Background: an optimization exercise with open tools, aiming at small area. Do not read the settings as production practice.
In this exercise RTL edits were held to simulation tests only and were not proved equivalent to the original.
Not every run is shown, and edits may drop behaviour that the tests do not exercise.
No activity file was given, so power comes from the tool's default toggle rates.

Run 1, congestion heat map:
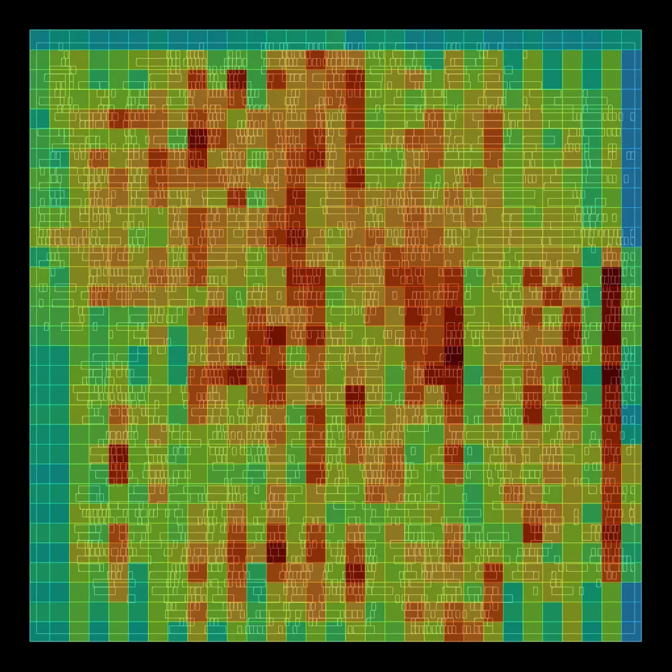
Run 1, worst path highlighted:
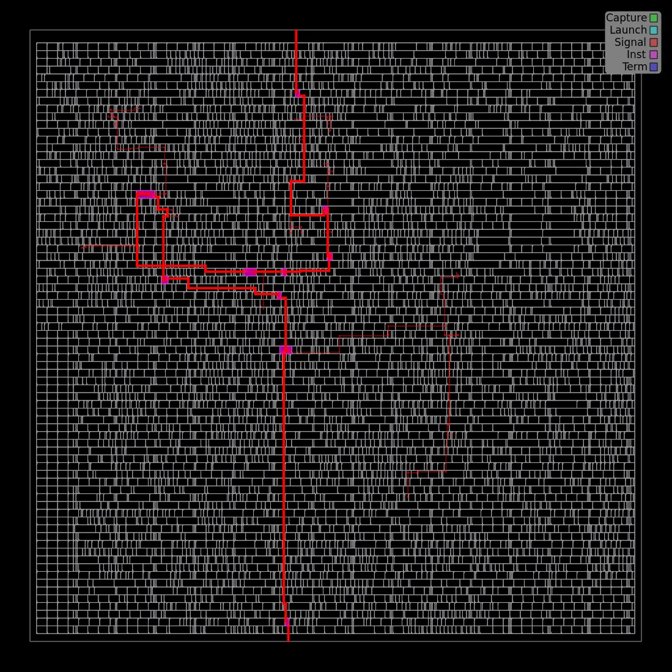
Run 1, placement density heat map:
21 x 21 tiles, from black (low) to pale yellow (high), 0 to 100% covered.
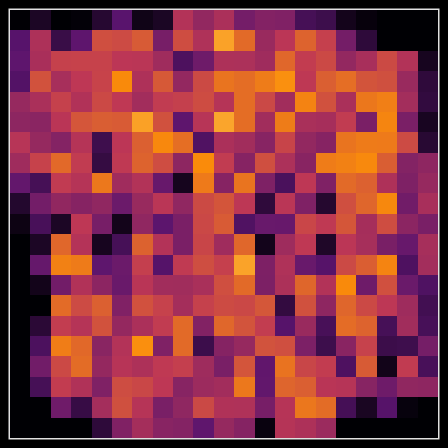
==> flow/design.v <==
module usb_device_controller
(
        input clk_i,
        input reset_i,
        output usbrst_o,
        output highspeed_o,
        output suspend_o,
        output online_o,
        input  [7:0]    txdat_i  ,
        input           txval_i  ,
        input  [11:0]   txdat_len_i,
        input  [3:0]    txiso_pid_i,
        input           txcork_i ,
        output          txpop_o  ,
        output          txact_o  ,
        output [7:0]    rxdat_o  ,
        output          rxval_o  ,
        input           rxrdy_i  ,
        output          rxact_o  ,
        output          rxpktval_o,
        output          txpktfin_o,
        output          setup_o,
        output [3:0]    endpt_o  ,
        output          sof_o    ,
        input  [7:0]    inf_alter_i,
        output [7:0]    inf_alter_o,
        output [7:0]    inf_sel_o,
        output          inf_set_o,
        output [15:0]   descrom_raddr_o,
        output [7:0]    desc_index_o,
        output [7:0]    desc_type_o,
        input  [7:0]    descrom_rdata_i,
        input  [15:0]    desc_dev_addr_i,
        input  [15:0]    desc_dev_len_i,
        input  [15:0]    desc_qual_addr_i,
        input  [15:0]    desc_qual_len_i,
        input  [15:0]    desc_fscfg_addr_i,
        input  [15:0]    desc_fscfg_len_i,
        input  [15:0]    desc_hscfg_addr_i,
        input  [15:0]    desc_hscfg_len_i,
        input  [15:0]    desc_oscfg_addr_i,
        input  [15:0]    desc_strlang_addr_i,
        input  [15:0]    desc_strvendor_addr_i,
        input  [15:0]    desc_strvendor_len_i,
        input  [15:0]    desc_strproduct_addr_i,
        input  [15:0]    desc_strproduct_len_i,
        input  [15:0]    desc_strserial_addr_i,
        input  [15:0]    desc_strserial_len_i,
        input           desc_have_strings_i,
        input  [15:0]    desc_hidrpt_addr_i,
        input  [15:0]    desc_hidrpt_len_i,
        output [7:0] utmi_dataout_o   ,
        output       utmi_txvalid_o   ,
        input        utmi_txready_i   ,
        input  [7:0] utmi_datain_i    ,
        input        utmi_rxactive_i  ,
        input        utmi_rxvalid_i   ,
        input        utmi_rxerror_i   ,
        input  [1:0] utmi_linestate_i ,
        output [1:0] utmi_opmode_o    ,
        output       utmi_xcvrselect_o,
        output       utmi_termselect_o,
        output       utmi_reset_o     ,
        output       ack_timeout_o    ,
        output       ack_received_o   ,
        output       ack_bad_packet_o
        ,output wire [3:0] transact_state_o
        ,output wire [3:0] crc_dbg_dataout_o
        ,input wire clk_120
        ,output wire stuck_in_2nd_or_3rd_state_o
        ,output wire [19:0] dev_controller_dbg_o
);
    parameter ENDPT_NUM = 0;
    localparam ST_IDLE= 0;
    localparam ST_STALL= 1;
    localparam ST_NAK= 2;
    localparam ST_INSTART= 3;
    localparam ST_INSEND= 4;
    localparam ST_INDONE= 5;
    localparam ST_OUTRECV= 6;
    localparam ST_OUTNAK = 7;
    localparam ST_SETUP= 8;
    wire [7:0] txbuf_rdat;
    wire       usbi_usbrst;
    wire       usbi_highspeed;
    wire       usbi_suspend;
    wire       usbp_chirpk;
    wire       usbp_rxact;
    wire       usbp_rxrdy;
    wire       usbp_rxfin;
    wire [7:0] usbp_rxdat;
    wire       usbp_txact;
    wire       usbp_txrdy;
    wire [7:0] usbp_txdat;
    wire       usbt_in;
    wire       usbt_out;
    wire       usbt_setup;
    wire       usbt_ping;
    wire       usbt_fin;
    wire [3:0] usbt_endpt;
    wire       usbt_nak;
    wire       usbt_stall;
    wire       usbt_nyet;
    wire       usbt_send;
    wire       usbt_isync;
    wire       usbt_osync;
    wire       usbt_rxrdy;
    wire [7:0] usbt_rxdat;
    wire [1:0] usbt_type = 2'd0;  
    wire       usbt_txrdy;
    wire [7:0] usbt_txdat;
    wire [6:0] usbc_addr;
    wire       usbc_confd;
    wire [1:ENDPT_NUM] usbc_clr_in;
    wire [1:ENDPT_NUM] usbc_clr_out;
    wire [1:ENDPT_NUM] usbc_sethlt_in;
    wire [1:ENDPT_NUM] usbc_sethlt_out;
    wire       usbc_dscbusy;
    wire       usbc_dscrd;
    wire [7:0] usbc_dsctyp;
    wire [7:0] usbc_dscinx;
    wire [15:0] usbc_dscoff;
    reg  [15:0] descrom_raddr;
    reg  [15:0] descrom_start;
    reg  [15:0] usbc_dsclen;
    wire       usbc_selfpowered;
    wire       usbc_in;
    wire       usbc_out;
    wire       usbc_setup;
    wire       usbc_ping;
    wire       usbc_nak;
    wire       usbc_stall;
    wire       usbc_nyet;
    wire       usbc_send;
    wire       usbc_isync;
    wire [7:0] usbc_txdat;
    reg  [3:0] cur_state;
    reg  [3:0] next_state;
    reg [1:ENDPT_NUM] isync;
    reg [1:ENDPT_NUM] osync;
    reg [1:ENDPT_NUM] halt_in;
    reg [1:ENDPT_NUM] halt_out;
    reg [11 : 0] s_bufptr;
    reg          s_isync;
    reg          s_osync;
    reg          s_halt_in;
    reg          s_halt_out;
    reg          s_endpt_rxrdy;
    reg          s_endpt_txcork;
    reg          s_endpt_tx_en;
    reg          s_nyet;
    wire         s_reset;
    wire         q_usbrst;
    wire         q_online;
    wire         q_highspeed;
    wire       usbp_txvalid_o;
    wire [1:0] usbi_opmode;
    wire [7:0] usbp_dataout_o;
    assign utmi_opmode_o = usbi_opmode;
    assign utmi_dataout_o = usbp_dataout_o;
    assign utmi_txvalid_o = usbp_txvalid_o;
    wire [9:0] dev_packet_dbg_o;
    wire [9:0] dev_control_dbg_o;
    wire [9:0] dev_transact_dbg_o;
    assign dev_controller_dbg_o[0]  = isync[1];
    assign dev_controller_dbg_o[1]  = osync[1];
    assign dev_controller_dbg_o[2]  = usbt_fin;
    assign dev_controller_dbg_o[3]  = usbc_clr_in[1];
    assign dev_controller_dbg_o[4]  = usbc_clr_out[1];
    assign dev_controller_dbg_o[5]  = dev_control_dbg_o[0];
    assign dev_controller_dbg_o[6]  = dev_control_dbg_o[1];
    assign dev_controller_dbg_o[7]  = 1'b0;
    assign dev_controller_dbg_o[8]  = 1'b0;
    assign dev_controller_dbg_o[9]  = 1'b0;
    assign dev_controller_dbg_o[10] = 1'b0;
    assign dev_controller_dbg_o[11] = 1'b0;
    assign dev_controller_dbg_o[12] = 1'b0;
    assign dev_controller_dbg_o[13] = 1'b0;
    assign dev_controller_dbg_o[14] = 1'b0;
    assign dev_controller_dbg_o[15] = 1'b0;
    assign dev_controller_dbg_o[16] = 1'b0;
    assign dev_controller_dbg_o[17] = 1'b0;
    assign dev_controller_dbg_o[18] = 1'b0;
    assign dev_controller_dbg_o[19] = 1'b0;
    usb_init u_usb_init (
         .CLK             (clk_i            )
        ,.RESET           (s_reset          )
        ,.I_USBRST        (usbi_usbrst      )
        ,.I_HIGHSPEED     (usbi_highspeed   )
        ,.I_SUSPEND       (usbi_suspend     )
        ,.P_CHIRPK        (usbp_chirpk      )
        ,.PHY_RESET       (utmi_reset_o     )
        ,.PHY_LINESTATE   (utmi_linestate_i )
        ,.PHY_OPMODE      (usbi_opmode      )
        ,.PHY_XCVRSELECT  (utmi_xcvrselect_o)
        ,.PHY_TERMSELECT  (utmi_termselect_o)
    );
    usb_packet u_usb_packet(
         .CLK             (clk_i            )
        ,.RESET           (usbi_usbrst      )
        ,.P_CHIRPK        (usbp_chirpk      )
        ,.P_RXACT         (usbp_rxact       )
        ,.P_RXRDY         (usbp_rxrdy       )
        ,.P_RXFIN         (usbp_rxfin       )
        ,.P_RXDAT         (usbp_rxdat       )
        ,.P_TXACT         (usbp_txact       )
        ,.P_TXRDY         (usbp_txrdy       )
        ,.P_TXDAT         (usbp_txdat       )
        ,.PHY_DATAOUT     (usbp_dataout_o   )
        ,.PHY_TXVALID     (usbp_txvalid_o   )
        ,.PHY_TXREADY     (utmi_txready_i   )
        ,.PHY_DATAIN      (utmi_datain_i    )
        ,.PHY_RXACTIVE    (utmi_rxactive_i  )
        ,.PHY_RXVALID     (utmi_rxvalid_i   )
        ,.PHY_RXERROR     (utmi_rxerror_i   )
        ,.clk_120 (clk_120)
        ,.crc_dbg_dataout_o () 
        ,.dev_packet_dbg_o(dev_packet_dbg_o)
    );
    usb_transact usb_transact_inst(
         .CLK             (clk_i         )
        ,.RESET           (usbi_usbrst   )
        ,.T_IN            (usbt_in       )
        ,.T_OUT           (usbt_out      )
        ,.T_SOF           (sof_o         )
        ,.T_SETUP         (usbt_setup    )
        ,.T_PING          (usbt_ping     )
        ,.T_FIN           (usbt_fin      )
        ,.T_ADDR          (usbc_addr     )
        ,.T_ENDPT         (usbt_endpt    )
        ,.T_NAK           (usbt_nak      )
        ,.T_STALL         (usbt_stall    )
        ,.T_NYET          (usbt_nyet     )
        ,.T_SEND          (usbt_send     )
        ,.T_ISYNC         (usbt_isync    )
        ,.T_OSYNC         (usbt_osync    )
        ,.T_RXRDY         (usbt_rxrdy    )
        ,.T_RXDAT         (usbt_rxdat    )
        ,.T_TYPE          (usbt_type     )
        ,.T_PID_DATA      (txiso_pid_i   )
        ,.T_TXRDY         (usbt_txrdy    )
        ,.T_TXDAT         (usbt_txdat    )
        ,.I_HIGHSPEED     (usbi_highspeed)
        ,.P_RXACT         (usbp_rxact    )
        ,.P_RXRDY         (usbp_rxrdy    )
        ,.P_RXFIN         (usbp_rxfin    )
        ,.P_RXDAT         (usbp_rxdat    )
        ,.P_TXACT         (usbp_txact    )
        ,.P_TXRDY         (usbp_txrdy    )
        ,.P_TXDAT         (usbp_txdat    )
        ,.ack_timeout_o                  (ack_timeout_o )
        ,.ack_received_o                 (ack_received_o  )
        ,.ack_bad_packet_o               (ack_bad_packet_o)
        ,.transact_state_o               (transact_state_o)
        ,.stuck_in_2nd_or_3rd_state_o    (stuck_in_2nd_or_3rd_state_o)
        ,.dev_transact_dbg_o (dev_transact_dbg_o)
    );
    usb_control #(.NENDPT(ENDPT_NUM))
    usb_control_inst (
         .CLK                    (clk_i           )
        ,.RESET                  (usbi_usbrst     )
        ,.C_ADDR                 (usbc_addr       )
        ,.C_CONFD                (usbc_confd      )
        ,.C_CLRIN                (usbc_clr_in     )
        ,.C_CLROUT               (usbc_clr_out    )
        ,.C_HLTIN                (halt_in         )
        ,.C_HLTOUT               (halt_out        )
        ,.C_SHLTIN               (usbc_sethlt_in  )
        ,.C_SHLTOUT              (usbc_sethlt_out )
        ,.C_INTERFACE_ALTER_I    (inf_alter_i     )
        ,.C_INTERFACE_ALTER_O    (inf_alter_o     )
        ,.C_INTERFACE            (inf_sel_o       )
        ,.C_INTERFACE_UPDATE     (inf_set_o       )
        ,.C_DSCBUSY              (usbc_dscbusy    )
        ,.C_DSCRD                (usbc_dscrd      )
        ,.C_DSCTYP               (usbc_dsctyp     )
        ,.C_DSCINX               (usbc_dscinx     )
        ,.C_DSCOFF               (usbc_dscoff     )
        ,.C_DSCLEN               (usbc_dsclen     )
        ,.C_SELFPOWERED          (usbc_selfpowered)
        ,.T_IN                   (usbc_in         )
        ,.T_OUT                  (usbc_out        )
        ,.T_SETUP                (usbc_setup      )
        ,.T_PING                 (usbc_ping       )
        ,.T_FIN                  (usbt_fin        )
        ,.T_NAK                  (usbc_nak        )
        ,.T_STALL                (usbc_stall      )
        ,.T_NYET                 (usbc_nyet       )
        ,.T_SEND                 (usbc_send       )
        ,.T_ISYNC                (usbc_isync      )
        ,.T_OSYNC                (usbt_osync      )
        ,.T_RXRDY                (usbt_rxrdy      )
        ,.T_RXDAT                (usbt_rxdat      )
        ,.T_TXRDY                (usbt_txrdy      )
        ,.T_TXDAT                (usbc_txdat      )
        ,.dev_control_dbg_o      (dev_control_dbg_o)
    );
    assign usbrst_o      = q_usbrst;
    assign highspeed_o   = q_highspeed;
    assign suspend_o     = usbi_suspend;
    assign online_o      = q_online;
    assign usbc_in     = (usbt_endpt == 4'b0000) ? usbt_in    : 0;
    assign usbc_out    = (usbt_endpt == 4'b0000) ? usbt_out   : 0;
    assign usbc_setup  = (usbt_endpt == 4'b0000) ? usbt_setup : 0;
    assign usbc_ping   = (usbt_endpt == 4'b0000) ? usbt_ping  : 0;
    assign usbc_selfpowered = 1'b0;
    assign usbt_nak    = (usbt_endpt == 4'b0000) ? usbc_nak : (next_state == ST_NAK) ? 1 : 0;
    assign usbt_stall  = (usbt_endpt == 4'b0000) ? usbc_stall : (next_state == ST_STALL) ? 1 : 0;
    assign usbt_nyet   = (usbt_endpt == 4'b0000) ? usbc_nyet  : s_nyet;
    assign usbt_send   = (usbt_endpt == 4'b0000) ? txval_i|usbc_send  : (cur_state == ST_INSEND) ? 1 : 0;
    assign usbt_isync  = (usbt_endpt == 4'b0000) ? endpt0_isync : s_isync;
    assign usbt_txdat  = (usbt_endpt == 4'b0000 && usbc_dscbusy == 0) ? (txval_i ? txbuf_rdat : usbc_txdat) : (usbt_endpt == 4'b0000) ? descrom_rdata_i : txbuf_rdat;
    assign s_reset     = reset_i;
    assign q_online    = usbc_confd;
    assign q_usbrst    = usbi_usbrst;
    assign q_highspeed = usbi_highspeed;
    wire [ENDPT_NUM:0] endpt_in;
    wire [ENDPT_NUM:0] endpt_out;
    genvar i;
    generate
        for(i=1;i<=ENDPT_NUM;i=i+1) begin : halt_sync
            always @(posedge clk_i) begin
                if (s_reset == 1) begin
                    halt_in[i] <= 0;
                    halt_out[i] <= 0;
                end
                else if (usbi_usbrst == 1) begin
                    halt_in[i] <= 0;
                    halt_out[i] <= 0;
                end
                else begin
                    halt_in[i] <= (halt_in[i] || usbc_sethlt_in[i]) && (~usbc_clr_in[i]);
                    halt_out[i] <= (halt_out[i] || usbc_sethlt_out[i]) && (~usbc_clr_out[i]);
                end
            end
            always @(posedge clk_i) begin
                if (s_reset == 1) begin
                    isync[i] <= 0;
                    osync[i] <= 0;
                end
                else if (usbi_usbrst == 1) begin
                    isync[i] <= 0;
                    osync[i] <= 0;
                end
                else if (cur_state == ST_IDLE) begin
                    isync[i] <= isync[i] && (~usbc_clr_in[i]);
                    osync[i] <= osync[i] && (~usbc_clr_out[i]);
                end
                else if (cur_state == ST_INDONE) begin
                    if ( (usbt_endpt == i) ) begin
                        if (usbt_type == 2'd1) begin
                            isync[i] <= 1'b0;
                        end
                        else if (usbt_fin == 1) begin
                            isync[i] <= ~isync[i];
                        end
                    end
                end
                else if (cur_state == ST_OUTRECV) begin
                    if ( (usbt_endpt == i) && (usbt_fin == 1) && (usbt_osync == osync[i])) begin
                        osync[i] <= ~osync[i];
                    end
                end
            end
        end
    endgenerate
    reg endpt0_isync;
    reg endpt0_osync;
    always @(posedge clk_i) begin
        if (s_reset == 1) begin
            endpt0_isync <= 1'b1;
            endpt0_osync <= 1'b1;
        end
        else if (usbi_usbrst == 1) begin
            endpt0_isync <= 1'b1;
            endpt0_osync <= 1'b1;
        end
        else if (cur_state == ST_SETUP) begin
            endpt0_isync <= 1'b1;
            endpt0_osync <= 1'b1;
        end
        else if (cur_state == ST_INDONE) begin
            if (usbt_endpt == 4'b0000) begin
                if (usbt_fin == 1) begin
                    endpt0_isync <= ~endpt0_isync;
                end
            end
        end
        else if (cur_state == ST_OUTRECV) begin
            if ( (usbt_endpt == 4'b0000) && (usbt_fin == 1) && (usbt_osync == endpt0_osync)) begin
                endpt0_osync <= ~endpt0_osync;
            end
        end
    end
    assign crc_dbg_dataout_o[0] = endpt0_isync;
    assign crc_dbg_dataout_o[1] = endpt0_osync;
    assign crc_dbg_dataout_o[2] = isync[1];
    assign crc_dbg_dataout_o[3] = osync[1];
    always @(posedge clk_i) begin
        if (s_reset == 1) begin
            s_endpt_rxrdy  <= 1'b0;
            s_endpt_txcork <= 1'b0;
            s_halt_out     <= 1'b0;
            s_halt_in      <= 1'b0;
            s_osync        <= 1'b0;
            s_isync        <= 1'b0;
        end
        else begin
            s_endpt_rxrdy  <= rxrdy_i;
            s_endpt_txcork <= txcork_i;
            s_halt_out     <= (usbt_endpt >= 1 && usbt_endpt <= ENDPT_NUM) ? halt_out[usbt_endpt] : 1'b0;
            s_halt_in      <= (usbt_endpt >= 1 && usbt_endpt <= ENDPT_NUM) ? halt_in[usbt_endpt] : 1'b0;
            s_osync        <= (usbt_endpt >= 1 && usbt_endpt <= ENDPT_NUM) ? osync[usbt_endpt] : 1'b0;
            s_isync        <= (usbt_endpt >= 1 && usbt_endpt <= ENDPT_NUM) ? isync[usbt_endpt] : 1'b0;
        end
    end
    reg [11:0] bufptr_d;
    always @(*) begin
        if (s_reset == 1 || usbi_usbrst == 1 || cur_state == ST_IDLE)
            bufptr_d = 12'd0;
        else if (cur_state == ST_INSTART || (cur_state == ST_INSEND && usbt_txrdy == 1))
            bufptr_d = s_bufptr + 1'b1;
        else
            bufptr_d = s_bufptr;
    end
    reg s_bufptr_eq_stop;
    reg s_bufptr_ge_stop;
    always @(posedge clk_i) begin
        s_bufptr <= bufptr_d;
        if (s_reset == 1) begin
            s_bufptr_eq_stop <= 1'b0;
            s_bufptr_ge_stop <= 1'b0;
        end
        else begin
            s_bufptr_eq_stop <= (bufptr_d == txdat_len_i);
            s_bufptr_ge_stop <= (bufptr_d >= txdat_len_i);
        end
    end
    generate
       for(i=0;i<=ENDPT_NUM;i=i+1) begin : set_endpt
            assign endpt_in[i]  = (usbt_endpt == i);
            assign endpt_out[i] = (usbt_endpt == i);
        end
    endgenerate
    always @(posedge clk_i) begin
        if (s_reset == 1) begin
            cur_state <= ST_IDLE;
        end
        else begin
            cur_state <= next_state;
        end
    end
    always @(*) begin
        if (s_reset == 1) begin
            next_state = ST_IDLE;
        end
        else if (usbi_usbrst == 1) begin
            next_state  = ST_IDLE;
        end
        else begin
            case (cur_state)
                ST_IDLE : begin
                    if ((usbt_out == 1)&&(|endpt_out))begin
                        if (s_halt_out == 1) begin
                            next_state = ST_STALL;
                        end
                        else if (s_endpt_rxrdy == 1) begin
                            next_state = ST_OUTRECV;
                        end
                        else begin
                            next_state = ST_OUTNAK;
                        end
                    end
                    else if (usbt_setup == 1)begin
                        next_state = ST_SETUP;
                    end
                    else if ((usbt_in == 1)&&(|endpt_in)) begin
                        if (s_halt_in == 1)
                            next_state = ST_STALL;
                        else if (s_endpt_txcork == 0) begin
                            next_state = ST_INSTART;
                        end else begin
                            next_state = ST_NAK;
                        end
                    end
                    else if ((usbt_ping == 1) && (|endpt_out)) begin
                        if (s_endpt_rxrdy == 1) begin
                            next_state = ST_IDLE;
                        end
                        else begin
                            next_state = ST_NAK;
                        end
                    end
                    else begin
                        next_state = ST_IDLE;
                    end
                end
                ST_STALL :
                    if ((usbt_in == 0) && (usbt_out == 0) && (usbt_ping == 0)) begin
                        next_state = ST_IDLE;
                    end
                    else begin
                        next_state = ST_STALL;
                    end
                ST_NAK :
                    if ((usbt_in == 0) && (usbt_out == 0) && (usbt_ping == 0)) begin
                        next_state = ST_IDLE;
                    end
                    else begin
                        next_state = ST_NAK;
                    end
                ST_INSTART : begin
                    if (usbt_in == 0)
                        next_state = ST_IDLE;
                    else if (s_bufptr_eq_stop) begin
                        next_state = ST_INDONE;
                    end
                    else begin
                        next_state = ST_INSEND;
                    end
                end
                ST_INSEND :
                    if (usbt_in == 0) begin
                        next_state = ST_IDLE;
                    end
                     else if ( usbt_txrdy == 1) begin
                        if (s_bufptr_ge_stop) begin
                            next_state = ST_INDONE;
                        end
                        else begin
                            next_state = ST_INSEND;
                        end
                    end
                    else begin
                        next_state = ST_INSEND;
                    end
                ST_INDONE : begin
                    if (usbt_in == 0) begin
                        next_state = ST_IDLE;
                    end
                    else if ( usbt_fin == 1) begin
                        next_state = ST_IDLE;
                    end
                    else begin
                        next_state = ST_INDONE;
                    end
                end
                ST_SETUP :
                    if (usbt_setup == 0) begin
                        next_state = ST_IDLE;
                    end
                    else begin
                        next_state = ST_SETUP;
                    end
                ST_OUTRECV :
                    if (usbt_out == 0) begin
                        next_state = ST_IDLE;
                    end
                    else begin
                        next_state = ST_OUTRECV;
                    end
                ST_OUTNAK :
                    if (usbt_out == 0) begin
                        next_state = ST_IDLE;
                    end
                    else if (usbt_rxrdy == 1) begin
                        if (usbt_type == 1'b1) begin
                            next_state = ST_IDLE;
                        end
                        else if (usbt_osync == s_osync) begin
                            next_state = ST_NAK;
                        end
                        else begin
                            next_state = ST_OUTNAK;
                        end
                    end
                    else begin
                        next_state = ST_OUTNAK;
                    end
                default: next_state  = ST_IDLE;
            endcase
        end
    end
    always @(posedge clk_i) begin
        if (s_reset == 1) begin
            s_endpt_tx_en <= 1'b0;
            s_nyet <= 0;
        end
        else if (usbi_usbrst == 1) begin
            s_endpt_tx_en <= 1'b0;
            s_nyet <= 0;
        end
        else begin
            case (cur_state)
                ST_IDLE : begin
                    s_nyet <= 0;
                    s_endpt_tx_en <= 1'b0;
                end
                ST_INSTART : begin
                    s_endpt_tx_en <= 1'b1;
                end
                ST_OUTRECV :
                    if ( usbt_rxrdy == 1) begin
                        s_nyet <= ~s_endpt_rxrdy;
                    end
                default:;
            endcase
        end
    end
reg [7:0] rxdat_d0;
reg [7:0] rxdat_d1;
reg [7:0] rxdat_d2;
reg       rxval_d0;
reg       rxval_d1;
reg       rxval_d2;
wire rx_shift = (cur_state == ST_OUTRECV || cur_state == ST_SETUP) && usbt_rxrdy == 1;
wire rx_clear = (cur_state == ST_OUTRECV && usbt_out == 0) || (cur_state == ST_SETUP && usbt_setup == 0);
always @ (posedge clk_i) begin
    if (rx_shift) begin
        rxdat_d0 <= usbt_rxdat;
        rxdat_d1 <= rxdat_d0;
    end
    rxdat_d2 <= (rx_shift && rxval_d1) ? rxdat_d1 : 8'd0;
end
always @ (posedge clk_i) begin
    if (reset_i) begin
        rxval_d0 <= 1'd0;
        rxval_d1 <= 1'd0;
        rxval_d2 <= 1'd0;
    end
    else if (rx_shift) begin
        rxval_d0 <= 1'b1;
        rxval_d1 <= rxval_d0;
        rxval_d2 <= rxval_d1;
    end
    else if (rx_clear) begin
        rxval_d0 <= 1'd0;
        rxval_d1 <= 1'd0;
        rxval_d2 <= 1'd0;
    end
    else begin
        rxval_d2 <= 1'd0;
    end
end
reg rx_packet_valid;
always @ (posedge clk_i) begin
    if (reset_i) begin
        rx_packet_valid <= 1'b0;
    end
    else begin
        if (cur_state == ST_OUTRECV) begin
            if (usbt_fin == 1) begin
                if (usbt_type == 1'b1) begin
                    rx_packet_valid <= 1'b1;
                end
                else if (usbt_osync == s_osync) begin
                    rx_packet_valid <= 1'b1;
                end
                else begin
                    rx_packet_valid <= 1'b0;
                end
            end
            else begin
                rx_packet_valid <= 1'b0;
            end
        end
        else begin
            rx_packet_valid <= 1'b0;
        end
    end
end
assign txpktfin_o = (cur_state == ST_INDONE)&(usbt_fin == 1);
assign txbuf_rdat = txdat_i;
assign rxdat_o  = ((cur_state == ST_OUTRECV)|(cur_state == ST_SETUP)) ? rxdat_d2 : 0;
assign rxval_o  = ((cur_state == ST_OUTRECV)|(cur_state == ST_SETUP)) ? rxval_d2 : 0;
assign rxact_o  = (cur_state == ST_OUTRECV);
assign rxpktval_o = rx_packet_valid;
assign setup_o = (cur_state == ST_SETUP);
assign endpt_o  = usbt_endpt;
assign txpop_o  = usbt_txrdy;
assign txact_o  = s_endpt_tx_en;
    assign desc_index_o = usbc_dscinx;
    assign desc_type_o  = usbc_dsctyp;
    always @(*) 
    begin
        descrom_start <= 0;
        usbc_dsclen <= 0;
        case (usbc_dsctyp)
            8'h01 : begin    
                descrom_start <= desc_dev_addr_i;
                usbc_dsclen   <= desc_dev_len_i;
            end
            8'h02 : begin    
                if (usbc_dscinx == 0) begin
                    descrom_start <= desc_hscfg_addr_i;
                    usbc_dsclen   <= desc_hscfg_len_i;
                end
            end
            8'h03 : begin    
                case (usbc_dscinx)
                    0: begin  
                        descrom_start <= desc_strlang_addr_i;
                        usbc_dsclen <= 4;
                    end
                    default: begin  
                        descrom_start <= desc_strvendor_addr_i;
                        usbc_dsclen <= desc_strvendor_len_i;
                    end
                endcase
            end
            8'h06 : begin    
                    descrom_start <= desc_qual_addr_i;
                    usbc_dsclen   <= desc_qual_len_i;
            end
            8'h07 : begin    
                if (usbc_dscinx == 0) begin
                    descrom_start <= desc_hscfg_addr_i;
                    usbc_dsclen   <= desc_hscfg_len_i;
                end
            end
        endcase
    end
    always @(posedge clk_i) begin
        if (s_reset == 1) begin
           descrom_raddr <= 16'd0;
        end
        else if (usbc_dscrd == 1) begin
           descrom_raddr <= descrom_start + usbc_dscoff;
       end
    end
    assign descrom_raddr_o = descrom_raddr;
endmodule
`timescale 1ns / 1ps
module usb_init #(
    parameter HSSUPPORT = 1
)
(
    input wire CLK,
    input wire RESET,
    output wire I_USBRST,
    output wire I_HIGHSPEED,
    output wire I_SUSPEND,
    output wire P_CHIRPK,
    output wire PHY_RESET,
    input wire [1 : 0] PHY_LINESTATE,
    output wire [1 : 0] PHY_OPMODE,
    output wire         PHY_XCVRSELECT,
    output wire PHY_TERMSELECT
);
    localparam TIME_SUSPEND = 19'h5d54d;  
    localparam TIME_RESET = 16'hebdd;  
    localparam TIME_SUSPRST = 19'h7870c;  
    localparam TIME_CHIRPK  = 19'h53159;  
    localparam TIME_FILT = 16'h7570;  
    localparam TIME_WTFS = 19'h38e7d;  
    localparam TIME_WTRSTHS = 19'h08ae4;  
    localparam TIME_OVERFLOW = 19'h1b637;  
    localparam ST_INIT        = 4'h0;
    localparam ST_FSRESET    = 4'h1;
    localparam ST_FULLSPEED    = 4'h2;
    localparam ST_SUSPEND    = 4'h3;
    localparam ST_SUSPRESET    = 4'h4;
    localparam ST_SENDCHIRP    = 4'h5;
    localparam ST_RECVCHIRP    = 4'h6;
    localparam ST_HIGHSPEED    = 4'h7;
    localparam ST_HSREVERT    = 4'h8;
    reg [3 : 0] s_state;
    reg [15 : 0] s_timer1;
    reg [18 : 0] s_timer2;
    wire [15 : 0] timer1_step = {s_timer1[14:0], s_timer1[15] ^ s_timer1[13] ^ s_timer1[12] ^ s_timer1[10] ^ (s_timer1[14:0] == 15'd0)};
    wire [18 : 0] timer2_step = {s_timer2[17:0], ~(s_timer2[18] ^ s_timer2[17] ^ s_timer2[16] ^ s_timer2[13])};
    reg [2 : 0] s_chirpcnt;
    reg s_highspeed;
    reg s_suspend;
    reg [1 : 0] s_linestate;
    reg         s_reset;
    reg [1 : 0] s_opmode;
    reg         s_xcvrselect;
    reg         s_termselect;
    reg         s_chirpk;
    reg v_clrtimer1;
    reg v_clrtimer2;
    assign I_USBRST          = s_reset;
    assign I_HIGHSPEED       = s_highspeed;
    wire phy_linestate_rst;
    assign phy_linestate_rst =  (PHY_LINESTATE != 2'b01) ? 1'b1 : 1'b0;
    assign I_SUSPEND         = s_suspend & ~phy_linestate_rst;
    assign P_CHIRPK          = s_chirpk;
    assign PHY_RESET         = s_reset;
    assign PHY_OPMODE        = s_opmode;
    assign PHY_XCVRSELECT    = s_xcvrselect;
    assign PHY_TERMSELECT    = s_termselect;
    always@(posedge CLK) begin
        v_clrtimer1 <= 1'b0;
        v_clrtimer2 <= 1'b0;
        s_linestate <= PHY_LINESTATE;
        s_reset  <= 1'b0;
        s_chirpk <= 1'b0;
        if (RESET) begin
            s_reset      <= 1'b1;
            s_opmode     <= 2'b01;
            s_xcvrselect <= 1'b1;
            s_termselect <= 1'b1;
            v_clrtimer1  <= 1'b1;
            v_clrtimer2  <= 1'b1;
            s_highspeed  <= 1'b0;
            s_state      <= ST_INIT;
            s_timer1     <= 'h0;
            s_timer2     <= 'h0;
        end
        else begin
            case(s_state)
                ST_INIT : begin
                    s_opmode     <= 2'b01;    
                    s_xcvrselect <= 1'b1;     
                    s_termselect <= 1'b1;     
                    v_clrtimer1  <= 1'b1;
                    if(s_timer2 == TIME_OVERFLOW) begin
                        v_clrtimer2 <= 1'b1;
                        s_state     <= ST_FULLSPEED;
                    end
                end
                ST_FSRESET : begin
                    s_highspeed  <= 1'b0;
                    s_opmode     <= 2'b00;    
                    s_xcvrselect <= 1'b1;     
                    s_termselect <= 1'b1;     
                    v_clrtimer1  <= 1'b1;
                    v_clrtimer2  <= 1'b1;
                    if(s_linestate != 2'b00) begin
                        s_state  <= ST_FULLSPEED;
                    end
                end
                ST_FULLSPEED : begin
                    s_highspeed  <= 1'b0;
                    s_opmode     <= 2'b00;    
                    s_xcvrselect <= 1'b1;     
                    s_termselect <= 1'b1;     
                    if(s_linestate != 2'b00) begin
                        v_clrtimer1 <= 1'b1;
                    end
                    if(s_linestate != 2'b01) begin
                        v_clrtimer2 <= 1'b1;
                    end
                    if(s_timer1 == TIME_RESET) begin
                        s_reset <= 1'b1;
                        s_state <= ST_SENDCHIRP;
                    end
                    else if(s_timer2 == TIME_SUSPEND) begin
                        s_state <= ST_SUSPEND;
                    end
                end
                ST_SUSPEND : begin
                    s_opmode     <= 2'b00;    
                    s_xcvrselect <= 'b1;     
                    s_termselect <= 'b1;     
                    v_clrtimer1  <= 'b1;
                    v_clrtimer2  <= 'b1;
                    if(s_linestate != 'b01) begin
                            if(s_highspeed == 1'b1) begin
                                if(s_linestate == 2'b10) begin
                                    s_state <= ST_HIGHSPEED;
                                end
                                else if(s_linestate == 2'b00) begin
                                    s_state <= ST_SUSPRESET;
                                end
                            end
                            else begin
                                s_state <= ST_FULLSPEED;
                            end
                    end
                end
                ST_SUSPRESET : begin
                    s_opmode     <= 2'b00;    
                    s_xcvrselect <= 1'b1;     
                    s_termselect <= 1'b1;     
                    if(s_linestate != 2'b00) begin
                        v_clrtimer1 <= 1'b1;
                    end
                    if(s_timer1 == TIME_RESET) begin
                        s_reset     <= 1'b1;
                        v_clrtimer2 <= 1'b1;
                        s_state     <= ST_SENDCHIRP;
                    end
                    if(s_timer2 == TIME_SUSPRST) begin
                        s_state <= ST_SUSPEND;
                    end
                end
                ST_SENDCHIRP : begin
                    s_highspeed  <= 1'b0;
                    s_opmode     <= 2'b10;    
                    s_xcvrselect <= 1'b0;     
                    s_termselect <= 1'b1;     
                    s_chirpk     <= 1'b1;     
                    v_clrtimer1  <= 1'b1;
                    if(s_timer2 == TIME_CHIRPK) begin
                        v_clrtimer2 <= 1'b1;
                        s_chirpcnt  <= 3'b000;
                        s_state     <= ST_RECVCHIRP;
                    end
                end
                ST_RECVCHIRP : begin
                    s_opmode     <= 2'b10;    
                    s_xcvrselect <= 1'b0;     
                    s_termselect <= 1'b1;     
                    if((s_chirpcnt[0] == 1'b0 && s_linestate != 2'b10) || (s_chirpcnt[0] == 1'b1 && s_linestate != 2'b01)) begin
                        v_clrtimer1 <= 1'b1;
                    end
                    if(s_timer2 == TIME_WTFS) begin
                        v_clrtimer1 <= 1'b1;
                        v_clrtimer2 <= 1'b1;
                        s_state     <= ST_FSRESET;
                    end
                    else if (s_timer1 == TIME_FILT) begin
                        if(s_chirpcnt == 5) begin
                            v_clrtimer2 <= 1'b1;
                            s_state     <= ST_HIGHSPEED;
                        end
                        s_chirpcnt  <= s_chirpcnt + 1;
                        v_clrtimer1 <= 1'b1;
                    end
                end
                ST_HIGHSPEED : begin
                    s_highspeed  <= 1'b1;
                    s_opmode     <= 2'b00;    
                    s_xcvrselect <= 1'b0;     
                    s_termselect <= 1'b0;     
                    if(s_linestate != 2'b00) begin
                        v_clrtimer2 <= 1'b1;
                    end
                    if(s_timer2 == TIME_SUSPEND) begin
                        v_clrtimer2 <= 1'b1;
                        s_state     <= ST_HSREVERT;
                    end
                end
                ST_HSREVERT : begin
                    s_opmode     <= 2'b00;    
                    s_xcvrselect <= 1'b1;     
                    s_termselect <= 1'b1;     
                    if(s_timer2 == TIME_WTRSTHS) begin
                        v_clrtimer2 <= 1'b1;
                        if(s_linestate == 2'b00) begin
                            s_reset <= 1'b1;
                            s_state <= ST_SENDCHIRP;
                        end
                        else begin
                            s_state <= ST_SUSPEND;
                        end
                    end
                end
            endcase
            if(v_clrtimer1 == 1'b1) begin
                s_timer1 <= 'h0;
            end
            else begin
                s_timer1 <= timer1_step;
            end
            if(v_clrtimer2 == 1'b1) begin
                s_timer2 <= 'h0;
            end
            else begin
                s_timer2 <= timer2_step;
            end
        end
    end
    always@(posedge CLK) begin
        if(phy_linestate_rst || RESET) begin
            s_suspend <= 1'b0;
      end
        else begin
            if (s_state == ST_SUSPEND) begin
                s_suspend   <= 1'b1;
            end
        end
    end
endmodule
module usb_transact
#(
    parameter HSSUPPORT = 1
)
(
        input CLK,
        input RESET,
        output T_IN,
        output T_OUT,
        output T_SOF,
        output T_SETUP,
        output T_PING,
        output T_FIN,
        input [6:0] T_ADDR,
        output [3:0] T_ENDPT,
        input T_NAK,
        input T_STALL,
        input T_NYET,
        input T_SEND,
        input T_ISYNC,
        output T_OSYNC,
        output T_RXRDY,
        input [1:0] T_TYPE,
        input [3:0] T_PID_DATA,
        output [7:0] T_RXDAT,
        output T_TXRDY,
        input [7:0] T_TXDAT,
        input I_HIGHSPEED,
        input P_RXACT,
        input P_RXRDY,
        input P_RXFIN,
        input [7:0] P_RXDAT,
        output P_TXACT,
        input P_TXRDY,
        output [7:0] P_TXDAT,
        output reg ack_timeout_o,
        output reg ack_received_o,
        output reg ack_bad_packet_o
        ,output wire [3:0] transact_state_o
        ,output wire stuck_in_2nd_or_3rd_state_o
        ,output wire [9:0] dev_transact_dbg_o
    );
    localparam pid_out   = 4'b0001;
    localparam pid_in    = 4'b1001;
    localparam pid_sof   = 4'b0101;
    localparam pid_setup = 4'b1101;
    localparam pid_ack   = 4'b0010;
    localparam pid_nak   = 4'b1010;
    localparam pid_stall = 4'b1110;
    localparam pid_nyet  = 4'b0110;
    localparam pid_ping  = 4'b0100;
    localparam pid_data  = 3'b011;
    localparam ST_IDLE = 4'd0;
    localparam ST_SKIP = 4'd1;
    localparam ST_GETTOKEN1 = 4'd2;
    localparam ST_GETTOKEN2 = 4'd3;
    localparam ST_GETTOKEN3 = 4'd4;
    localparam ST_GOTTOKEN = 4'd5;
    localparam ST_SENDSHAKE = 4'd6;
    localparam ST_GETDATA = 4'd7;
    localparam ST_GOTDATA = 4'd8;
    localparam ST_SENDDATA = 4'd9;
    localparam ST_SENDING = 4'd10;
    localparam ST_WAITACK = 4'd11;
    localparam ST_WAITSKIP = 4'd12;
    localparam ST_GETACK = 4'd13;
    reg [3:0] s_state;
    wire s_active;
    reg [3:0] transact_state;
    always @(posedge CLK) begin
        case (s_state)
            ST_IDLE     :   begin   transact_state <= 4'd0    ;end
            ST_SKIP     :   begin   transact_state <= 4'd1    ;end
            ST_GETTOKEN1:   begin   transact_state <= 4'd2    ;end
            ST_GETTOKEN2:   begin   transact_state <= 4'd3    ;end
            ST_GETTOKEN3:   begin   transact_state <= 4'd4    ;end
            ST_GOTTOKEN :   begin   transact_state <= 4'd5    ;end
            ST_SENDSHAKE:   begin   transact_state <= 4'd6    ;end
            ST_GETDATA  :   begin   transact_state <= 4'd7    ;end
            ST_GOTDATA  :   begin   transact_state <= 4'd8    ;end
            ST_SENDDATA :   begin   transact_state <= 4'd9    ;end
            ST_SENDING  :   begin   transact_state <= 4'd10   ;end
            ST_WAITACK  :   begin   transact_state <= 4'd11   ;end
            ST_WAITSKIP :   begin   transact_state <= 4'd12   ;end
            ST_GETACK   :   begin   transact_state <= 4'd13   ;end
            default     :   begin   transact_state <= 4'd15   ;end
        endcase
    end
    assign transact_state_o = transact_state;
    wire stuck_in_2nd_or_3rd_state;
    reg [3:0] stuck_in_2nd_or_3rd_state_counter;
    assign stuck_in_2nd_or_3rd_state = (stuck_in_2nd_or_3rd_state_counter >= 4'd10) ? 1'b1 : 1'b0;
    assign stuck_in_2nd_or_3rd_state_o = stuck_in_2nd_or_3rd_state;
    reg s_in;
    reg s_out;
    wire s_sof = ~(s_in | s_out | s_setup | s_ping);
    reg s_in_valid;
    reg s_out_valid;
    reg s_sof_valid;
    reg s_setup  ;
    reg s_ping;
    reg s_finished;
    reg s_prevrxact;
    reg s_sendpid3;
    reg s_sendpid2;
    wire [3:0] s_sendpid = (s_state == ST_SENDDATA) ? {s_sendpid3, 3'b011} : {s_sendpid3, s_sendpid2, 2'b10};
    wire [7:0] s_sendpid_mirrored;
    assign s_sendpid_mirrored = {~s_sendpid, s_sendpid};
    reg [3:0] s_endpt;
    reg s_osync;
    localparam wait_timeout_fs = 16'd511;  
    localparam wait_timeout_hs = 16'd255;  
    localparam wait_send_fs = 16'd14;  
    localparam wait_send_hs = 16'd2;  
    reg[15:0] wait_count;
    wire [15:0] wait_count_dec = wait_count - 1'b1;
    assign T_IN    = s_in_valid & s_active;   
    assign T_OUT   = s_out_valid & s_active;  
    assign T_SOF   = s_sof_valid; 
    assign T_SETUP = s_setup & s_active;
    assign T_PING  = s_ping & s_active;
    assign T_FIN   = s_finished;   
    assign T_ENDPT = s_endpt;
    assign T_OSYNC = s_osync;
    assign T_RXRDY = (s_state == ST_GETDATA) ? P_RXRDY : 0;
    assign T_RXDAT = P_RXDAT;
    assign T_TXRDY = (s_state == ST_SENDING) ? P_TXRDY : 0;
    assign P_TXACT = (s_state == ST_SENDSHAKE || s_state == ST_SENDDATA || (s_state == ST_SENDING && T_SEND == 1)) ? 1 : 0;
    assign P_TXDAT = (s_state == ST_SENDSHAKE || s_state == ST_SENDDATA) ? s_sendpid_mirrored : T_TXDAT;
    assign s_active =
                 (s_state == ST_IDLE || s_state == ST_GOTTOKEN ||
                  s_state == ST_SENDSHAKE ||
                  s_state == ST_GETDATA || s_state == ST_GOTDATA ||
                  s_state == ST_SENDDATA || s_state == ST_SENDING ||
                  s_state == ST_WAITACK || s_state == ST_WAITSKIP || s_state == ST_GETACK);
always @(posedge CLK)
    s_prevrxact     <= P_RXACT;
always @(posedge CLK ) begin
    if(RESET) begin
        s_state         <= ST_IDLE;
        s_in            <= 0;
        s_out           <= 0;
        s_in_valid      <= 1'b0;
        s_out_valid     <= 1'b0;
        s_sof_valid     <= 0;
        s_setup         <= 0;
        s_ping          <= 0;
        s_finished      <= 0;
        s_endpt         <= 0;
        s_osync         <= 0;
        wait_count      <= 0;
        ack_timeout_o   <= 1'b0;
        ack_received_o  <= 1'b0;
        ack_bad_packet_o<= 1'b0;
        stuck_in_2nd_or_3rd_state_counter <= 4'b0;
    end
    else begin
        case(s_state)
            ST_IDLE: begin
                s_in            <= 0;
                s_out           <= 0;
                s_setup         <= 0;
                s_ping          <= 0;
                s_finished      <= 0;
                s_in_valid      <= 1'b0;
                s_out_valid     <= 1'b0;
                s_sof_valid     <= 0;
                ack_timeout_o   <= 1'b0;
                ack_received_o  <= 1'b0;
                ack_bad_packet_o<= 1'b0;
                stuck_in_2nd_or_3rd_state_counter <= 4'b0;
                if(P_RXRDY == 1) begin
                    case (P_RXDAT[3:0])
                        pid_out: begin
                            s_out   <= 1;
                            s_state <= ST_GETTOKEN1;
                        end
                        pid_in: begin
                            s_in    <= 1;
                            s_state <= ST_GETTOKEN1;
                        end
                        pid_sof: begin
                            s_state <= ST_GETTOKEN1;
                        end
                        pid_setup: begin
                            s_setup <= 1;
                            s_state <= ST_GETTOKEN1;
                        end
                        pid_ping: begin
                                s_ping  <= 1;
                                s_state <= ST_GETTOKEN1;
                        end
                        default: begin
                            s_state <= ST_SKIP;
                        end
                    endcase
                end
            end
            ST_SKIP: begin
                stuck_in_2nd_or_3rd_state_counter <= 4'b0;
                if(P_RXACT == 0) begin
                    s_state <= ST_IDLE;
                end
            end
            ST_GETTOKEN1: begin
                if(P_RXACT == 0) begin
                    s_state <= ST_IDLE;
                end else if(P_RXRDY == 1) begin
                    if(s_sof == 1) begin  
                        s_state <= ST_GETTOKEN2;
                    end
                    else begin
                        s_endpt[0] <= P_RXDAT[7];
                        if ((P_RXDAT[6:0] == T_ADDR)) begin
                            s_state <= ST_GETTOKEN2;
                        end
                        else begin
                            s_state <= ST_SKIP;
                        end
                    end
                end
                if (stuck_in_2nd_or_3rd_state_counter < 4'd10) stuck_in_2nd_or_3rd_state_counter <= stuck_in_2nd_or_3rd_state_counter + 1'b1;
                else stuck_in_2nd_or_3rd_state_counter <= stuck_in_2nd_or_3rd_state_counter;
            end
            ST_GETTOKEN2: begin
                if (P_RXACT == 0) begin
                    s_state <= ST_IDLE;
                end
                else if (P_RXRDY == 1) begin
                    if(s_sof == 1) begin  
                        s_state <= ST_IDLE;
                        s_sof_valid <= 1;
                    end
                    else begin
                        s_endpt[3:1] <= P_RXDAT[2:0];
                        s_state <= ST_GETTOKEN3;
                    end
                end
                if (stuck_in_2nd_or_3rd_state_counter < 4'd10) stuck_in_2nd_or_3rd_state_counter <= stuck_in_2nd_or_3rd_state_counter + 1'b1;
                else stuck_in_2nd_or_3rd_state_counter <= stuck_in_2nd_or_3rd_state_counter;
            end
            ST_GETTOKEN3: begin
                stuck_in_2nd_or_3rd_state_counter <= 4'b0;
                if (P_RXFIN == 1) begin
                    s_state <= ST_GOTTOKEN;
                    if (s_in) begin
                        s_in_valid <= 1'b1;
                        s_out_valid <= 1'b0;
                    end
                    else if (s_out) begin
                        s_in_valid <= 1'b0;
                        s_out_valid <= 1'b1;
                    end
                end else if(P_RXACT == 0) begin
                    s_state <= ST_IDLE;
                end
                if (s_in == 1) begin
                   if (I_HIGHSPEED == 1)
                       wait_count <= wait_send_hs;
                   else
                       wait_count <= wait_send_fs;
                end
                else if (s_ping == 1) begin
                    if (I_HIGHSPEED == 1)
                        wait_count <= wait_send_hs;
                    else
                        wait_count <= wait_send_fs;
                end
                else begin
                   if (I_HIGHSPEED == 1)
                       wait_count <= wait_timeout_hs;
                   else
                       wait_count <= wait_timeout_fs;
                end
            end
            ST_GOTTOKEN: begin
                if (P_RXACT == 1) begin
                    if (P_RXRDY == 1) begin
                        if (((s_out == 1) || (s_setup == 1)) && (P_RXDAT[2:0] == pid_data)) begin
                            s_osync <= P_RXDAT[3];
                            s_state <= ST_GETDATA;
                        end    else begin
                            s_in_valid <= 0;
                            s_out_valid <= 0;
                            s_in    <= 0;
                            s_out   <= 0;
                            s_setup <= 0;
                            s_ping  <= 0;
                            case(P_RXDAT[3:0])
                                pid_out: begin
                                    s_out <= 1;
                                    s_state <= ST_GETTOKEN1;
                                end
                                pid_in: begin
                                    s_in <= 1;
                                    s_state <= ST_GETTOKEN1;
                                end
                                pid_setup: begin
                                    s_setup <= 1;
                                    s_state <= ST_GETTOKEN1;
                                end
                                pid_ping: begin
                                        s_ping  <= 1;
                                        s_state <= ST_GETTOKEN1;
                                end
                                default: begin
                                    s_state <= ST_SKIP;
                                end
                            endcase
                        end
                    end
                end else if (s_prevrxact == 1) begin
                    s_state <= ST_IDLE;
               end else if (s_in == 1) begin
                    if (T_STALL == 1) begin
                        s_state   <= ST_SENDSHAKE;
                        s_sendpid3 <= 1'b1;
                        s_sendpid2 <= 1'b1;
                    end else if (T_NAK == 1) begin
                        s_state   <= ST_SENDSHAKE;
                        s_sendpid3 <= 1'b1;
                        s_sendpid2 <= 1'b0;
                    end else begin
                        if (wait_count == 0)begin
                            s_state   <= ST_SENDDATA;
                            s_sendpid3 <= T_ISYNC;
                        end
                    end
                end
                else if ((s_ping == 1)) begin
                    s_state <= ST_SENDSHAKE;
                    s_sendpid3 <= T_STALL | T_NAK;
                    s_sendpid2 <= T_STALL;
                end
                else if (wait_count == 0)begin
                    s_state <= ST_IDLE;
                end
                wait_count <= wait_count_dec;
            end
            ST_SENDSHAKE: begin
                if (P_TXRDY == 1) begin
                    s_finished <= 1;
                    s_state <= ST_IDLE;
                end
            end
            ST_GETDATA: begin
                if (P_RXFIN == 1) begin
                    s_state <= ST_GOTDATA;
                end
                else if (P_RXACT == 0) begin
                    s_state <= ST_IDLE;
                end
                if (I_HIGHSPEED == 1)
                   wait_count <= wait_send_hs;
                else
                   wait_count <= wait_send_fs;
            end
            ST_GOTDATA: begin
                if (wait_count == 0) begin
                    s_state <= ST_SENDSHAKE;
                    s_sendpid3 <= T_STALL | T_NAK;
                    s_sendpid2 <= T_STALL | (~T_NAK & I_HIGHSPEED & T_NYET);
                end
                else begin
                    wait_count <= wait_count_dec;
                end
            end
            ST_SENDDATA: begin
                if (P_TXRDY == 1) begin
                    s_state <= ST_SENDING;
                end
            end
            ST_SENDING: begin
                if (T_SEND == 0) begin
                    if (P_RXACT == 1) begin
                        s_state <= ST_WAITSKIP;
                    end else begin
                        if (T_TYPE == 2'd1) begin  
                            s_state <= ST_IDLE;
                            s_finished <= 1;
                        end
                        else begin
                            s_state <= ST_WAITACK;
                        end
                    end
                end
                    if (I_HIGHSPEED == 1)
                       wait_count <= wait_timeout_hs;
                    else
                       wait_count <= wait_timeout_fs;
            end
            ST_WAITACK: begin
                if (P_RXACT == 1) begin
                    if (P_RXRDY == 1) begin
                        case (P_RXDAT[3:0])
                            pid_ack: begin
                                s_state <= ST_GETACK;
                            end
                            pid_out: begin
                                s_in_valid <= 0;
                                s_in    <= 0;
                                s_out   <= 1;
                                s_state <= ST_GETTOKEN1;
                            end
                            pid_in: begin
                                s_in    <= 1;
                                s_state <= ST_GETTOKEN1;
                            end
                            pid_setup: begin
                                s_in_valid <= 0;
                                s_in    <= 0;
                                s_setup <= 1;
                                s_state <= ST_GETTOKEN1;
                            end
                            pid_ping: begin
                                        s_in_valid <= 0;
                                    s_in    <= 0;
                                    s_ping  <= 1;
                                    s_state <= ST_GETTOKEN1;
                            end
                            default: begin
                                s_state <= ST_WAITSKIP;
                            end
                        endcase
                    end
                end else if (s_prevrxact == 1) begin
                        ack_bad_packet_o <= 1'b1;
                        s_state <= ST_IDLE;
                end else if (wait_count == 0) begin
                    ack_timeout_o <= 1'b1;
                    s_state <= ST_IDLE;
                end
                    wait_count <= wait_count_dec;
            end
            ST_WAITSKIP: begin
                if (wait_count == 0) begin
                    s_state <= ST_SKIP;
                end else if (P_RXACT == 0) begin
                    if (T_TYPE == 2'd1) begin  
                        s_state <= ST_IDLE;
                        s_finished <= 1;
                    end
                    else begin
                        s_state <= ST_WAITACK;
                    end
                end
                wait_count <= wait_count_dec;
            end
            ST_GETACK: begin
                if (P_RXFIN == 1) begin
                    ack_received_o <= 1'b1;
                    s_finished <= 1;
                    s_state <= ST_IDLE;
                end
                else if (P_RXACT == 0) begin
                    s_state <= ST_IDLE;
                end
            end
        endcase
    end
end
endmodule
module usb_packet (
    input wire CLK,
    input wire RESET,
    input wire P_CHIRPK,
    output wire P_RXACT,
    output wire P_RXRDY,
    output wire P_RXFIN,
    output wire [7 : 0] P_RXDAT,
    input wire P_TXACT,
    output wire P_TXRDY,
    input wire [7 : 0] P_TXDAT,
    input wire [7 : 0] PHY_DATAIN,
    output reg [7 : 0] PHY_DATAOUT,
    output reg PHY_TXVALID,
    input wire PHY_TXREADY,
    input wire PHY_RXACTIVE,
    input PHY_RXVALID,
    input wire PHY_RXERROR
    ,input wire clk_120
    ,output reg [3:0] crc_dbg_dataout_o
    ,output wire [9 : 0] dev_packet_dbg_o
);
    localparam ST_NONE = 4'd0;
    localparam ST_CHIRPK = 4'd1;
    localparam ST_RWAIT = 4'd2;
    localparam ST_RTOKEN = 4'd3;
    localparam ST_RDATA = 4'd4;
    localparam ST_RSHAKE = 4'd5;
    localparam ST_TSTART = 4'd6;
    localparam ST_TDATA = 4'd7;
    localparam ST_TCRC1 = 4'd8;
    localparam ST_TCRC2 = 4'd9;
    reg [3 : 0] s_state;
    reg s_txfirst;
    reg s_rxactive;
    reg s_rxvalid;
    reg s_rxerror;
    reg [7 : 0] s_datain;
    reg s_txready;
    reg [7 : 0] s_dataout;
    reg s_rxgoodpacket;
    localparam crc5_gen  = 5'b00101;
    localparam crc5_res  = 5'b01100;
    localparam crc16_gen = 16'b1000000000000101;
    localparam crc16_res = 16'b1000000000001101;
    reg [4 : 0] crc5_buf ;
    reg [15 : 0]  crc16_buf;
    reg [7 : 0] v_dataout;
    reg v_txvalid;
    reg v_crc_upd;
    reg [7 : 0] v_crc_data;
    reg [4 : 0] v_crc5_new;
    reg [15 : 0] v_crc16_new;
    integer i;
    function [4 : 0] crc5_upd;
        input  [4 : 0] c;
        input  [7 : 0] b;
        reg [4 : 0] t;
        begin
             t = {b[0] ^ c[4],
                        b[1] ^ c[3],
                        b[2] ^ c[2],
                        b[3] ^ c[1],
                        b[4] ^ c[0]};
         crc5_upd = {b[5] ^ t[1] ^ t[2],
                        b[6] ^ t[0] ^ t[1] ^ t[4],
                        b[5] ^ b[7] ^ t[0] ^ t[3] ^ t[4],
                        b[6] ^ t[1] ^ t[3] ^ t[4],
                        b[7] ^ t[0] ^ t[2] ^ t[3] };
        end
    endfunction
    function [15:0] crc16_upd;
        input  [15 : 0] c;
        input  [ 7 : 0] b;
        reg [7 : 0] t;
        begin
             t = {b[0] ^ c[15],
                        b[1] ^ c[14],
                        b[2] ^ c[13],
                        b[3] ^ c[12],
                        b[4] ^ c[11],
                        b[5] ^ c[10],
                        b[6] ^ c[9],
                        b[7] ^ c[8] };
             crc16_upd = {c[7] ^ t[0] ^ t[1] ^ t[2] ^ t[3] ^ t[4] ^ t[5] ^ t[6] ^ t[7],
                        c[6], c[5], c[4], c[3], c[2],
                        c[1] ^ t[7],
                        c[0] ^ t[6] ^ t[7],
                        t[5] ^ t[6],
                        t[4] ^ t[5],
                        t[3] ^ t[4],
                        t[2] ^ t[3],
                        t[1] ^ t[2],
                        t[0] ^ t[1],
                        t[1] ^ t[2] ^ t[3] ^ t[4] ^ t[5] ^ t[6] ^ t[7],
                        t[0] ^ t[1] ^ t[2] ^ t[3] ^ t[4] ^ t[5] ^ t[6] ^ t[7] };
        end
    endfunction
    assign P_RXACT = s_rxactive;
    assign P_RXFIN = ~s_rxactive & ~s_rxerror & s_rxgoodpacket;
    assign P_RXRDY = s_rxactive & s_rxvalid;
    assign P_RXDAT = s_datain;
    assign P_TXRDY = (s_state == ST_TSTART) ? 1'b1 : ((s_state == ST_TDATA)&P_TXACT) ? (s_txfirst | s_txready) : 1'b0;
    always@(posedge CLK) begin
        v_dataout   = s_dataout;
        v_txvalid   = 1'b0;
        v_crc_upd   = 1'b0;
        v_crc_data  = 8'h00;
        v_crc5_new  = 5'h00;
        v_crc16_new = 16'h0000;
        s_txfirst <= 1'b0;
        s_rxactive <= PHY_RXACTIVE;
        s_rxvalid  <= PHY_RXVALID;
        s_rxerror  <= PHY_RXERROR;
        s_datain   <= PHY_DATAIN;
        s_txready  <= PHY_TXREADY;
        if(RESET) begin
            s_state        <= ST_NONE;
            s_rxgoodpacket <= 1'b0;
        end
        else begin
            case(s_state)
                ST_NONE : begin
                    crc16_buf      <= 16'hFFFF;
                    s_rxgoodpacket <= 1'b0;
                    if(P_CHIRPK) begin
                        s_state <= ST_CHIRPK;
                    end    else if(s_rxactive) begin
                        if(s_rxerror) begin
                            s_state <= ST_RWAIT;
                        end    else if(s_rxvalid) begin
                            if (s_datain[3:0] ==  ~s_datain[7:4]) begin
                                case (s_datain[1:0])
                                    2'b01 : begin  
                                        s_state <= ST_RTOKEN;
                                    end
                                    2'b11 : begin  
                                        s_state <= ST_RDATA;
                                    end
                                    2'b10 : begin  
                                        s_state        <= ST_RSHAKE;
                                        s_rxgoodpacket <= 1'b1;
                                    end
                                    default : begin  
                                        s_state <= ST_RTOKEN;
                                    end
                                endcase
                            end    else begin
                                s_state <= ST_RWAIT;
                            end
                        end
                    end    else if (P_TXACT) begin
                        v_txvalid = 1'b1;
                        v_dataout = P_TXDAT;
                        s_state   <= ST_TSTART;
                    end
                end
                ST_CHIRPK : begin
                    if (!P_CHIRPK) begin
                        s_state <= ST_NONE;
                    end
                end
                ST_RTOKEN : begin
                    if(!s_rxactive) begin
                        s_rxgoodpacket <= 1'b0;
                        s_state        <= ST_NONE;
                    end    else if(s_rxerror) begin
                        s_rxgoodpacket <= 1'b0;
                        s_state <= ST_RWAIT;
                    end    else if(s_rxvalid) begin
                        v_crc5_new = crc5_upd(crc16_buf[4:0], s_datain);
                        crc16_buf[4:0] <= v_crc5_new;
                        if(v_crc5_new == crc5_res) begin
                            s_rxgoodpacket <= 1'b1;
                        end    else begin
                            s_rxgoodpacket <= 1'b0;
                        end
                    end
                end
                ST_RDATA : begin
                    if(!s_rxactive) begin
                        s_rxgoodpacket <= 1'b0;
                        s_state        <= ST_NONE;
                    end    else if(s_rxerror) begin
                        s_rxgoodpacket <= 1'b0;
                        s_state        <= ST_RWAIT;
                    end else if(s_rxvalid) begin
                        v_crc_upd  = 1'b1;
                        v_crc_data = s_datain;
                    end
                end
                ST_RWAIT : begin
                    if (!s_rxactive) begin
                        s_state <= ST_NONE;
                    end
                end
                ST_RSHAKE : begin
                    if(!s_rxactive) begin
                        s_rxgoodpacket <= 1'b0;
                        s_state        <= ST_NONE;
                    end    else if(s_rxerror | s_rxvalid) begin
                        s_rxgoodpacket <= 1'b0;
                        s_state        <= ST_RWAIT;
                    end
                end
                ST_TSTART : begin
                    v_txvalid = 1'b1;
                    case(P_TXDAT[1:0])
                        2'b11 : begin  
                            s_state   <= ST_TDATA;
                            s_txfirst <= 1'b1;
                        end
                        2'b10 : begin  
                            s_state <= ST_RWAIT;
                        end
                        default : begin  
                        end
                    endcase
                end
                ST_TDATA : begin
                    v_txvalid = 1'b1;
                    if(s_txready | s_txfirst) begin
                        if(!P_TXACT) begin
                            for(i=0; i<=7; i=i+1) begin
                                v_dataout[i] = ~crc16_buf[15-i];
                            end
                            s_state <= ST_TCRC1;
                        end    else begin
                            v_dataout = P_TXDAT;
                            v_crc_upd  = 1'b1;
                            v_crc_data = P_TXDAT;
                        end
                    end
                end
                ST_TCRC1 : begin
                    v_txvalid = 1'b1;
                    if(s_txready) begin
                        for(i=0; i<=7; i=i+1) begin
                            v_dataout[i] = ~crc16_buf[7-i];
                        end
                        s_state <= ST_TCRC2;
                    end
                end
                ST_TCRC2 : begin
                    if(s_txready) begin
                        s_state <= ST_RWAIT;
                    end
                    else begin
                        v_txvalid = 1'b1;
                    end
                end
            endcase
        end
        if(v_crc_upd) begin
            v_crc16_new = crc16_upd(crc16_buf, v_crc_data);
            crc16_buf   <= v_crc16_new;
            if(s_state == ST_RDATA && v_crc16_new == crc16_res) begin
                s_rxgoodpacket <= 1'b1;
            end    else begin
                s_rxgoodpacket <= 1'b0;
            end
        end
        if(RESET) begin
            PHY_TXVALID <= 1'b0;
            PHY_DATAOUT <= 8'h00;
        end    else if(s_state == ST_CHIRPK) begin
            PHY_TXVALID <= P_CHIRPK;
            PHY_DATAOUT <= 8'h00;
        end    else if((PHY_TXREADY==1'b1) || (s_state == ST_NONE && P_TXACT == 1'b1)) begin
            PHY_TXVALID <= v_txvalid;
            PHY_DATAOUT <= v_dataout;
        end
        s_dataout <= v_dataout;
    end
endmodule
`timescale 1ns / 1ps
module usb_control #(
    parameter NENDPT = 4'h0
)(
    input wire CLK,
    input wire RESET,
    output wire [6 : 0] C_ADDR,
    output wire C_CONFD,
    output reg [1 : NENDPT] C_CLRIN,
    output reg [1 : NENDPT] C_CLROUT,
    input wire [1 : NENDPT] C_HLTIN,
    input wire [1 : NENDPT] C_HLTOUT,
    output reg [1 : NENDPT] C_SHLTIN,
    output reg [1 : NENDPT] C_SHLTOUT,
    input      [7 : 0] C_INTERFACE_ALTER_I,
    output     [7 : 0] C_INTERFACE_ALTER_O,
    output     [7 : 0] C_INTERFACE,
    output             C_INTERFACE_UPDATE,
    output wire C_DSCBUSY,
    output wire C_DSCRD,
    output wire [7 : 0] C_DSCTYP,
    output wire [7 : 0] C_DSCINX,
    output wire [15 : 0] C_DSCOFF,
    input wire [15 : 0] C_DSCLEN,
    input wire C_SELFPOWERED,
    input wire T_IN,
    input wire T_OUT,
    input wire T_SETUP,
    input wire T_PING,
    input wire T_FIN,
    output wire T_NAK,
    output wire T_STALL,
    output wire T_NYET,
    output wire T_SEND,
    output wire T_ISYNC,
    input wire T_OSYNC,
    input wire T_RXRDY,
    input wire [7 : 0] T_RXDAT,
    input wire T_TXRDY,
    output wire [7 : 0] T_TXDAT
    ,output reg [9 : 0] dev_control_dbg_o
);
    localparam req_getstatus    = 4'b0000;
    localparam req_clearfeature = 4'b0001;
    localparam req_setfeature   = 4'b0011;
    localparam req_setaddress   = 4'b0101;
    localparam req_getdesc      = 4'b0110;
    localparam req_getconf      = 4'b1000;
    localparam req_setconf      = 4'b1001;
    localparam req_getiface     = 4'b1010;
    localparam req_setinterface = 4'b1011;
    localparam ST_IDLE = 4'd0;
    localparam ST_STALL = 4'd1;
    localparam ST_SETUP = 4'd2;
    localparam ST_SETUPERR = 4'd3;
    localparam ST_NONSTANDARD = 4'd4;
    localparam ST_ENDSETUP = 4'd5;
    localparam ST_WAITIN = 4'd6;
    localparam ST_SENDRESP = 4'd7;
    localparam ST_STARTDESC = 4'd8;
    localparam ST_SENDDESC = 4'd9;
    localparam ST_DONESEND = 4'd10;
    reg [3 : 0] s_state;
    reg [ 3:0] s_ctlrequest;
    reg [ 7:0] s_ctlparam;
    reg [ 7:0] s_desctyp;
    reg [15:0] s_answerlen;
    reg [ 7:0] s_sendbyte;
    reg [ 7:0] s_interface_alter;
    reg [ 7:0] s_interface;
    reg        s_interface_set;
    reg [ 6:0] s_addr;
    reg        s_confd;
    reg [ 2:0] s_setupptr;
    reg [15:0] s_answerptr;
    reg        s_nak;
    assign dev_control_dbg_o[1] = T_STALL;
   assign C_INTERFACE_ALTER_O  = s_interface_alter;
   assign C_INTERFACE          = s_interface;
   assign C_INTERFACE_UPDATE  = s_interface_set;
    assign C_ADDR  = s_addr;
    assign C_CONFD = s_confd;
    assign C_DSCBUSY = (s_state == ST_WAITIN) ? T_IN : (s_state == ST_STARTDESC || s_state == ST_SENDDESC) ? 1'b1 : 1'b0;
    assign C_DSCRD   = (s_state == ST_STARTDESC) ? 1'b1 : T_TXRDY;
    assign C_DSCTYP  = s_desctyp;
    assign C_DSCINX  = s_ctlparam;
    assign C_DSCOFF  = s_answerptr;
    assign T_NAK   = 1'b0;
    assign T_STALL = (s_state == ST_STALL) ? 1'b1 : 1'b0;
    assign T_NYET  = 1'b0;
    assign T_SEND  = ((s_state == ST_SENDRESP) || (s_state == ST_SENDDESC)) ? 1'b1 : 1'b0;
        assign T_ISYNC = ~s_answerptr[6];
    assign T_TXDAT = s_sendbyte;
integer i;
    always@(posedge CLK) begin
        if(RESET) begin
            s_state <= ST_IDLE;
            s_addr  <= 'h0;
            s_confd <= 'b0;
            C_CLRIN  <= ~0;
            C_CLROUT <= ~0;
            C_SHLTIN  <= 'h0;
            C_SHLTOUT <= 'h0;
            s_interface_alter <= 'd0;
            s_interface <= 'd0;
            s_interface_set <= 'd0;
            dev_control_dbg_o[0] <= 1'b0;
        end
        else begin
            case(s_state)
                ST_IDLE : begin
                    s_answerptr <= 'h0;
                    s_interface_set <= 'd0;
                    if(T_SETUP == 1'b1) begin
                        s_state <= ST_SETUP;
                        s_setupptr <= 'h0;
                        C_CLRIN   <= 'h0;
                        C_CLROUT  <= 'h0;
                        C_SHLTIN  <= 'h0;
                        C_SHLTOUT <= 'h0;
                    end
                    dev_control_dbg_o[0] <= 1'b0;
                end
                ST_STALL : begin
                    if(T_SETUP == 1'b1) begin
                        s_state <= ST_SETUP;
                        s_setupptr <= 'h0;
                    end
                end
                ST_SETUP : begin
                    s_answerptr <= 'h0;
                    if (T_RXRDY == 1'b1) begin
                        case (s_setupptr)
                            3'b000 : begin
                                s_ctlparam <= T_RXDAT;
                                if (T_RXDAT[6:5] != 2'b00) begin
                                    s_state <= ST_NONSTANDARD;
                                end
                            end
                            3'b001 : begin
                                s_ctlrequest <= T_RXDAT[3:0];
                                if (T_RXDAT[7:4] != 4'b0000) begin
                                    s_state <= ST_SETUPERR;
                                end
                            end
                            3'b010 : begin
                                if(s_ctlrequest != req_getstatus) begin
                                    s_ctlparam <= T_RXDAT;
                                    s_interface_alter <= T_RXDAT;
                                end
                            end
                            3'b011 : begin
                                s_desctyp <= T_RXDAT[7:0];
                            end
                            3'b100 : begin
                                case (s_ctlrequest)
                                    req_clearfeature : begin
                                        if (s_ctlparam == 8'h0) begin
                                            s_ctlparam <= T_RXDAT;
                                        end
                                        else begin
                                            s_ctlparam <= 0;
                                        end
                                    end
                                    req_setfeature : begin
                                        if(s_ctlparam == 8'h0) begin
                                            s_ctlparam <= T_RXDAT;
                                        end
                                        else begin
                                            s_state <= ST_SETUPERR;
                                        end
                                    end
                                    req_getiface : begin
                                        s_interface <= T_RXDAT;
                                    end
                                    req_setinterface : begin
                                        s_interface <= T_RXDAT;
                                    end
                                    req_getstatus : begin
                                        if(s_ctlparam[1:0] == 2'b00) begin
                                            s_sendbyte <= {7'h0, C_SELFPOWERED};
                                            s_ctlparam <= 8'h0;
                                        end
                                        else if(s_ctlparam[1:0] == 2'b10) begin
                                            s_sendbyte <= 8'h0;
                                            s_ctlparam <= T_RXDAT;
                                        end
                                        else begin
                                            s_sendbyte <= 8'h0;
                                            s_ctlparam <= 8'h0;
                                        end
                                    end
                                    default : begin
                                    end
                                endcase
                            end
                            3'b101 : begin
                                if (s_ctlrequest == req_setfeature) begin
                                end
                            end
                            3'b110 : begin
                                s_answerlen[7:0] <= T_RXDAT;
                            end
                            3'b111 : begin
                                s_answerlen[15:8] <= T_RXDAT;
                                s_state <= ST_ENDSETUP;
                            end
                            default : begin
                            end
                        endcase
                        s_setupptr <= s_setupptr + 1;
                    end
                    else if(T_FIN == 1'b1) begin
                        s_state <= ST_STALL;
                    end
                    else if(T_SETUP == 1'b0) begin
                        s_state <= ST_IDLE;
                    end
                end
                ST_SETUPERR : begin
                    if(T_FIN == 1'b1) begin
                        s_state <= ST_STALL;
                    end
                    else if(T_SETUP == 1'b0) begin
                        s_state <= ST_IDLE;
                    end
                end
                ST_NONSTANDARD : begin
                    if(T_SETUP == 1'b0) begin
                        s_state <= ST_IDLE;
                    end
                end
                ST_ENDSETUP : begin
                    if(T_FIN == 1'b1) begin
                        case (s_ctlrequest)
                            req_getstatus : begin
                                for(i=1; i<=NENDPT; i=i+1) begin
                                    if(s_ctlparam[3:0] == i) begin
                                        if(s_ctlparam[7] == 1'b1) begin
                                            s_sendbyte <= {7'h0, C_HLTIN[i]};
                                        end
                                        else begin
                                            s_sendbyte <= {7'h0, C_HLTOUT[i]};
                                        end
                                    end
                                end
                               s_state <= ST_WAITIN;
                            end
                            req_clearfeature : begin
                                dev_control_dbg_o[0] <= 1'b1;
                                for(i=1; i<=NENDPT; i=i+1) begin
                                    if(s_ctlparam[3:0] == i) begin
                                        if(s_ctlparam[7] == 1'b1) begin
                                            C_CLRIN[i] <= 1'b1;
                                        end
                                        else begin
                                            C_CLROUT[i] <= 1'b1;
                                        end
                                    end
                                end
                                s_state <= ST_IDLE;
                            end
                            req_setfeature : begin
                                    for(i=1; i<=NENDPT; i=i+1) begin
                                        if(s_ctlparam[3:0] == i) begin
                                            if(s_ctlparam[7] == 1'b1) begin
                                                C_SHLTIN[i] <= 1'b1;
                                            end
                                            else begin
                                                C_SHLTOUT[i] <= 1'b1;
                                            end
                                        end
                                    end
                                    s_state <= ST_IDLE;
                            end
                            req_setinterface : begin
                                s_interface_set <= 1'b1;
                            end
                            req_setaddress : begin
                                s_state <= ST_WAITIN;
                            end
                            req_getdesc : begin
                                s_state <= ST_WAITIN;
                            end
                            req_getconf : begin
                                s_state <= ST_WAITIN;
                            end
                            req_setconf : begin
                                if(s_ctlparam[7:1] == 7'h0) begin
                                    s_confd  <= s_ctlparam[0];
                                    s_state  <= ST_IDLE;
                                    C_CLRIN  <= ~0;
                                    C_CLROUT <= ~0;
                                end
                                else begin
                                    s_state <= ST_STALL;
                                end
                            end
                            req_setinterface : begin
                                s_state <= ST_IDLE;
                            end
                            req_getiface : begin
                                s_state <= ST_WAITIN;
                            end
                            default : begin
                                s_state <= ST_STALL;
                            end
                        endcase
                    end
                    else if(T_SETUP == 1'b0) begin
                        s_state <= ST_IDLE;
                    end
                end
                ST_WAITIN : begin
                        s_answerptr[5:0] <= 6'd0;
                    if(T_SETUP == 1'b1) begin
                        s_state    <= ST_SETUP;
                        s_setupptr <= 'h0;
                    end
                    else if(T_IN == 1'b1) begin
                        case(s_ctlrequest)
                            req_getstatus : begin
                                s_state <= ST_SENDRESP;
                            end
                            req_setaddress : begin
                                s_addr  <= s_ctlparam[6:0];
                                s_state <= ST_IDLE;
                            end
                            req_getdesc : begin
                                s_state <= ST_STARTDESC;
                            end
                            req_getconf : begin
                                s_sendbyte <= {7'h0, s_confd};
                                s_state <= ST_SENDRESP;
                            end
                            req_getiface : begin
                                s_sendbyte <= C_INTERFACE_ALTER_I;
                                s_state <= ST_SENDRESP;
                            end
                            req_setfeature : begin
                                s_state <= ST_STALL;
                            end
                            default : begin
                            end
                        endcase
                    end
                end
                ST_SENDRESP : begin
                    if(T_IN == 1'b0) begin
                        s_state <= ST_WAITIN;
                    end
                    else if(T_TXRDY == 1'b1) begin
                        s_sendbyte <= 8'h0;
                        if(s_answerptr[0] | s_answerlen[0]) begin
                            s_state <= ST_DONESEND;
                        end
                            s_answerptr[5:0] <= s_answerptr[5:0] + 1'b1;
                    end
                end
                ST_STARTDESC : begin
                    if(T_IN == 1'b0) begin
                        s_state <= ST_WAITIN;
                    end
                    else if(C_DSCLEN == 'h0) begin
                        s_state <= ST_STALL;
                    end
                    else if((s_answerptr == C_DSCLEN) || (s_answerptr == s_answerlen)) begin
                        s_state <= ST_DONESEND;
                    end
                    else begin
                        s_state <= ST_SENDDESC;
                    end
                        s_answerptr[5:0] <= s_answerptr[5:0] + 1'b1;
                end
                ST_SENDDESC : begin
                    if(T_IN == 1'b0) begin
                        s_state <= ST_WAITIN;
                    end    else if(T_TXRDY == 1'b1) begin
                            if((s_answerptr[5:0] == 0) || (s_answerptr == C_DSCLEN) || (s_answerptr == s_answerlen)) begin
                            s_state <= ST_DONESEND;
                        end
                        else begin
                                s_answerptr[5:0] <= s_answerptr[5:0] + 1'b1;
                        end
                    end
                end
                ST_DONESEND : begin
                    if(T_FIN == 1'b1) begin
                            if(s_answerptr[5:0] == 0) begin
                            s_state <= ST_WAITIN;
                        end    else begin
                            s_state <= ST_IDLE;
                        end
                            s_answerptr <= s_answerptr + 64;
                    end    else if(T_IN == 1'b0) begin
                        s_state <= ST_WAITIN;
                    end
                end
            endcase
        end
    end
endmodule
module USB_Device_Controller_Top
(
    input clk_i         ,
    input reset_i       ,
    output usbrst_o      ,
    output highspeed_o   ,
    output suspend_o     ,
    output online_o      ,
    input  [7:0]    txdat_i  ,
    input           txval_i  ,
    input  [11:0]   txdat_len_i  ,
    input  [3:0]    txiso_pid_i  ,
    input           txcork_i ,
    output          txpop_o  ,
    output          txact_o  ,
    output          txpktfin_o  ,
    output [7:0]    rxdat_o  ,
    output          rxval_o  ,
    input           rxrdy_i  ,
    output          rxact_o  ,
    output          rxpktval_o  ,
    output          setup_o,
    output [3:0]    endpt_o  ,
    output          sof_o    ,
    input  [7:0]    inf_alter_i,
    output [7:0]    inf_alter_o,
    output [7:0]    inf_sel_o,
    output          inf_set_o,
    output [9:0]    descrom_raddr_o,         
    input  [7:0]    descrom_rdata_i,         
    input  [9:0]    desc_dev_addr_i,         
    input  [7:0]    desc_dev_len_i,          
    input  [9:0]    desc_qual_addr_i,        
    input  [7:0]    desc_qual_len_i,         
    input  [9:0]    desc_fscfg_addr_i,       
    input  [7:0]    desc_fscfg_len_i,        
    input  [9:0]    desc_hscfg_addr_i,       
    input  [7:0]    desc_hscfg_len_i,        
    input  [9:0]    desc_oscfg_addr_i,       
    input  [9:0]    desc_strlang_addr_i,     
    input  [9:0]    desc_strvendor_addr_i,   
    input  [7:0]    desc_strvendor_len_i,    
    input  [9:0]    desc_strproduct_addr_i,  
    input  [7:0]    desc_strproduct_len_i,   
    input  [9:0]    desc_strserial_addr_i,   
    input  [7:0]    desc_strserial_len_i,    
    input           desc_have_strings_i,     
    output [7:0] utmi_dataout_o   ,
    output       utmi_txvalid_o   ,
    input        utmi_txready_i   ,
    input  [7:0] utmi_datain_i    ,
    input        utmi_rxactive_i  ,
    input        utmi_rxvalid_i   ,
    input        utmi_rxerror_i   ,
    input  [1:0] utmi_linestate_i ,
    output [1:0] utmi_opmode_o    ,
    output       utmi_xcvrselect_o,
    output       utmi_termselect_o,
    output       utmi_reset_o
);
    usb_device_controller #(.ENDPT_NUM(1))
    u_usb_device_controller (
         .clk_i                 (clk_i               )
        ,.reset_i               (reset_i             )
        ,.usbrst_o              (usbrst_o            )
        ,.highspeed_o           (highspeed_o         )
        ,.suspend_o             (suspend_o           )
        ,.online_o              (online_o            )
        ,.txdat_i               (txdat_i             )
        ,.txval_i               (txval_i             )
        ,.txdat_len_i           (txdat_len_i         )
        ,.txiso_pid_i           (txiso_pid_i         )
        ,.txcork_i              (txcork_i            )
        ,.txpop_o               (txpop_o             )
        ,.txact_o               (txact_o             )
        ,.txpktfin_o            (txpktfin_o          )
        ,.rxdat_o               (rxdat_o             )
        ,.rxval_o               (rxval_o             )
        ,.rxact_o               (rxact_o             )
        ,.rxrdy_i               (rxrdy_i             )
        ,.rxpktval_o            (rxpktval_o          )
        ,.setup_o               (setup_o             )
        ,.endpt_o               (endpt_o             )
        ,.sof_o                 (sof_o               )
        ,.inf_alter_i           (inf_alter_i         )
        ,.inf_alter_o           (inf_alter_o         )
        ,.inf_sel_o             (inf_sel_o           )
        ,.inf_set_o             (inf_set_o           )
        ,.descrom_rdata_i       (descrom_rdata_i     )
        ,.descrom_raddr_o       (descrom_raddr_o     )
        ,.desc_dev_addr_i       (desc_dev_addr_i       )
        ,.desc_dev_len_i        (desc_dev_len_i        )
        ,.desc_qual_addr_i      (desc_qual_addr_i      )
        ,.desc_qual_len_i       (desc_qual_len_i       )
        ,.desc_fscfg_addr_i     (desc_fscfg_addr_i     )
        ,.desc_fscfg_len_i      (desc_fscfg_len_i      )
        ,.desc_hscfg_addr_i     (desc_hscfg_addr_i     )
        ,.desc_hscfg_len_i      (desc_hscfg_len_i      )
        ,.desc_oscfg_addr_i     (desc_oscfg_addr_i     )
        ,.desc_strlang_addr_i   (desc_strlang_addr_i   )
        ,.desc_strvendor_addr_i (desc_strvendor_addr_i )
        ,.desc_strvendor_len_i  (desc_strvendor_len_i  )
        ,.desc_strproduct_addr_i(desc_strproduct_addr_i)
        ,.desc_strproduct_len_i (desc_strproduct_len_i )
        ,.desc_strserial_addr_i (desc_strserial_addr_i )
        ,.desc_strserial_len_i  (desc_strserial_len_i  )
        ,.desc_have_strings_i   (desc_have_strings_i   )
        ,.utmi_dataout_o        (utmi_dataout_o      )
        ,.utmi_txvalid_o        (utmi_txvalid_o      )
        ,.utmi_txready_i        (utmi_txready_i      )
        ,.utmi_datain_i         (utmi_datain_i       )
        ,.utmi_rxactive_i       (utmi_rxactive_i     )
        ,.utmi_rxvalid_i        (utmi_rxvalid_i      )
        ,.utmi_rxerror_i        (utmi_rxerror_i      )
        ,.utmi_linestate_i      (utmi_linestate_i    )
        ,.utmi_opmode_o         (utmi_opmode_o       )
        ,.utmi_xcvrselect_o     (utmi_xcvrselect_o   )
        ,.utmi_termselect_o     (utmi_termselect_o   )
        ,.utmi_reset_o          (utmi_reset_o        )
        ,.ack_timeout_o         (                    )
        ,.ack_received_o        (                    )
        ,.ack_bad_packet_o      (                    )
        ,.transact_state_o              ()
        ,.clk_120                       (1'b0)
        ,.crc_dbg_dataout_o             ()
        ,.stuck_in_2nd_or_3rd_state_o   ()
        ,.dev_controller_dbg_o          ()
    );
endmodule
==> flow/flow/run.sh <==
#!/bin/bash
# Own layout flow: the standard flow (standard.sh, unchanged synthesis) with
#  - plain buf_1 cells as the input/output port buffers,
#  - synthesis buffers removed at floorplan instead of timing-driven placement,
#  - a clock tree of clkbuf_4 cells over clusters of at most 10 flip-flops, without dummy loads.
# All tool output goes to the ORFS logs under orfs/logs and to flow_make.log here.
set -uo pipefail
export BUFFER_PORTS_ARGS="-buffer_cell sky130_fd_sc_hd__buf_1"
export CTS_ARGS="-sink_clustering_enable -repair_clock_nets -dont_use_dummy_load -buf_list {sky130_fd_sc_hd__clkbuf_4} -sink_clustering_size 10 -sink_clustering_max_diameter 50"
export REMOVE_ABC_BUFFERS=1
bash standard.sh finish > flow_make.log 2>&1
==> flow/standard.sh <==
#!/bin/bash
# synth_recipe.tcl (not shown) runs the flow's synth.tcl, then flattens the netlist and writes it again
# the make line also repeats each setting of config.mk as NAME=value (left out here)
make -C /OpenROAD-flow-scripts/flow DESIGN_CONFIG=/design/flow/config.mk WORK_HOME=/design/flow/orfs CLKGATE_MAP_FILE= SYNTH_SCRIPT=/design/flow/synth_recipe.tcl "${@:-finish}"
==> flow/config.mk <==
export PLATFORM = sky130hd
export DESIGN_NAME = USB_Device_Controller_Top
export DESIGN_NICKNAME = USB_Device_Controller_Top
export VERILOG_FILES = /design/flow/design.v
export SDC_FILE = /design/flow/constraint.sdc
export NUM_CORES = 4
export LEC_CHECK = 0
export ABC_AREA = 1
export CAP_MARGIN = 20
export CORE_MARGIN = 2
export CORE_UTILIZATION = 40
export GPL_TIMING_DRIVEN = 0
export PLACE_DENSITY = 0.6
export SLEW_MARGIN = 20
==> flow/constraint.sdc <==
create_clock -name core_clock -period 10.0 [get_ports {clk_i}]
set_input_delay 2.0000 -clock core_clock [delete_from_list [all_inputs] [get_ports {clk_i}]]
set_output_delay 2.0000 -clock core_clock [all_outputs]
set_load 0.01 [all_outputs]
==> qor.csv, run 1 <==
metric,value,unit
critical path endpoint,txpop_o,
number of max-cap violations,0,
final setup fails,0,
total power,2.89,mW
nets,2914,
Final Cycle Share,0.592,
layout cells sized above 1,0.0491,
met3 wire len,3.20,mm
Pwr per Cell Area,149,mW/mm²
Worst Setup End Kind,output port,
Synth top cells by count,"nand2_1, nor2_1, inv_1, dfxtp_1, o21ai_0",
slew margin rel.,0.330,
timing-limited maximum frequency,169,MHz
DR top layer,met4,
GR Overflow Total,0,
Largest Register,u_usb_device_controller.u_usb_init.s_timer2,
first-pass GRT wire length,85.6,mm
crit path kind,in -> out,
routed wl met2,26.0,mm
FP Rows,76,
fraction of registers with async set/reset,0,
min-delay src,u_usb_device_controller.rxdat_d0[2],
status,"complete, no violations",
Syn Area/Cell,7.13,µm²
pre-CTS setup slack,3.98,ns
Remaining DRCs,0,
CTS-repair resized insts,0,
Yosys reg bits,306,
Leak,7.94,nW
"delay-heaviest family, CP",simple AND/OR/NAND/NOR gates,
Synthesis Warnings,23,
Synth area leader,dfxtp_1,
-- 'congestion heat map' (at the start) --
routed len/inst: 16.7 µm
overall global routing resource usage: 0.231
GRT busiest layer: met2
met3 Use GR: 0.0471

-- 'worst path highlighted' (at the start) --
post-route insts no fill: 3,255
Final min period: 5.92 ns
final setup margin: 4.08 ns

-- 'placement density heat map' (at the start) --
- mean over tiles: 41%
- tiles over 75% full: 1.4%
- nearly empty tiles: 7.0%
- densest ninth of the die: north
- fullest tile: 81%
CORE AREA: 0.0433 mm²
Initial Util: 0.407
fin util: 0.447

[run 1: where the power goes]
group / switching, mW / total, mW / internal (mW)
sequential: 0.0930 / 1.47 / 1.38
combinational: 0.537 / 0.790 / 0.252
clock: 0.419 / 0.625 / 0.206
[run 1: layout make-up]
class	instances	area, µm²
timing repair buffer	207	826
antenna	2	5.00
multi-input combinational	1709	8810
fill	4539	23900
sequential	306	7140
clock buffer	45	338
tap	585	732
inverter	401	1510
[run 1: kinds of logic (layout without fill, tap and decap cells)]
group | count (synthesis) | in the layout | share of synthesized area
fa+ha+maj | 38 | 38 | 0.0274
mux | 3 | 3 | 0.00170
simple gates | 1126 | 1126 | 0.279
buf+inv | 456 | 653 | 0.0984
other cells | 0 | 2 | 0
xor+xnor | 60 | 60 | 0.0298
flops | 306 | 306 | 0.405
compound gates | 482 | 482 | 0.159
[run 1: through the flow]
stage               hold slack, ns   util  cell area [µm²]  instances
finish                       0.369  0.447            19400       3255
global route                 0.368  0.447            19400       3255
CTS                          0.364  0.447            19300       3253
detailed placement           0.405  0.439            19000       3208
global placement             0.401  0.436            18900       3202
floorplan                    0.400      -            17400       2416
Run 1, pin placement:
Pins as bars across the die edge, other pins in grey.
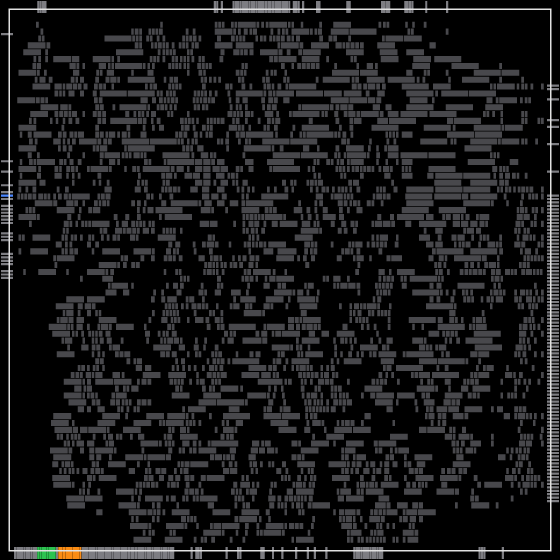

==> inputs of run 2 (changes only) <==
--- a/flow/design.v
+++ b/flow/design.v
@@ -397,15 +397,7 @@
     assign crc_dbg_dataout_o[2] = isync[1];
     assign crc_dbg_dataout_o[3] = osync[1];
     always @(posedge clk_i) begin
-        if (s_reset == 1) begin
-            s_endpt_rxrdy  <= 1'b0;
-            s_endpt_txcork <= 1'b0;
-            s_halt_out     <= 1'b0;
-            s_halt_in      <= 1'b0;
-            s_osync        <= 1'b0;
-            s_isync        <= 1'b0;
-        end
-        else begin
+        begin
             s_endpt_rxrdy  <= rxrdy_i;
             s_endpt_txcork <= txcork_i;
             s_halt_out     <= (usbt_endpt >= 1 && usbt_endpt <= ENDPT_NUM) ? halt_out[usbt_endpt] : 1'b0;
@@ -427,12 +419,11 @@
     reg s_bufptr_ge_stop;
     always @(posedge clk_i) begin
         s_bufptr <= bufptr_d;
+        s_bufptr_eq_stop <= (txdat_len_i == 12'd0);
         if (s_reset == 1) begin
-            s_bufptr_eq_stop <= 1'b0;
             s_bufptr_ge_stop <= 1'b0;
         end
         else begin
-            s_bufptr_eq_stop <= (bufptr_d == txdat_len_i);
             s_bufptr_ge_stop <= (bufptr_d >= txdat_len_i);
         end
     end
@@ -644,10 +635,7 @@
 end
 reg rx_packet_valid;
 always @ (posedge clk_i) begin
-    if (reset_i) begin
-        rx_packet_valid <= 1'b0;
-    end
-    else begin
+    begin
         if (cur_state == ST_OUTRECV) begin
             if (usbt_fin == 1) begin
                 if (usbt_type == 1'b1) begin
@@ -1476,13 +1464,15 @@
     reg [7 : 0] s_datain;
     reg s_txready;
     reg [7 : 0] s_dataout;
-    reg s_rxgoodpacket;
     localparam crc5_gen  = 5'b00101;
     localparam crc5_res  = 5'b01100;
     localparam crc16_gen = 16'b1000000000000101;
     localparam crc16_res = 16'b1000000000001101;
     reg [4 : 0] crc5_buf ;
     reg [15 : 0]  crc16_buf;
+    wire s_rxgoodpacket = (s_state == ST_RSHAKE)
+                        | (s_state == ST_RTOKEN && crc16_buf[4:0] == crc5_res)
+                        | (s_state == ST_RDATA && crc16_buf == crc16_res);
     reg [7 : 0] v_dataout;
     reg v_txvalid;
     reg v_crc_upd;
@@ -1554,13 +1544,11 @@
         s_txready  <= PHY_TXREADY;
         if(RESET) begin
             s_state        <= ST_NONE;
-            s_rxgoodpacket <= 1'b0;
         end
         else begin
             case(s_state)
                 ST_NONE : begin
                     crc16_buf      <= 16'hFFFF;
-                    s_rxgoodpacket <= 1'b0;
                     if(P_CHIRPK) begin
                         s_state <= ST_CHIRPK;
                     end    else if(s_rxactive) begin
@@ -1577,7 +1565,6 @@
                                     end
                                     2'b10 : begin  
                                         s_state        <= ST_RSHAKE;
-                                        s_rxgoodpacket <= 1'b1;
                                     end
                                     default : begin  
                                         s_state <= ST_RTOKEN;
@@ -1600,27 +1587,18 @@
                 end
                 ST_RTOKEN : begin
                     if(!s_rxactive) begin
-                        s_rxgoodpacket <= 1'b0;
                         s_state        <= ST_NONE;
                     end    else if(s_rxerror) begin
-                        s_rxgoodpacket <= 1'b0;
                         s_state <= ST_RWAIT;
                     end    else if(s_rxvalid) begin
                         v_crc5_new = crc5_upd(crc16_buf[4:0], s_datain);
                         crc16_buf[4:0] <= v_crc5_new;
-                        if(v_crc5_new == crc5_res) begin
-                            s_rxgoodpacket <= 1'b1;
-                        end    else begin
-                            s_rxgoodpacket <= 1'b0;
-                        end
                     end
                 end
                 ST_RDATA : begin
                     if(!s_rxactive) begin
-                        s_rxgoodpacket <= 1'b0;
                         s_state        <= ST_NONE;
                     end    else if(s_rxerror) begin
-                        s_rxgoodpacket <= 1'b0;
                         s_state        <= ST_RWAIT;
                     end else if(s_rxvalid) begin
                         v_crc_upd  = 1'b1;
@@ -1634,10 +1612,8 @@
                 end
                 ST_RSHAKE : begin
                     if(!s_rxactive) begin
-                        s_rxgoodpacket <= 1'b0;
                         s_state        <= ST_NONE;
                     end    else if(s_rxerror | s_rxvalid) begin
-                        s_rxgoodpacket <= 1'b0;
                         s_state        <= ST_RWAIT;
                     end
                 end
@@ -1692,11 +1668,6 @@
         if(v_crc_upd) begin
             v_crc16_new = crc16_upd(crc16_buf, v_crc_data);
             crc16_buf   <= v_crc16_new;
-            if(s_state == ST_RDATA && v_crc16_new == crc16_res) begin
-                s_rxgoodpacket <= 1'b1;
-            end    else begin
-                s_rxgoodpacket <= 1'b0;
-            end
         end
         if(RESET) begin
             PHY_TXVALID <= 1'b0;
--- a/flow/config.mk
+++ b/flow/config.mk
@@ -5,7 +5,6 @@
 export SDC_FILE = /design/flow/constraint.sdc
 export NUM_CORES = 4
 export LEC_CHECK = 0
-export ABC_AREA = 1
 export CAP_MARGIN = 20
 export CORE_MARGIN = 2
 export CORE_UTILIZATION = 40
Run 2, pin placement:
Pins as bars across the die edge, other pins in grey.
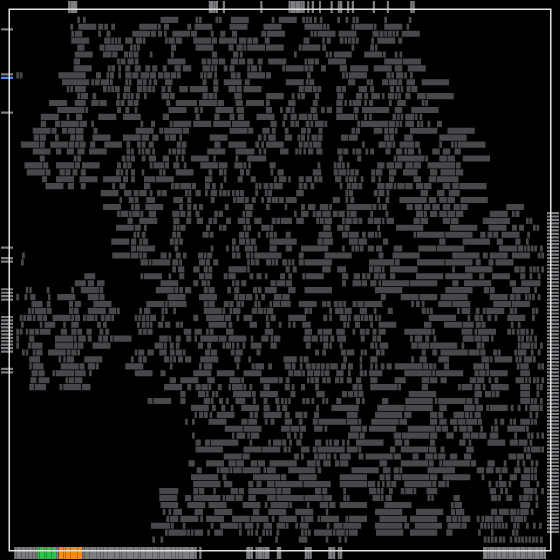
- `desc_oscfg_addr_i`: orange (pins 10; direction input; edge south)
- `utmi_reset_o`: blue (pins 1; direction output; edge west)
- `desc_fscfg_len_i`: green (pins 8; direction input; edge south)
buffers added on ports: 201
Die W: 212 µm

Run 2, gate-type map:
Bar = 50 µm.
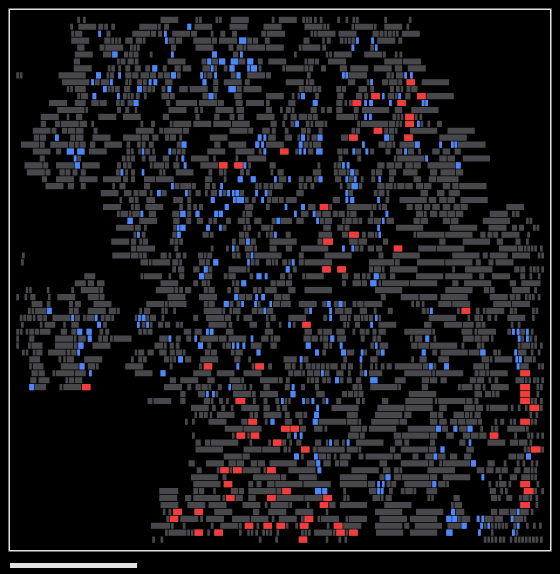
- mux cells: red (cells 66)
- nand cells: blue (cells 290)
most common cell after layout, fill and taps aside: nor2_1
multi-input combinational area share: 0.506
post-route insts no fill: 2,736

==> qor.csv, run 2 <==
metric,value,unit,change
crit path kind,in -> out,,unchanged
Largest Register,u_usb_device_controller.u_usb_init.s_timer2,,unchanged
min-delay src,u_usb_device_controller.rxdat_d0[2],,unchanged
largest family of logic cells by synthesized area,simple AND/OR/NAND/NOR gates,,unchanged
overall global routing resource usage,0.225,,was 0.231
Int Power,1.84,mW,about the same
number of max-cap violations,0,,unchanged
routed len/inst,18.7,µm,was 16.7 µm
P_sw,1.05,mW,about the same
nets,2395,,"was 2,914"
status,"complete, no violations",,unchanged
total power,2.90,mW,was 2.89 mW
mux contribution to synthesized area,0.0391,,was 0.00170
Hold WS,0.428,ns,was 0.369 ns
timing-limited maximum frequency,155,MHz,was 169 MHz
Synth Area in Compound Gates,0.170,,was 0.159
Syn Area/Cell,8.62,µm²,was 7.13 µm²
pre-CTS setup slack,3.03,ns,was 3.98 ns
DP Area,0.0185,mm²,was 0.0190 mm²
"delay-heaviest family, CP",compound AO/OA/AOI/OAI gates,,was simple AND/OR/NAND/NOR gates
final setup fails,0,,unchanged
Remaining DRCs,0,,unchanged
layout cells sized above 1,0.0549,,was 0.0491
simple-gate share of the synthesized area,0.247,,was 0.279
Net Sw Frac,0.364,,was 0.363
Pwr per Cell Area,154,mW/mm²,was 149 mW/mm²
placed insts,2689,,"was 3,208"
Run 2, placement density heat map:
21 x 21 tiles, from black (low) to pale yellow (high), 0 to 100% covered.
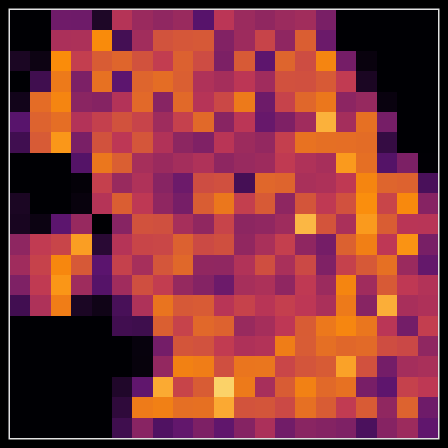
- nearly empty tiles: 16%
- emptiest ninth of the die: south-west
- mean over tiles: 40%
fin util: 0.440
CORE AREA: 0.0429 mm²
Initial Util: 0.403

Run 2, worst path highlighted:
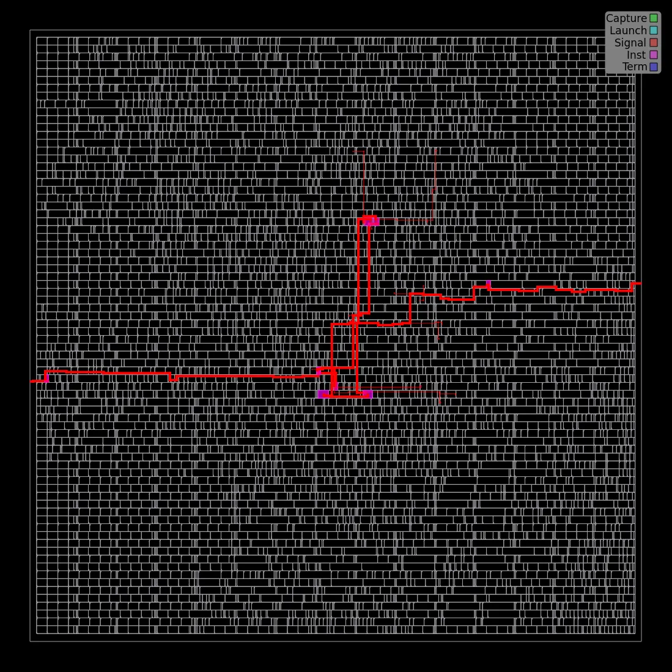
Final min period: 6.47 ns
final setup margin: 3.53 ns
Final TNS setup: 0 ns

[run 2: layout make-up]
| type | count | area, µm² |
|---|---|---|
| inverters | 67 | 251 |
| fillers | 4345 | 24000 |
| clock buffers | 43 | 323 |
| flip-flops and latches | 305 | 7120 |
| diodes | 3 | 7.51 |
| multi-input cells | 1519 | 9540 |
| well taps | 585 | 732 |
| repair buffers | 214 | 885 |
[run 2: layer usage]
metal | share of wire | GRT usage | vias to the layer above
li1 | - | - | 7518
met1 | 0.44 | 0.295 | 7290
met2 | 0.44 | 0.356 | 570
met3 | 0.078 | 0.0522 | 106
met4 | 0.040 | 0.0983 | 0
met5 | 0 | 0 | -
[run 2: final timing paths]
kind	endpoint
worst max-delay path	txpop_o
worst min-delay path	u_usb_device_controller.rxdat_d1[2]
worst max register to register	u_usb_device_controller.s_bufptr_ge_stop
worst min register to register	u_usb_device_controller.rxdat_d1[2]
[run 2: power by group through the flow]
stage               Sequential (mW)  Clock (mW)  Combinational (mW)
floorplan                      1.49           0               0.549
global placement               1.55           0               0.741
finish                         1.52       0.610               0.768
global route                   1.54       0.688               0.862
CTS                            1.52       0.644               0.761
detailed placement             1.54           0               0.757
Run 2, placement by cell class:
Bar = 50 µm. Fill, decap, tap and diode cells in grey.
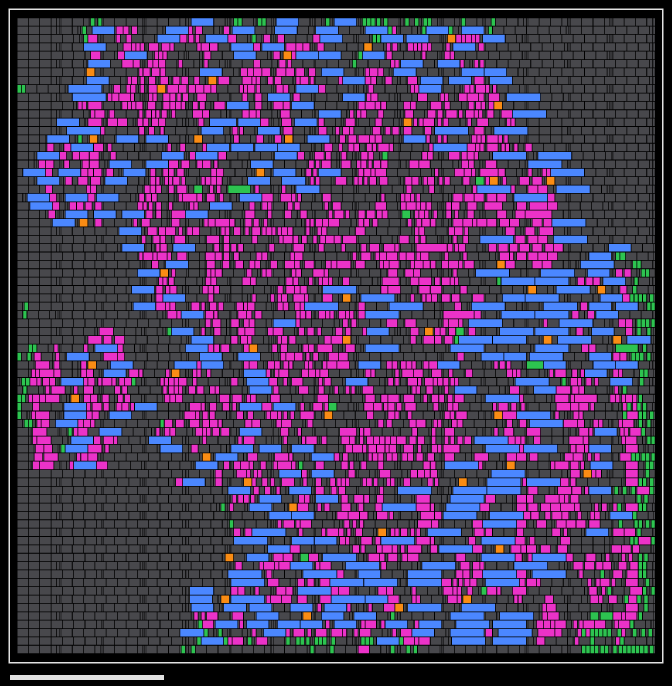

==> inputs of run 3 (changes only) <==
--- a/flow/design.v
+++ b/flow/design.v
@@ -320,11 +320,7 @@
     generate
         for(i=1;i<=ENDPT_NUM;i=i+1) begin : halt_sync
             always @(posedge clk_i) begin
-                if (s_reset == 1) begin
-                    halt_in[i] <= 0;
-                    halt_out[i] <= 0;
-                end
-                else if (usbi_usbrst == 1) begin
+                if (usbi_usbrst == 1) begin
                     halt_in[i] <= 0;
                     halt_out[i] <= 0;
                 end
@@ -334,11 +330,7 @@
                 end
             end
             always @(posedge clk_i) begin
-                if (s_reset == 1) begin
-                    isync[i] <= 0;
-                    osync[i] <= 0;
-                end
-                else if (usbi_usbrst == 1) begin
+                if (usbi_usbrst == 1) begin
                     isync[i] <= 0;
                     osync[i] <= 0;
                 end
@@ -367,11 +359,7 @@
     reg endpt0_isync;
     reg endpt0_osync;
     always @(posedge clk_i) begin
-        if (s_reset == 1) begin
-            endpt0_isync <= 1'b1;
-            endpt0_osync <= 1'b1;
-        end
-        else if (usbi_usbrst == 1) begin
+        if (usbi_usbrst == 1) begin
             endpt0_isync <= 1'b1;
             endpt0_osync <= 1'b1;
         end
@@ -408,7 +396,7 @@
     end
     reg [11:0] bufptr_d;
     always @(*) begin
-        if (s_reset == 1 || usbi_usbrst == 1 || cur_state == ST_IDLE)
+        if (cur_state == ST_IDLE)
             bufptr_d = 12'd0;
         else if (cur_state == ST_INSTART || (cur_state == ST_INSEND && usbt_txrdy == 1))
             bufptr_d = s_bufptr + 1'b1;
@@ -420,12 +408,7 @@
     always @(posedge clk_i) begin
         s_bufptr <= bufptr_d;
         s_bufptr_eq_stop <= (txdat_len_i == 12'd0);
-        if (s_reset == 1) begin
-            s_bufptr_ge_stop <= 1'b0;
-        end
-        else begin
-            s_bufptr_ge_stop <= (bufptr_d >= txdat_len_i);
-        end
+        s_bufptr_ge_stop <= (bufptr_d >= txdat_len_i);
     end
     generate
        for(i=0;i<=ENDPT_NUM;i=i+1) begin : set_endpt
@@ -434,18 +417,10 @@
         end
     endgenerate
     always @(posedge clk_i) begin
-        if (s_reset == 1) begin
-            cur_state <= ST_IDLE;
-        end
-        else begin
-            cur_state <= next_state;
-        end
+        cur_state <= next_state;
     end
     always @(*) begin
-        if (s_reset == 1) begin
-            next_state = ST_IDLE;
-        end
-        else if (usbi_usbrst == 1) begin
+        if (usbi_usbrst == 1) begin
             next_state  = ST_IDLE;
         end
         else begin
@@ -573,11 +548,7 @@
         end
     end
     always @(posedge clk_i) begin
-        if (s_reset == 1) begin
-            s_endpt_tx_en <= 1'b0;
-            s_nyet <= 0;
-        end
-        else if (usbi_usbrst == 1) begin
+        if (usbi_usbrst == 1) begin
             s_endpt_tx_en <= 1'b0;
             s_nyet <= 0;
         end
@@ -1058,8 +1029,9 @@
     reg s_in;
     reg s_out;
     wire s_sof = ~(s_in | s_out | s_setup | s_ping);
-    reg s_in_valid;
-    reg s_out_valid;
+    reg s_tok_valid;
+    wire s_in_valid  = s_in & s_tok_valid;
+    wire s_out_valid = s_out & s_tok_valid;
     reg s_sof_valid;
     reg s_setup  ;
     reg s_ping;
@@ -1104,8 +1076,7 @@
         s_state         <= ST_IDLE;
         s_in            <= 0;
         s_out           <= 0;
-        s_in_valid      <= 1'b0;
-        s_out_valid     <= 1'b0;
+        s_tok_valid     <= 1'b0;
         s_sof_valid     <= 0;
         s_setup         <= 0;
         s_ping          <= 0;
@@ -1126,8 +1097,7 @@
                 s_setup         <= 0;
                 s_ping          <= 0;
                 s_finished      <= 0;
-                s_in_valid      <= 1'b0;
-                s_out_valid     <= 1'b0;
+                s_tok_valid     <= 1'b0;
                 s_sof_valid     <= 0;
                 ack_timeout_o   <= 1'b0;
                 ack_received_o  <= 1'b0;
@@ -1207,13 +1177,8 @@
                 stuck_in_2nd_or_3rd_state_counter <= 4'b0;
                 if (P_RXFIN == 1) begin
                     s_state <= ST_GOTTOKEN;
-                    if (s_in) begin
-                        s_in_valid <= 1'b1;
-                        s_out_valid <= 1'b0;
-                    end
-                    else if (s_out) begin
-                        s_in_valid <= 1'b0;
-                        s_out_valid <= 1'b1;
+                    if (s_in | s_out) begin
+                        s_tok_valid <= 1'b1;
                     end
                 end else if(P_RXACT == 0) begin
                     s_state <= ST_IDLE;
@@ -1244,8 +1209,7 @@
                             s_osync <= P_RXDAT[3];
                             s_state <= ST_GETDATA;
                         end    else begin
-                            s_in_valid <= 0;
-                            s_out_valid <= 0;
+                            s_tok_valid <= 0;
                             s_in    <= 0;
                             s_out   <= 0;
                             s_setup <= 0;
@@ -1361,7 +1325,7 @@
                                 s_state <= ST_GETACK;
                             end
                             pid_out: begin
-                                s_in_valid <= 0;
+                                s_tok_valid <= 0;
                                 s_in    <= 0;
                                 s_out   <= 1;
                                 s_state <= ST_GETTOKEN1;
@@ -1371,13 +1335,13 @@
                                 s_state <= ST_GETTOKEN1;
                             end
                             pid_setup: begin
-                                s_in_valid <= 0;
+                                s_tok_valid <= 0;
                                 s_in    <= 0;
                                 s_setup <= 1;
                                 s_state <= ST_GETTOKEN1;
                             end
                             pid_ping: begin
-                                        s_in_valid <= 0;
+                                        s_tok_valid <= 0;
                                     s_in    <= 0;
                                     s_ping  <= 1;
                                     s_state <= ST_GETTOKEN1;
Run 3, placement by cell class:
Bar = 50 µm. Fill, decap, tap and diode cells in grey.
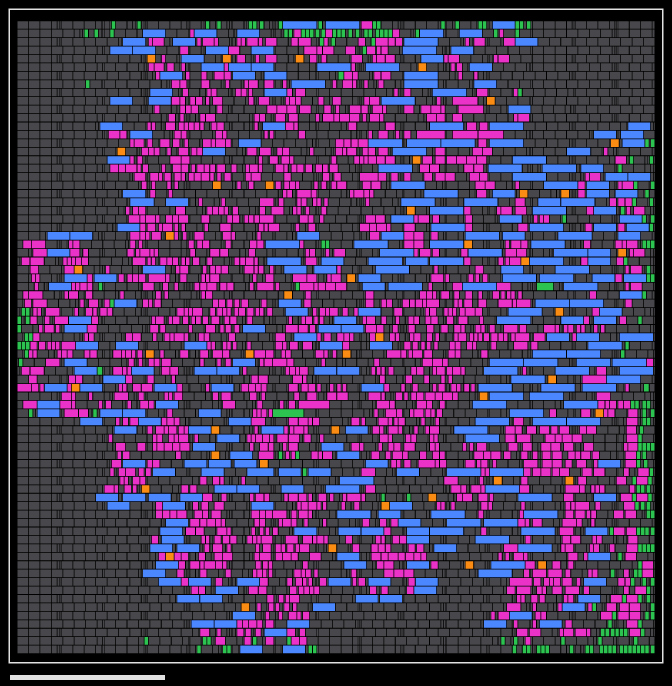
- remaining logic cells: magenta (cells 1,525)
- registers: blue (cells 304)
- remaining buffers and delay cells: green (cells 205)
- clock-net drivers: orange (cells 43)
CORE AREA: 0.0419 mm²
fin util: 0.440
post-route cell area: 0.0185 mm²
sequential cell area share: 0.384
FP Rows: 75

Run 3, pin placement:
Pins as bars across the die edge, other pins in grey.
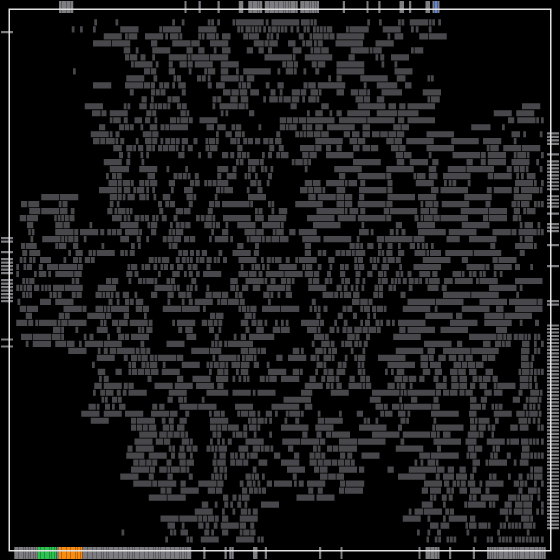
- `utmi_reset_o`: blue (pins 1; direction output; edge north)
- `desc_fscfg_len_i`: green (pins 8; direction input; edge south)
- `desc_oscfg_addr_i`: orange (pins 10; direction input; edge south)
- all pins by edge: 118 south, 85 east, 50 north, 18 west
Die W: 210 µm
die extent in y: 210 µm

==> qor.csv, run 3 <==
metric,value,unit,change
status,"complete, no violations",,unchanged
overall global routing resource usage,0.220,,was 0.225
fraction of registers with async set/reset,0,,unchanged
DR top layer,met4,,unchanged
Synth Area in Compound Gates,0.176,,was 0.170
pre-CTS setup slack,2.84,ns,was 3.03 ns
routed len/inst,19.1,µm,was 18.7 µm
Largest Register,u_usb_device_controller.u_usb_init.s_timer2,,unchanged
min-delay src,u_usb_device_controller.rxdat_d0[6],,was u_usb_device_controller.rxdat_d0[2]
sequential share of power,0.521,,was 0.524
Synth top cells by count,"nor2_1, dfxtp_1, nand2_1, a21oi_1, edfxtp_1",,"was nor2_1, dfxtp_1, nand2_1, a21oi_1, clkbuf_1"
routed wl met2,22.4,mm,was 22.8 mm
top power consumer group,registers,,unchanged
buffers added on ports,201,,unchanged
"most common cell after layout, fill and taps aside",nor2_1,,unchanged
Leak,6.69,nW,was 6.74 nW
Net Sw Frac,0.371,,was 0.364
Final TNS setup,0,ns,unchanged
Yosys reg bits,304,,was 305
layout cells sized above 1,0.0481,,was 0.0549
placed insts,2573,,"was 2,689"
Fillers,4186,,"was 4,345"
total power,2.99,mW,was 2.90 mW
Worst Setup End Kind,output port,,unchanged
Gate power share,0.274,,was 0.265
number of max-cap violations,0,,unchanged
met3 wire len,3.75,mm,was 4.00 mm
Synthesis Warnings,23,,unchanged
Pwr per Cell Area,162,mW/mm²,was 154 mW/mm²
Final Cycle Share,0.683,,was 0.647
Hold WS,0.424,ns,was 0.428 ns
CTS-repair resized insts,0,,unchanged
met2 usage,0.355,,was 0.356
P_clk,0.615,mW,was 0.610 mW
met3 Use GR,0.0445,,was 0.0522
timing-limited maximum frequency,146,MHz,was 155 MHz
Run 3, placement density heat map:
21 x 21 tiles, from black (low) to pale yellow (high), 0 to 100% covered.
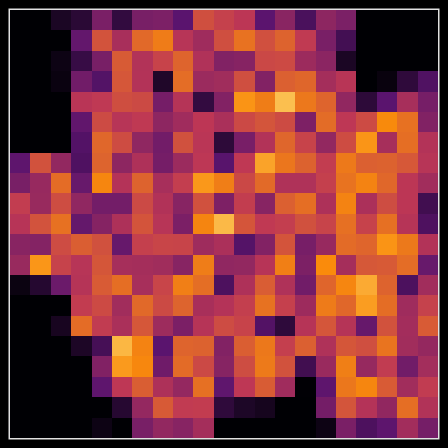
- fullest tile: 86%
- emptiest ninth of the die: south-west
- tiles over 75% full: 2.7%
Initial Util: 0.405

Run 3, worst path highlighted:
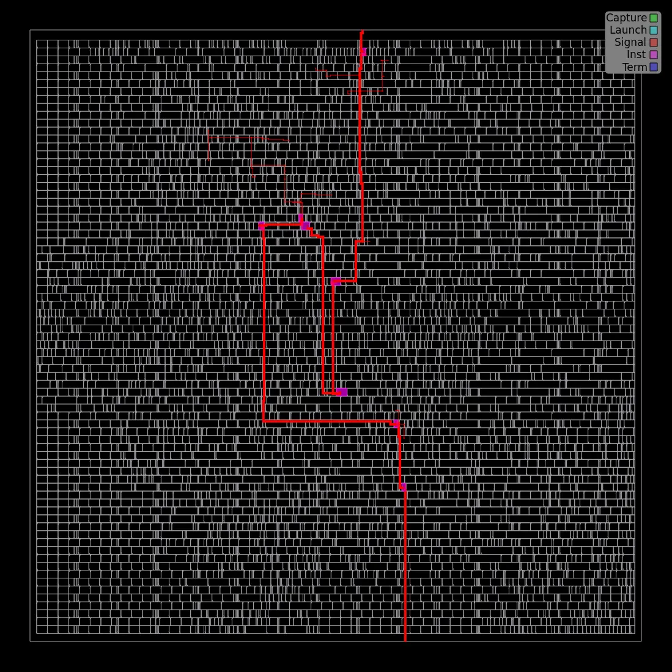
final setup margin: 3.17 ns
post-route insts no fill: 2,618
Final min period: 6.83 ns

## run 3: changes by cell type after synthesis, sizes merged, moves of 8 or more
| cell | before | now |
|---|---|---|
| nor2 | 257 | 244 |
| nand4 | 18 | 28 |
| a31oi | 24 | 14 |
| buf | 12 | 24 |
| clkbuf | 104 | 82 |
| a22o | 7 | 15 |
| inv | 66 | 58 |
| nand3 | 58 | 47 |
| xnor2 | 61 | 52 |
| nor3 | 71 | 42 |
## run 3: area by class of cell
| class | instances | area share |
|---|---|---|
| flip-flops and latches | 304 | 0.384 |
| well taps | 539 | 0.0365 |
| diodes | 2 | 0.000271 |
| clock buffers | 43 | 0.0175 |
| inverters | 59 | 0.0120 |
| repair buffers | 205 | 0.0438 |
| multi-input cells | 1466 | 0.506 |
## run 3: worst paths after layout
| kind | cells past startpoint | slack (ns) | to |
|---|---|---|---|
| worst max-delay path | 8 | 3.17 | txpop_o |
| worst min-delay path | 0 | 0.42 | u_usb_device_controller.rxdat_d1[6] |
| worst max register to register | 20 | 4.09 | u_usb_device_controller.s_bufptr_ge_stop |
| worst min register to register | 0 | 0.42 | u_usb_device_controller.rxdat_d1[6] |
Run 3, a small window of the routed layout:
Window x 43 to 63, y 43 to 63 µm. Cells in grey, sequential cells in the stronger grey; small squares are vias.
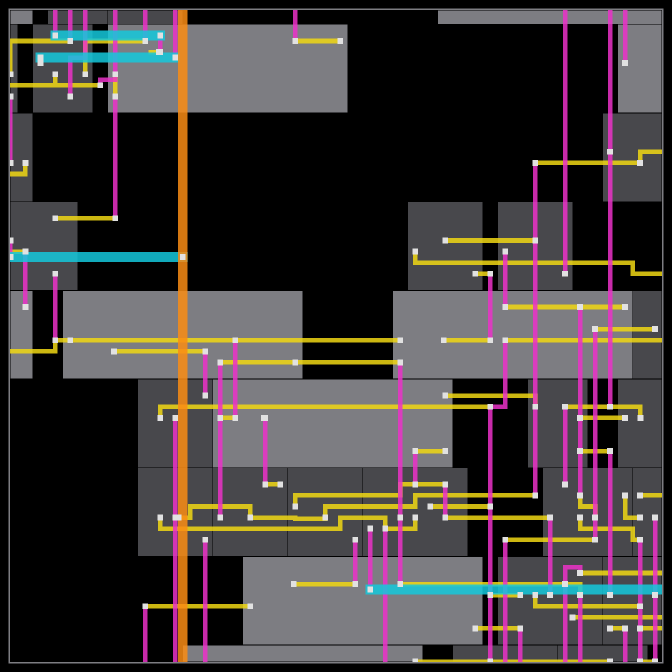

==> inputs of run 4 (changes only) <==
--- a/flow/config.mk
+++ b/flow/config.mk
@@ -5,9 +5,9 @@
 export SDC_FILE = /design/flow/constraint.sdc
 export NUM_CORES = 4
 export LEC_CHECK = 0
-export CAP_MARGIN = 20
+export CAP_MARGIN = 0
 export CORE_MARGIN = 2
 export CORE_UTILIZATION = 40
 export GPL_TIMING_DRIVEN = 0
 export PLACE_DENSITY = 0.6
-export SLEW_MARGIN = 20
+export SLEW_MARGIN = 0
Run 4, a small window of the routed layout:
Window x 43 to 63, y 43 to 63 µm. Cells in grey, sequential cells in the stronger grey; small squares are vias.
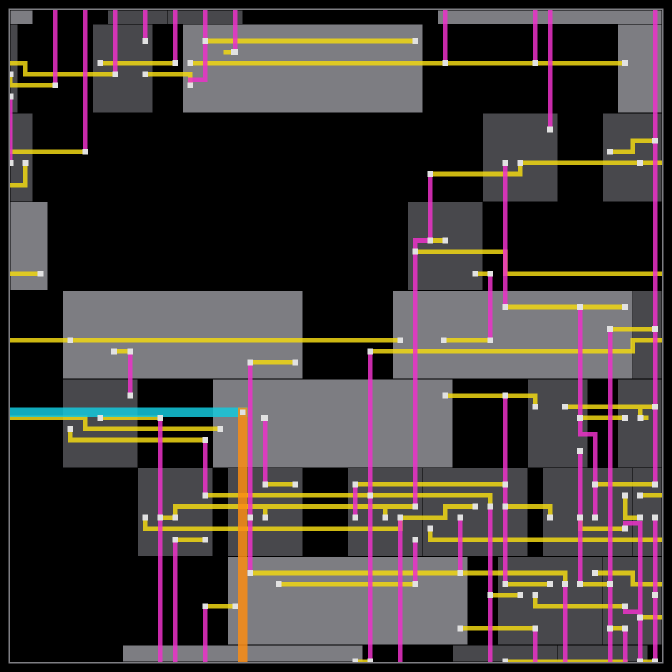
- M1: yellow
- M2: magenta
- M4: orange
- M3: cyan
- cells with their middle in the window: 19
- netlist names of flops here include: `u_usb_device_controller.u_usb_init.s_timer2` (4), `u_usb_device_controller.usb_transact_inst.wait_count` (1)
- sequential cells in the window: 5
- most frequent: and2_1 (7), dfxtp_1 (5)

Run 4, pin placement:
Pins as bars across the die edge, other pins in grey.
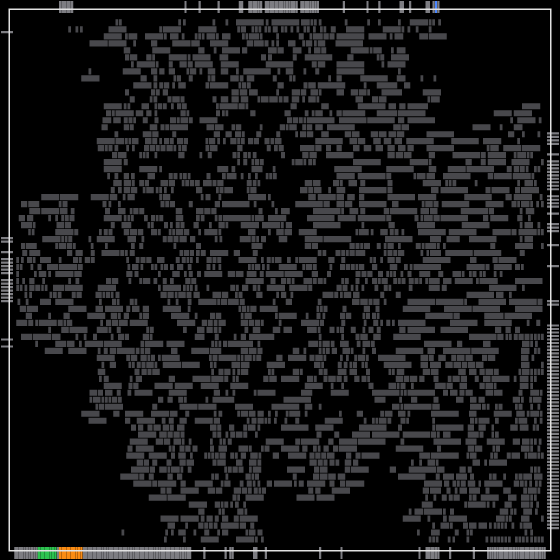
- `utmi_reset_o`: blue (pins 1; direction output; edge north)
- `desc_fscfg_len_i`: green (pins 8; direction input; edge south)
- `desc_oscfg_addr_i`: orange (pins 10; direction input; edge south)
- all pins by edge: 118 south, 85 east, 50 north, 18 west

Run 4, congestion heat map:
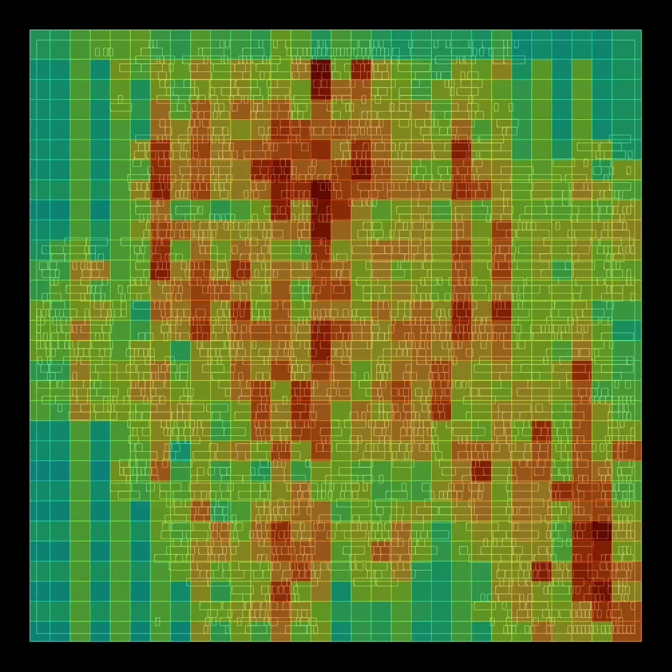
fin util: 0.439
met2 usage: 0.353
routed len/inst: 19.1 µm

Run 4, worst path highlighted:
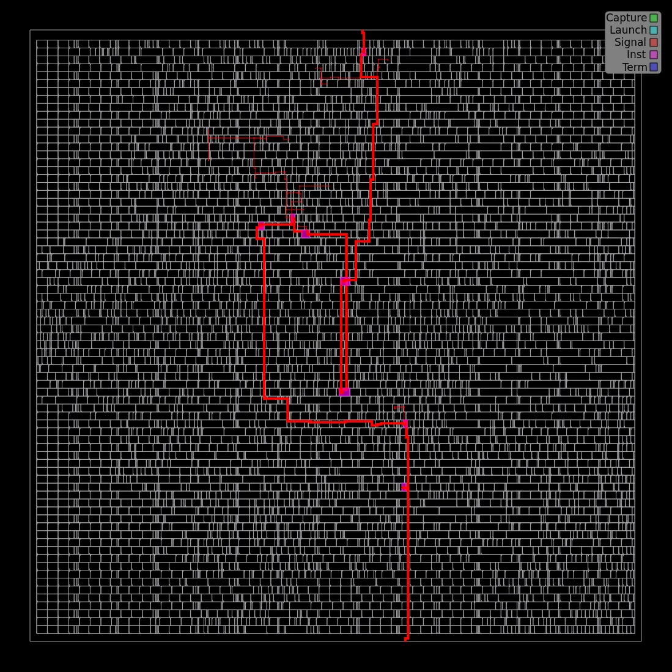
Final min period: 6.87 ns
final setup margin: 3.13 ns

==> qor.csv, run 4 <==
metric,value,unit,change
post-route insts no fill,2618,,unchanged
Int Power,1.88,mW,about the same
slew margin rel.,0.0716,,was 0.175
total power,2.98,mW,was 2.99 mW
Clock power frac,0.206,,was 0.205
Leak,6.68,nW,was 6.69 nW
sequential cell area share,0.385,,was 0.384
post-route cell area,0.0184,mm²,was 0.0185 mm²
crit path kind,in -> out,,unchanged
Worst Setup End Kind,output port,,unchanged
Synthesis Warnings,23,,unchanged
status,"complete, no violations",,unchanged
layout cells sized above 1,0.0424,,was 0.0481
Pwr per Cell Area,162,mW/mm²,about the same
Antenna Cells,2,,unchanged
buffers added on ports,201,,unchanged
Area-dominant class,multi-input gates,,unchanged
Remaining DRCs,0,,unchanged
Inverters,59,,unchanged
"most common cell after layout, fill and taps aside",nor2_1,,unchanged
Hold WS,0.417,ns,was 0.424 ns
area taken by multi-input logic gates,0.00929,mm²,was 0.00934 mm²
sequential share of power,0.523,,was 0.521
GR Overflow Total,0,,unchanged
nets,2323,,unchanged
hold path depth,0,,unchanged
FP Rows,75,,unchanged
final setup fails,0,,unchanged
P_clk,0.613,mW,was 0.615 mW
FF+latch area,0.00709,mm²,about the same
tap cell count,539,,unchanged
Fillers,4198,,"was 4,186"
placed insts,2573,,unchanged
Synth top cells by count,"nor2_1, dfxtp_1, nand2_1, a21oi_1, edfxtp_1",,unchanged
sequential power,1.56,mW,about the same
CTS-repair resized insts,0,,unchanged
Yosys reg bits,304,,unchanged
multi-input combinational area share,0.504,,was 0.506
number of max-cap violations,0,,unchanged
Largest Register,u_usb_device_controller.u_usb_init.s_timer2,,unchanged
Comb. pwr,0.808,mW,was 0.819 mW
timing-limited maximum frequency,146,MHz,about the same
Layout clock area frac,0.0175,,about the same
fraction of registers with async set/reset,0,,unchanged
## run 4: path summary, 6_finish.rpt
check,to,startpoint
min,u_usb_device_controller.rxdat_d1[6],u_usb_device_controller.rxdat_d0[6]
max,txpop_o,txval_i
max reg2reg,u_usb_device_controller.s_bufptr_ge_stop,flip-flop
min reg2reg,u_usb_device_controller.rxdat_d1[6],u_usb_device_controller.rxdat_d0[6]
## run 4: worst max-delay path, stage by stage
cell     delay [ns]
buf_1          0.24
nor4b_1        0.47
a32o_1         0.34
o21a_1         0.39
nor2_1         0.18
o21ai_0        0.82
inv_1          0.22
buf_1          0.21
## run 4: kinds of logic after synthesis
kind of cell | count (synthesis) | synth area share
AO/OA/AOI/OAI | 444 | 0.176
XOR/XNOR | 119 | 0.0659
adder cells (fa/ha/maj) | 38 | 0.0284
buffers and inverters | 165 | 0.0383
flip-flops | 304 | 0.417
multiplexers | 61 | 0.0364
AND/OR/NAND/NOR | 804 | 0.239
## run 4: per-layer routing
layer,global-route usage,wire length (µm),vias up
li1,-,-,7295
met1,0.301,22400,7291
met2,0.353,22500,544
met3,0.0399,3460,95
met4,0.0783,1550,0
met5,0,0,-

[what the ideal ports hide]
How much do the figures lean on ideal ports? The routed layouts below were timed once more, with nothing changed but the port constraints. Step 1, drivers: a clkbuf_16 drives clk_i and a buf_2 each remaining input, both assumed. Step 2 adds t to the input delays and takes it off the output delays; t is the mean of the earliest and latest rising clock arrival at the registers after step 1. Input paths then give back, and output paths get back, about the clock's delay inside the block. Slacks: ideal ports / drivers / drivers and shift; pairs: ideal ports / drivers.
run	t (ns)	setup WS [ns]	worst setup path at the end	latest minus earliest clock arrival (ns)	worst slew at a driven data input, ns
run 1	0.798	4.081 / 4.044 / 3.933	input to register	0.087 / 0.087	0.09
run 2	0.785	3.533 / 3.474 / 2.994	input to register	0.062 / 0.062	0.09
run 3	0.773	3.170 / 3.147 / 2.897	input to register	0.098 / 0.098	0.04
run 4	0.769	3.133 / 3.109 / 2.854	input to register	0.099 / 0.099	0.05
After both steps setup and hold are still met in every run listed. For run 2, which loses most, drivers alone change the setup slack by -0.059 ns; drivers and shift together by -0.539 ns.
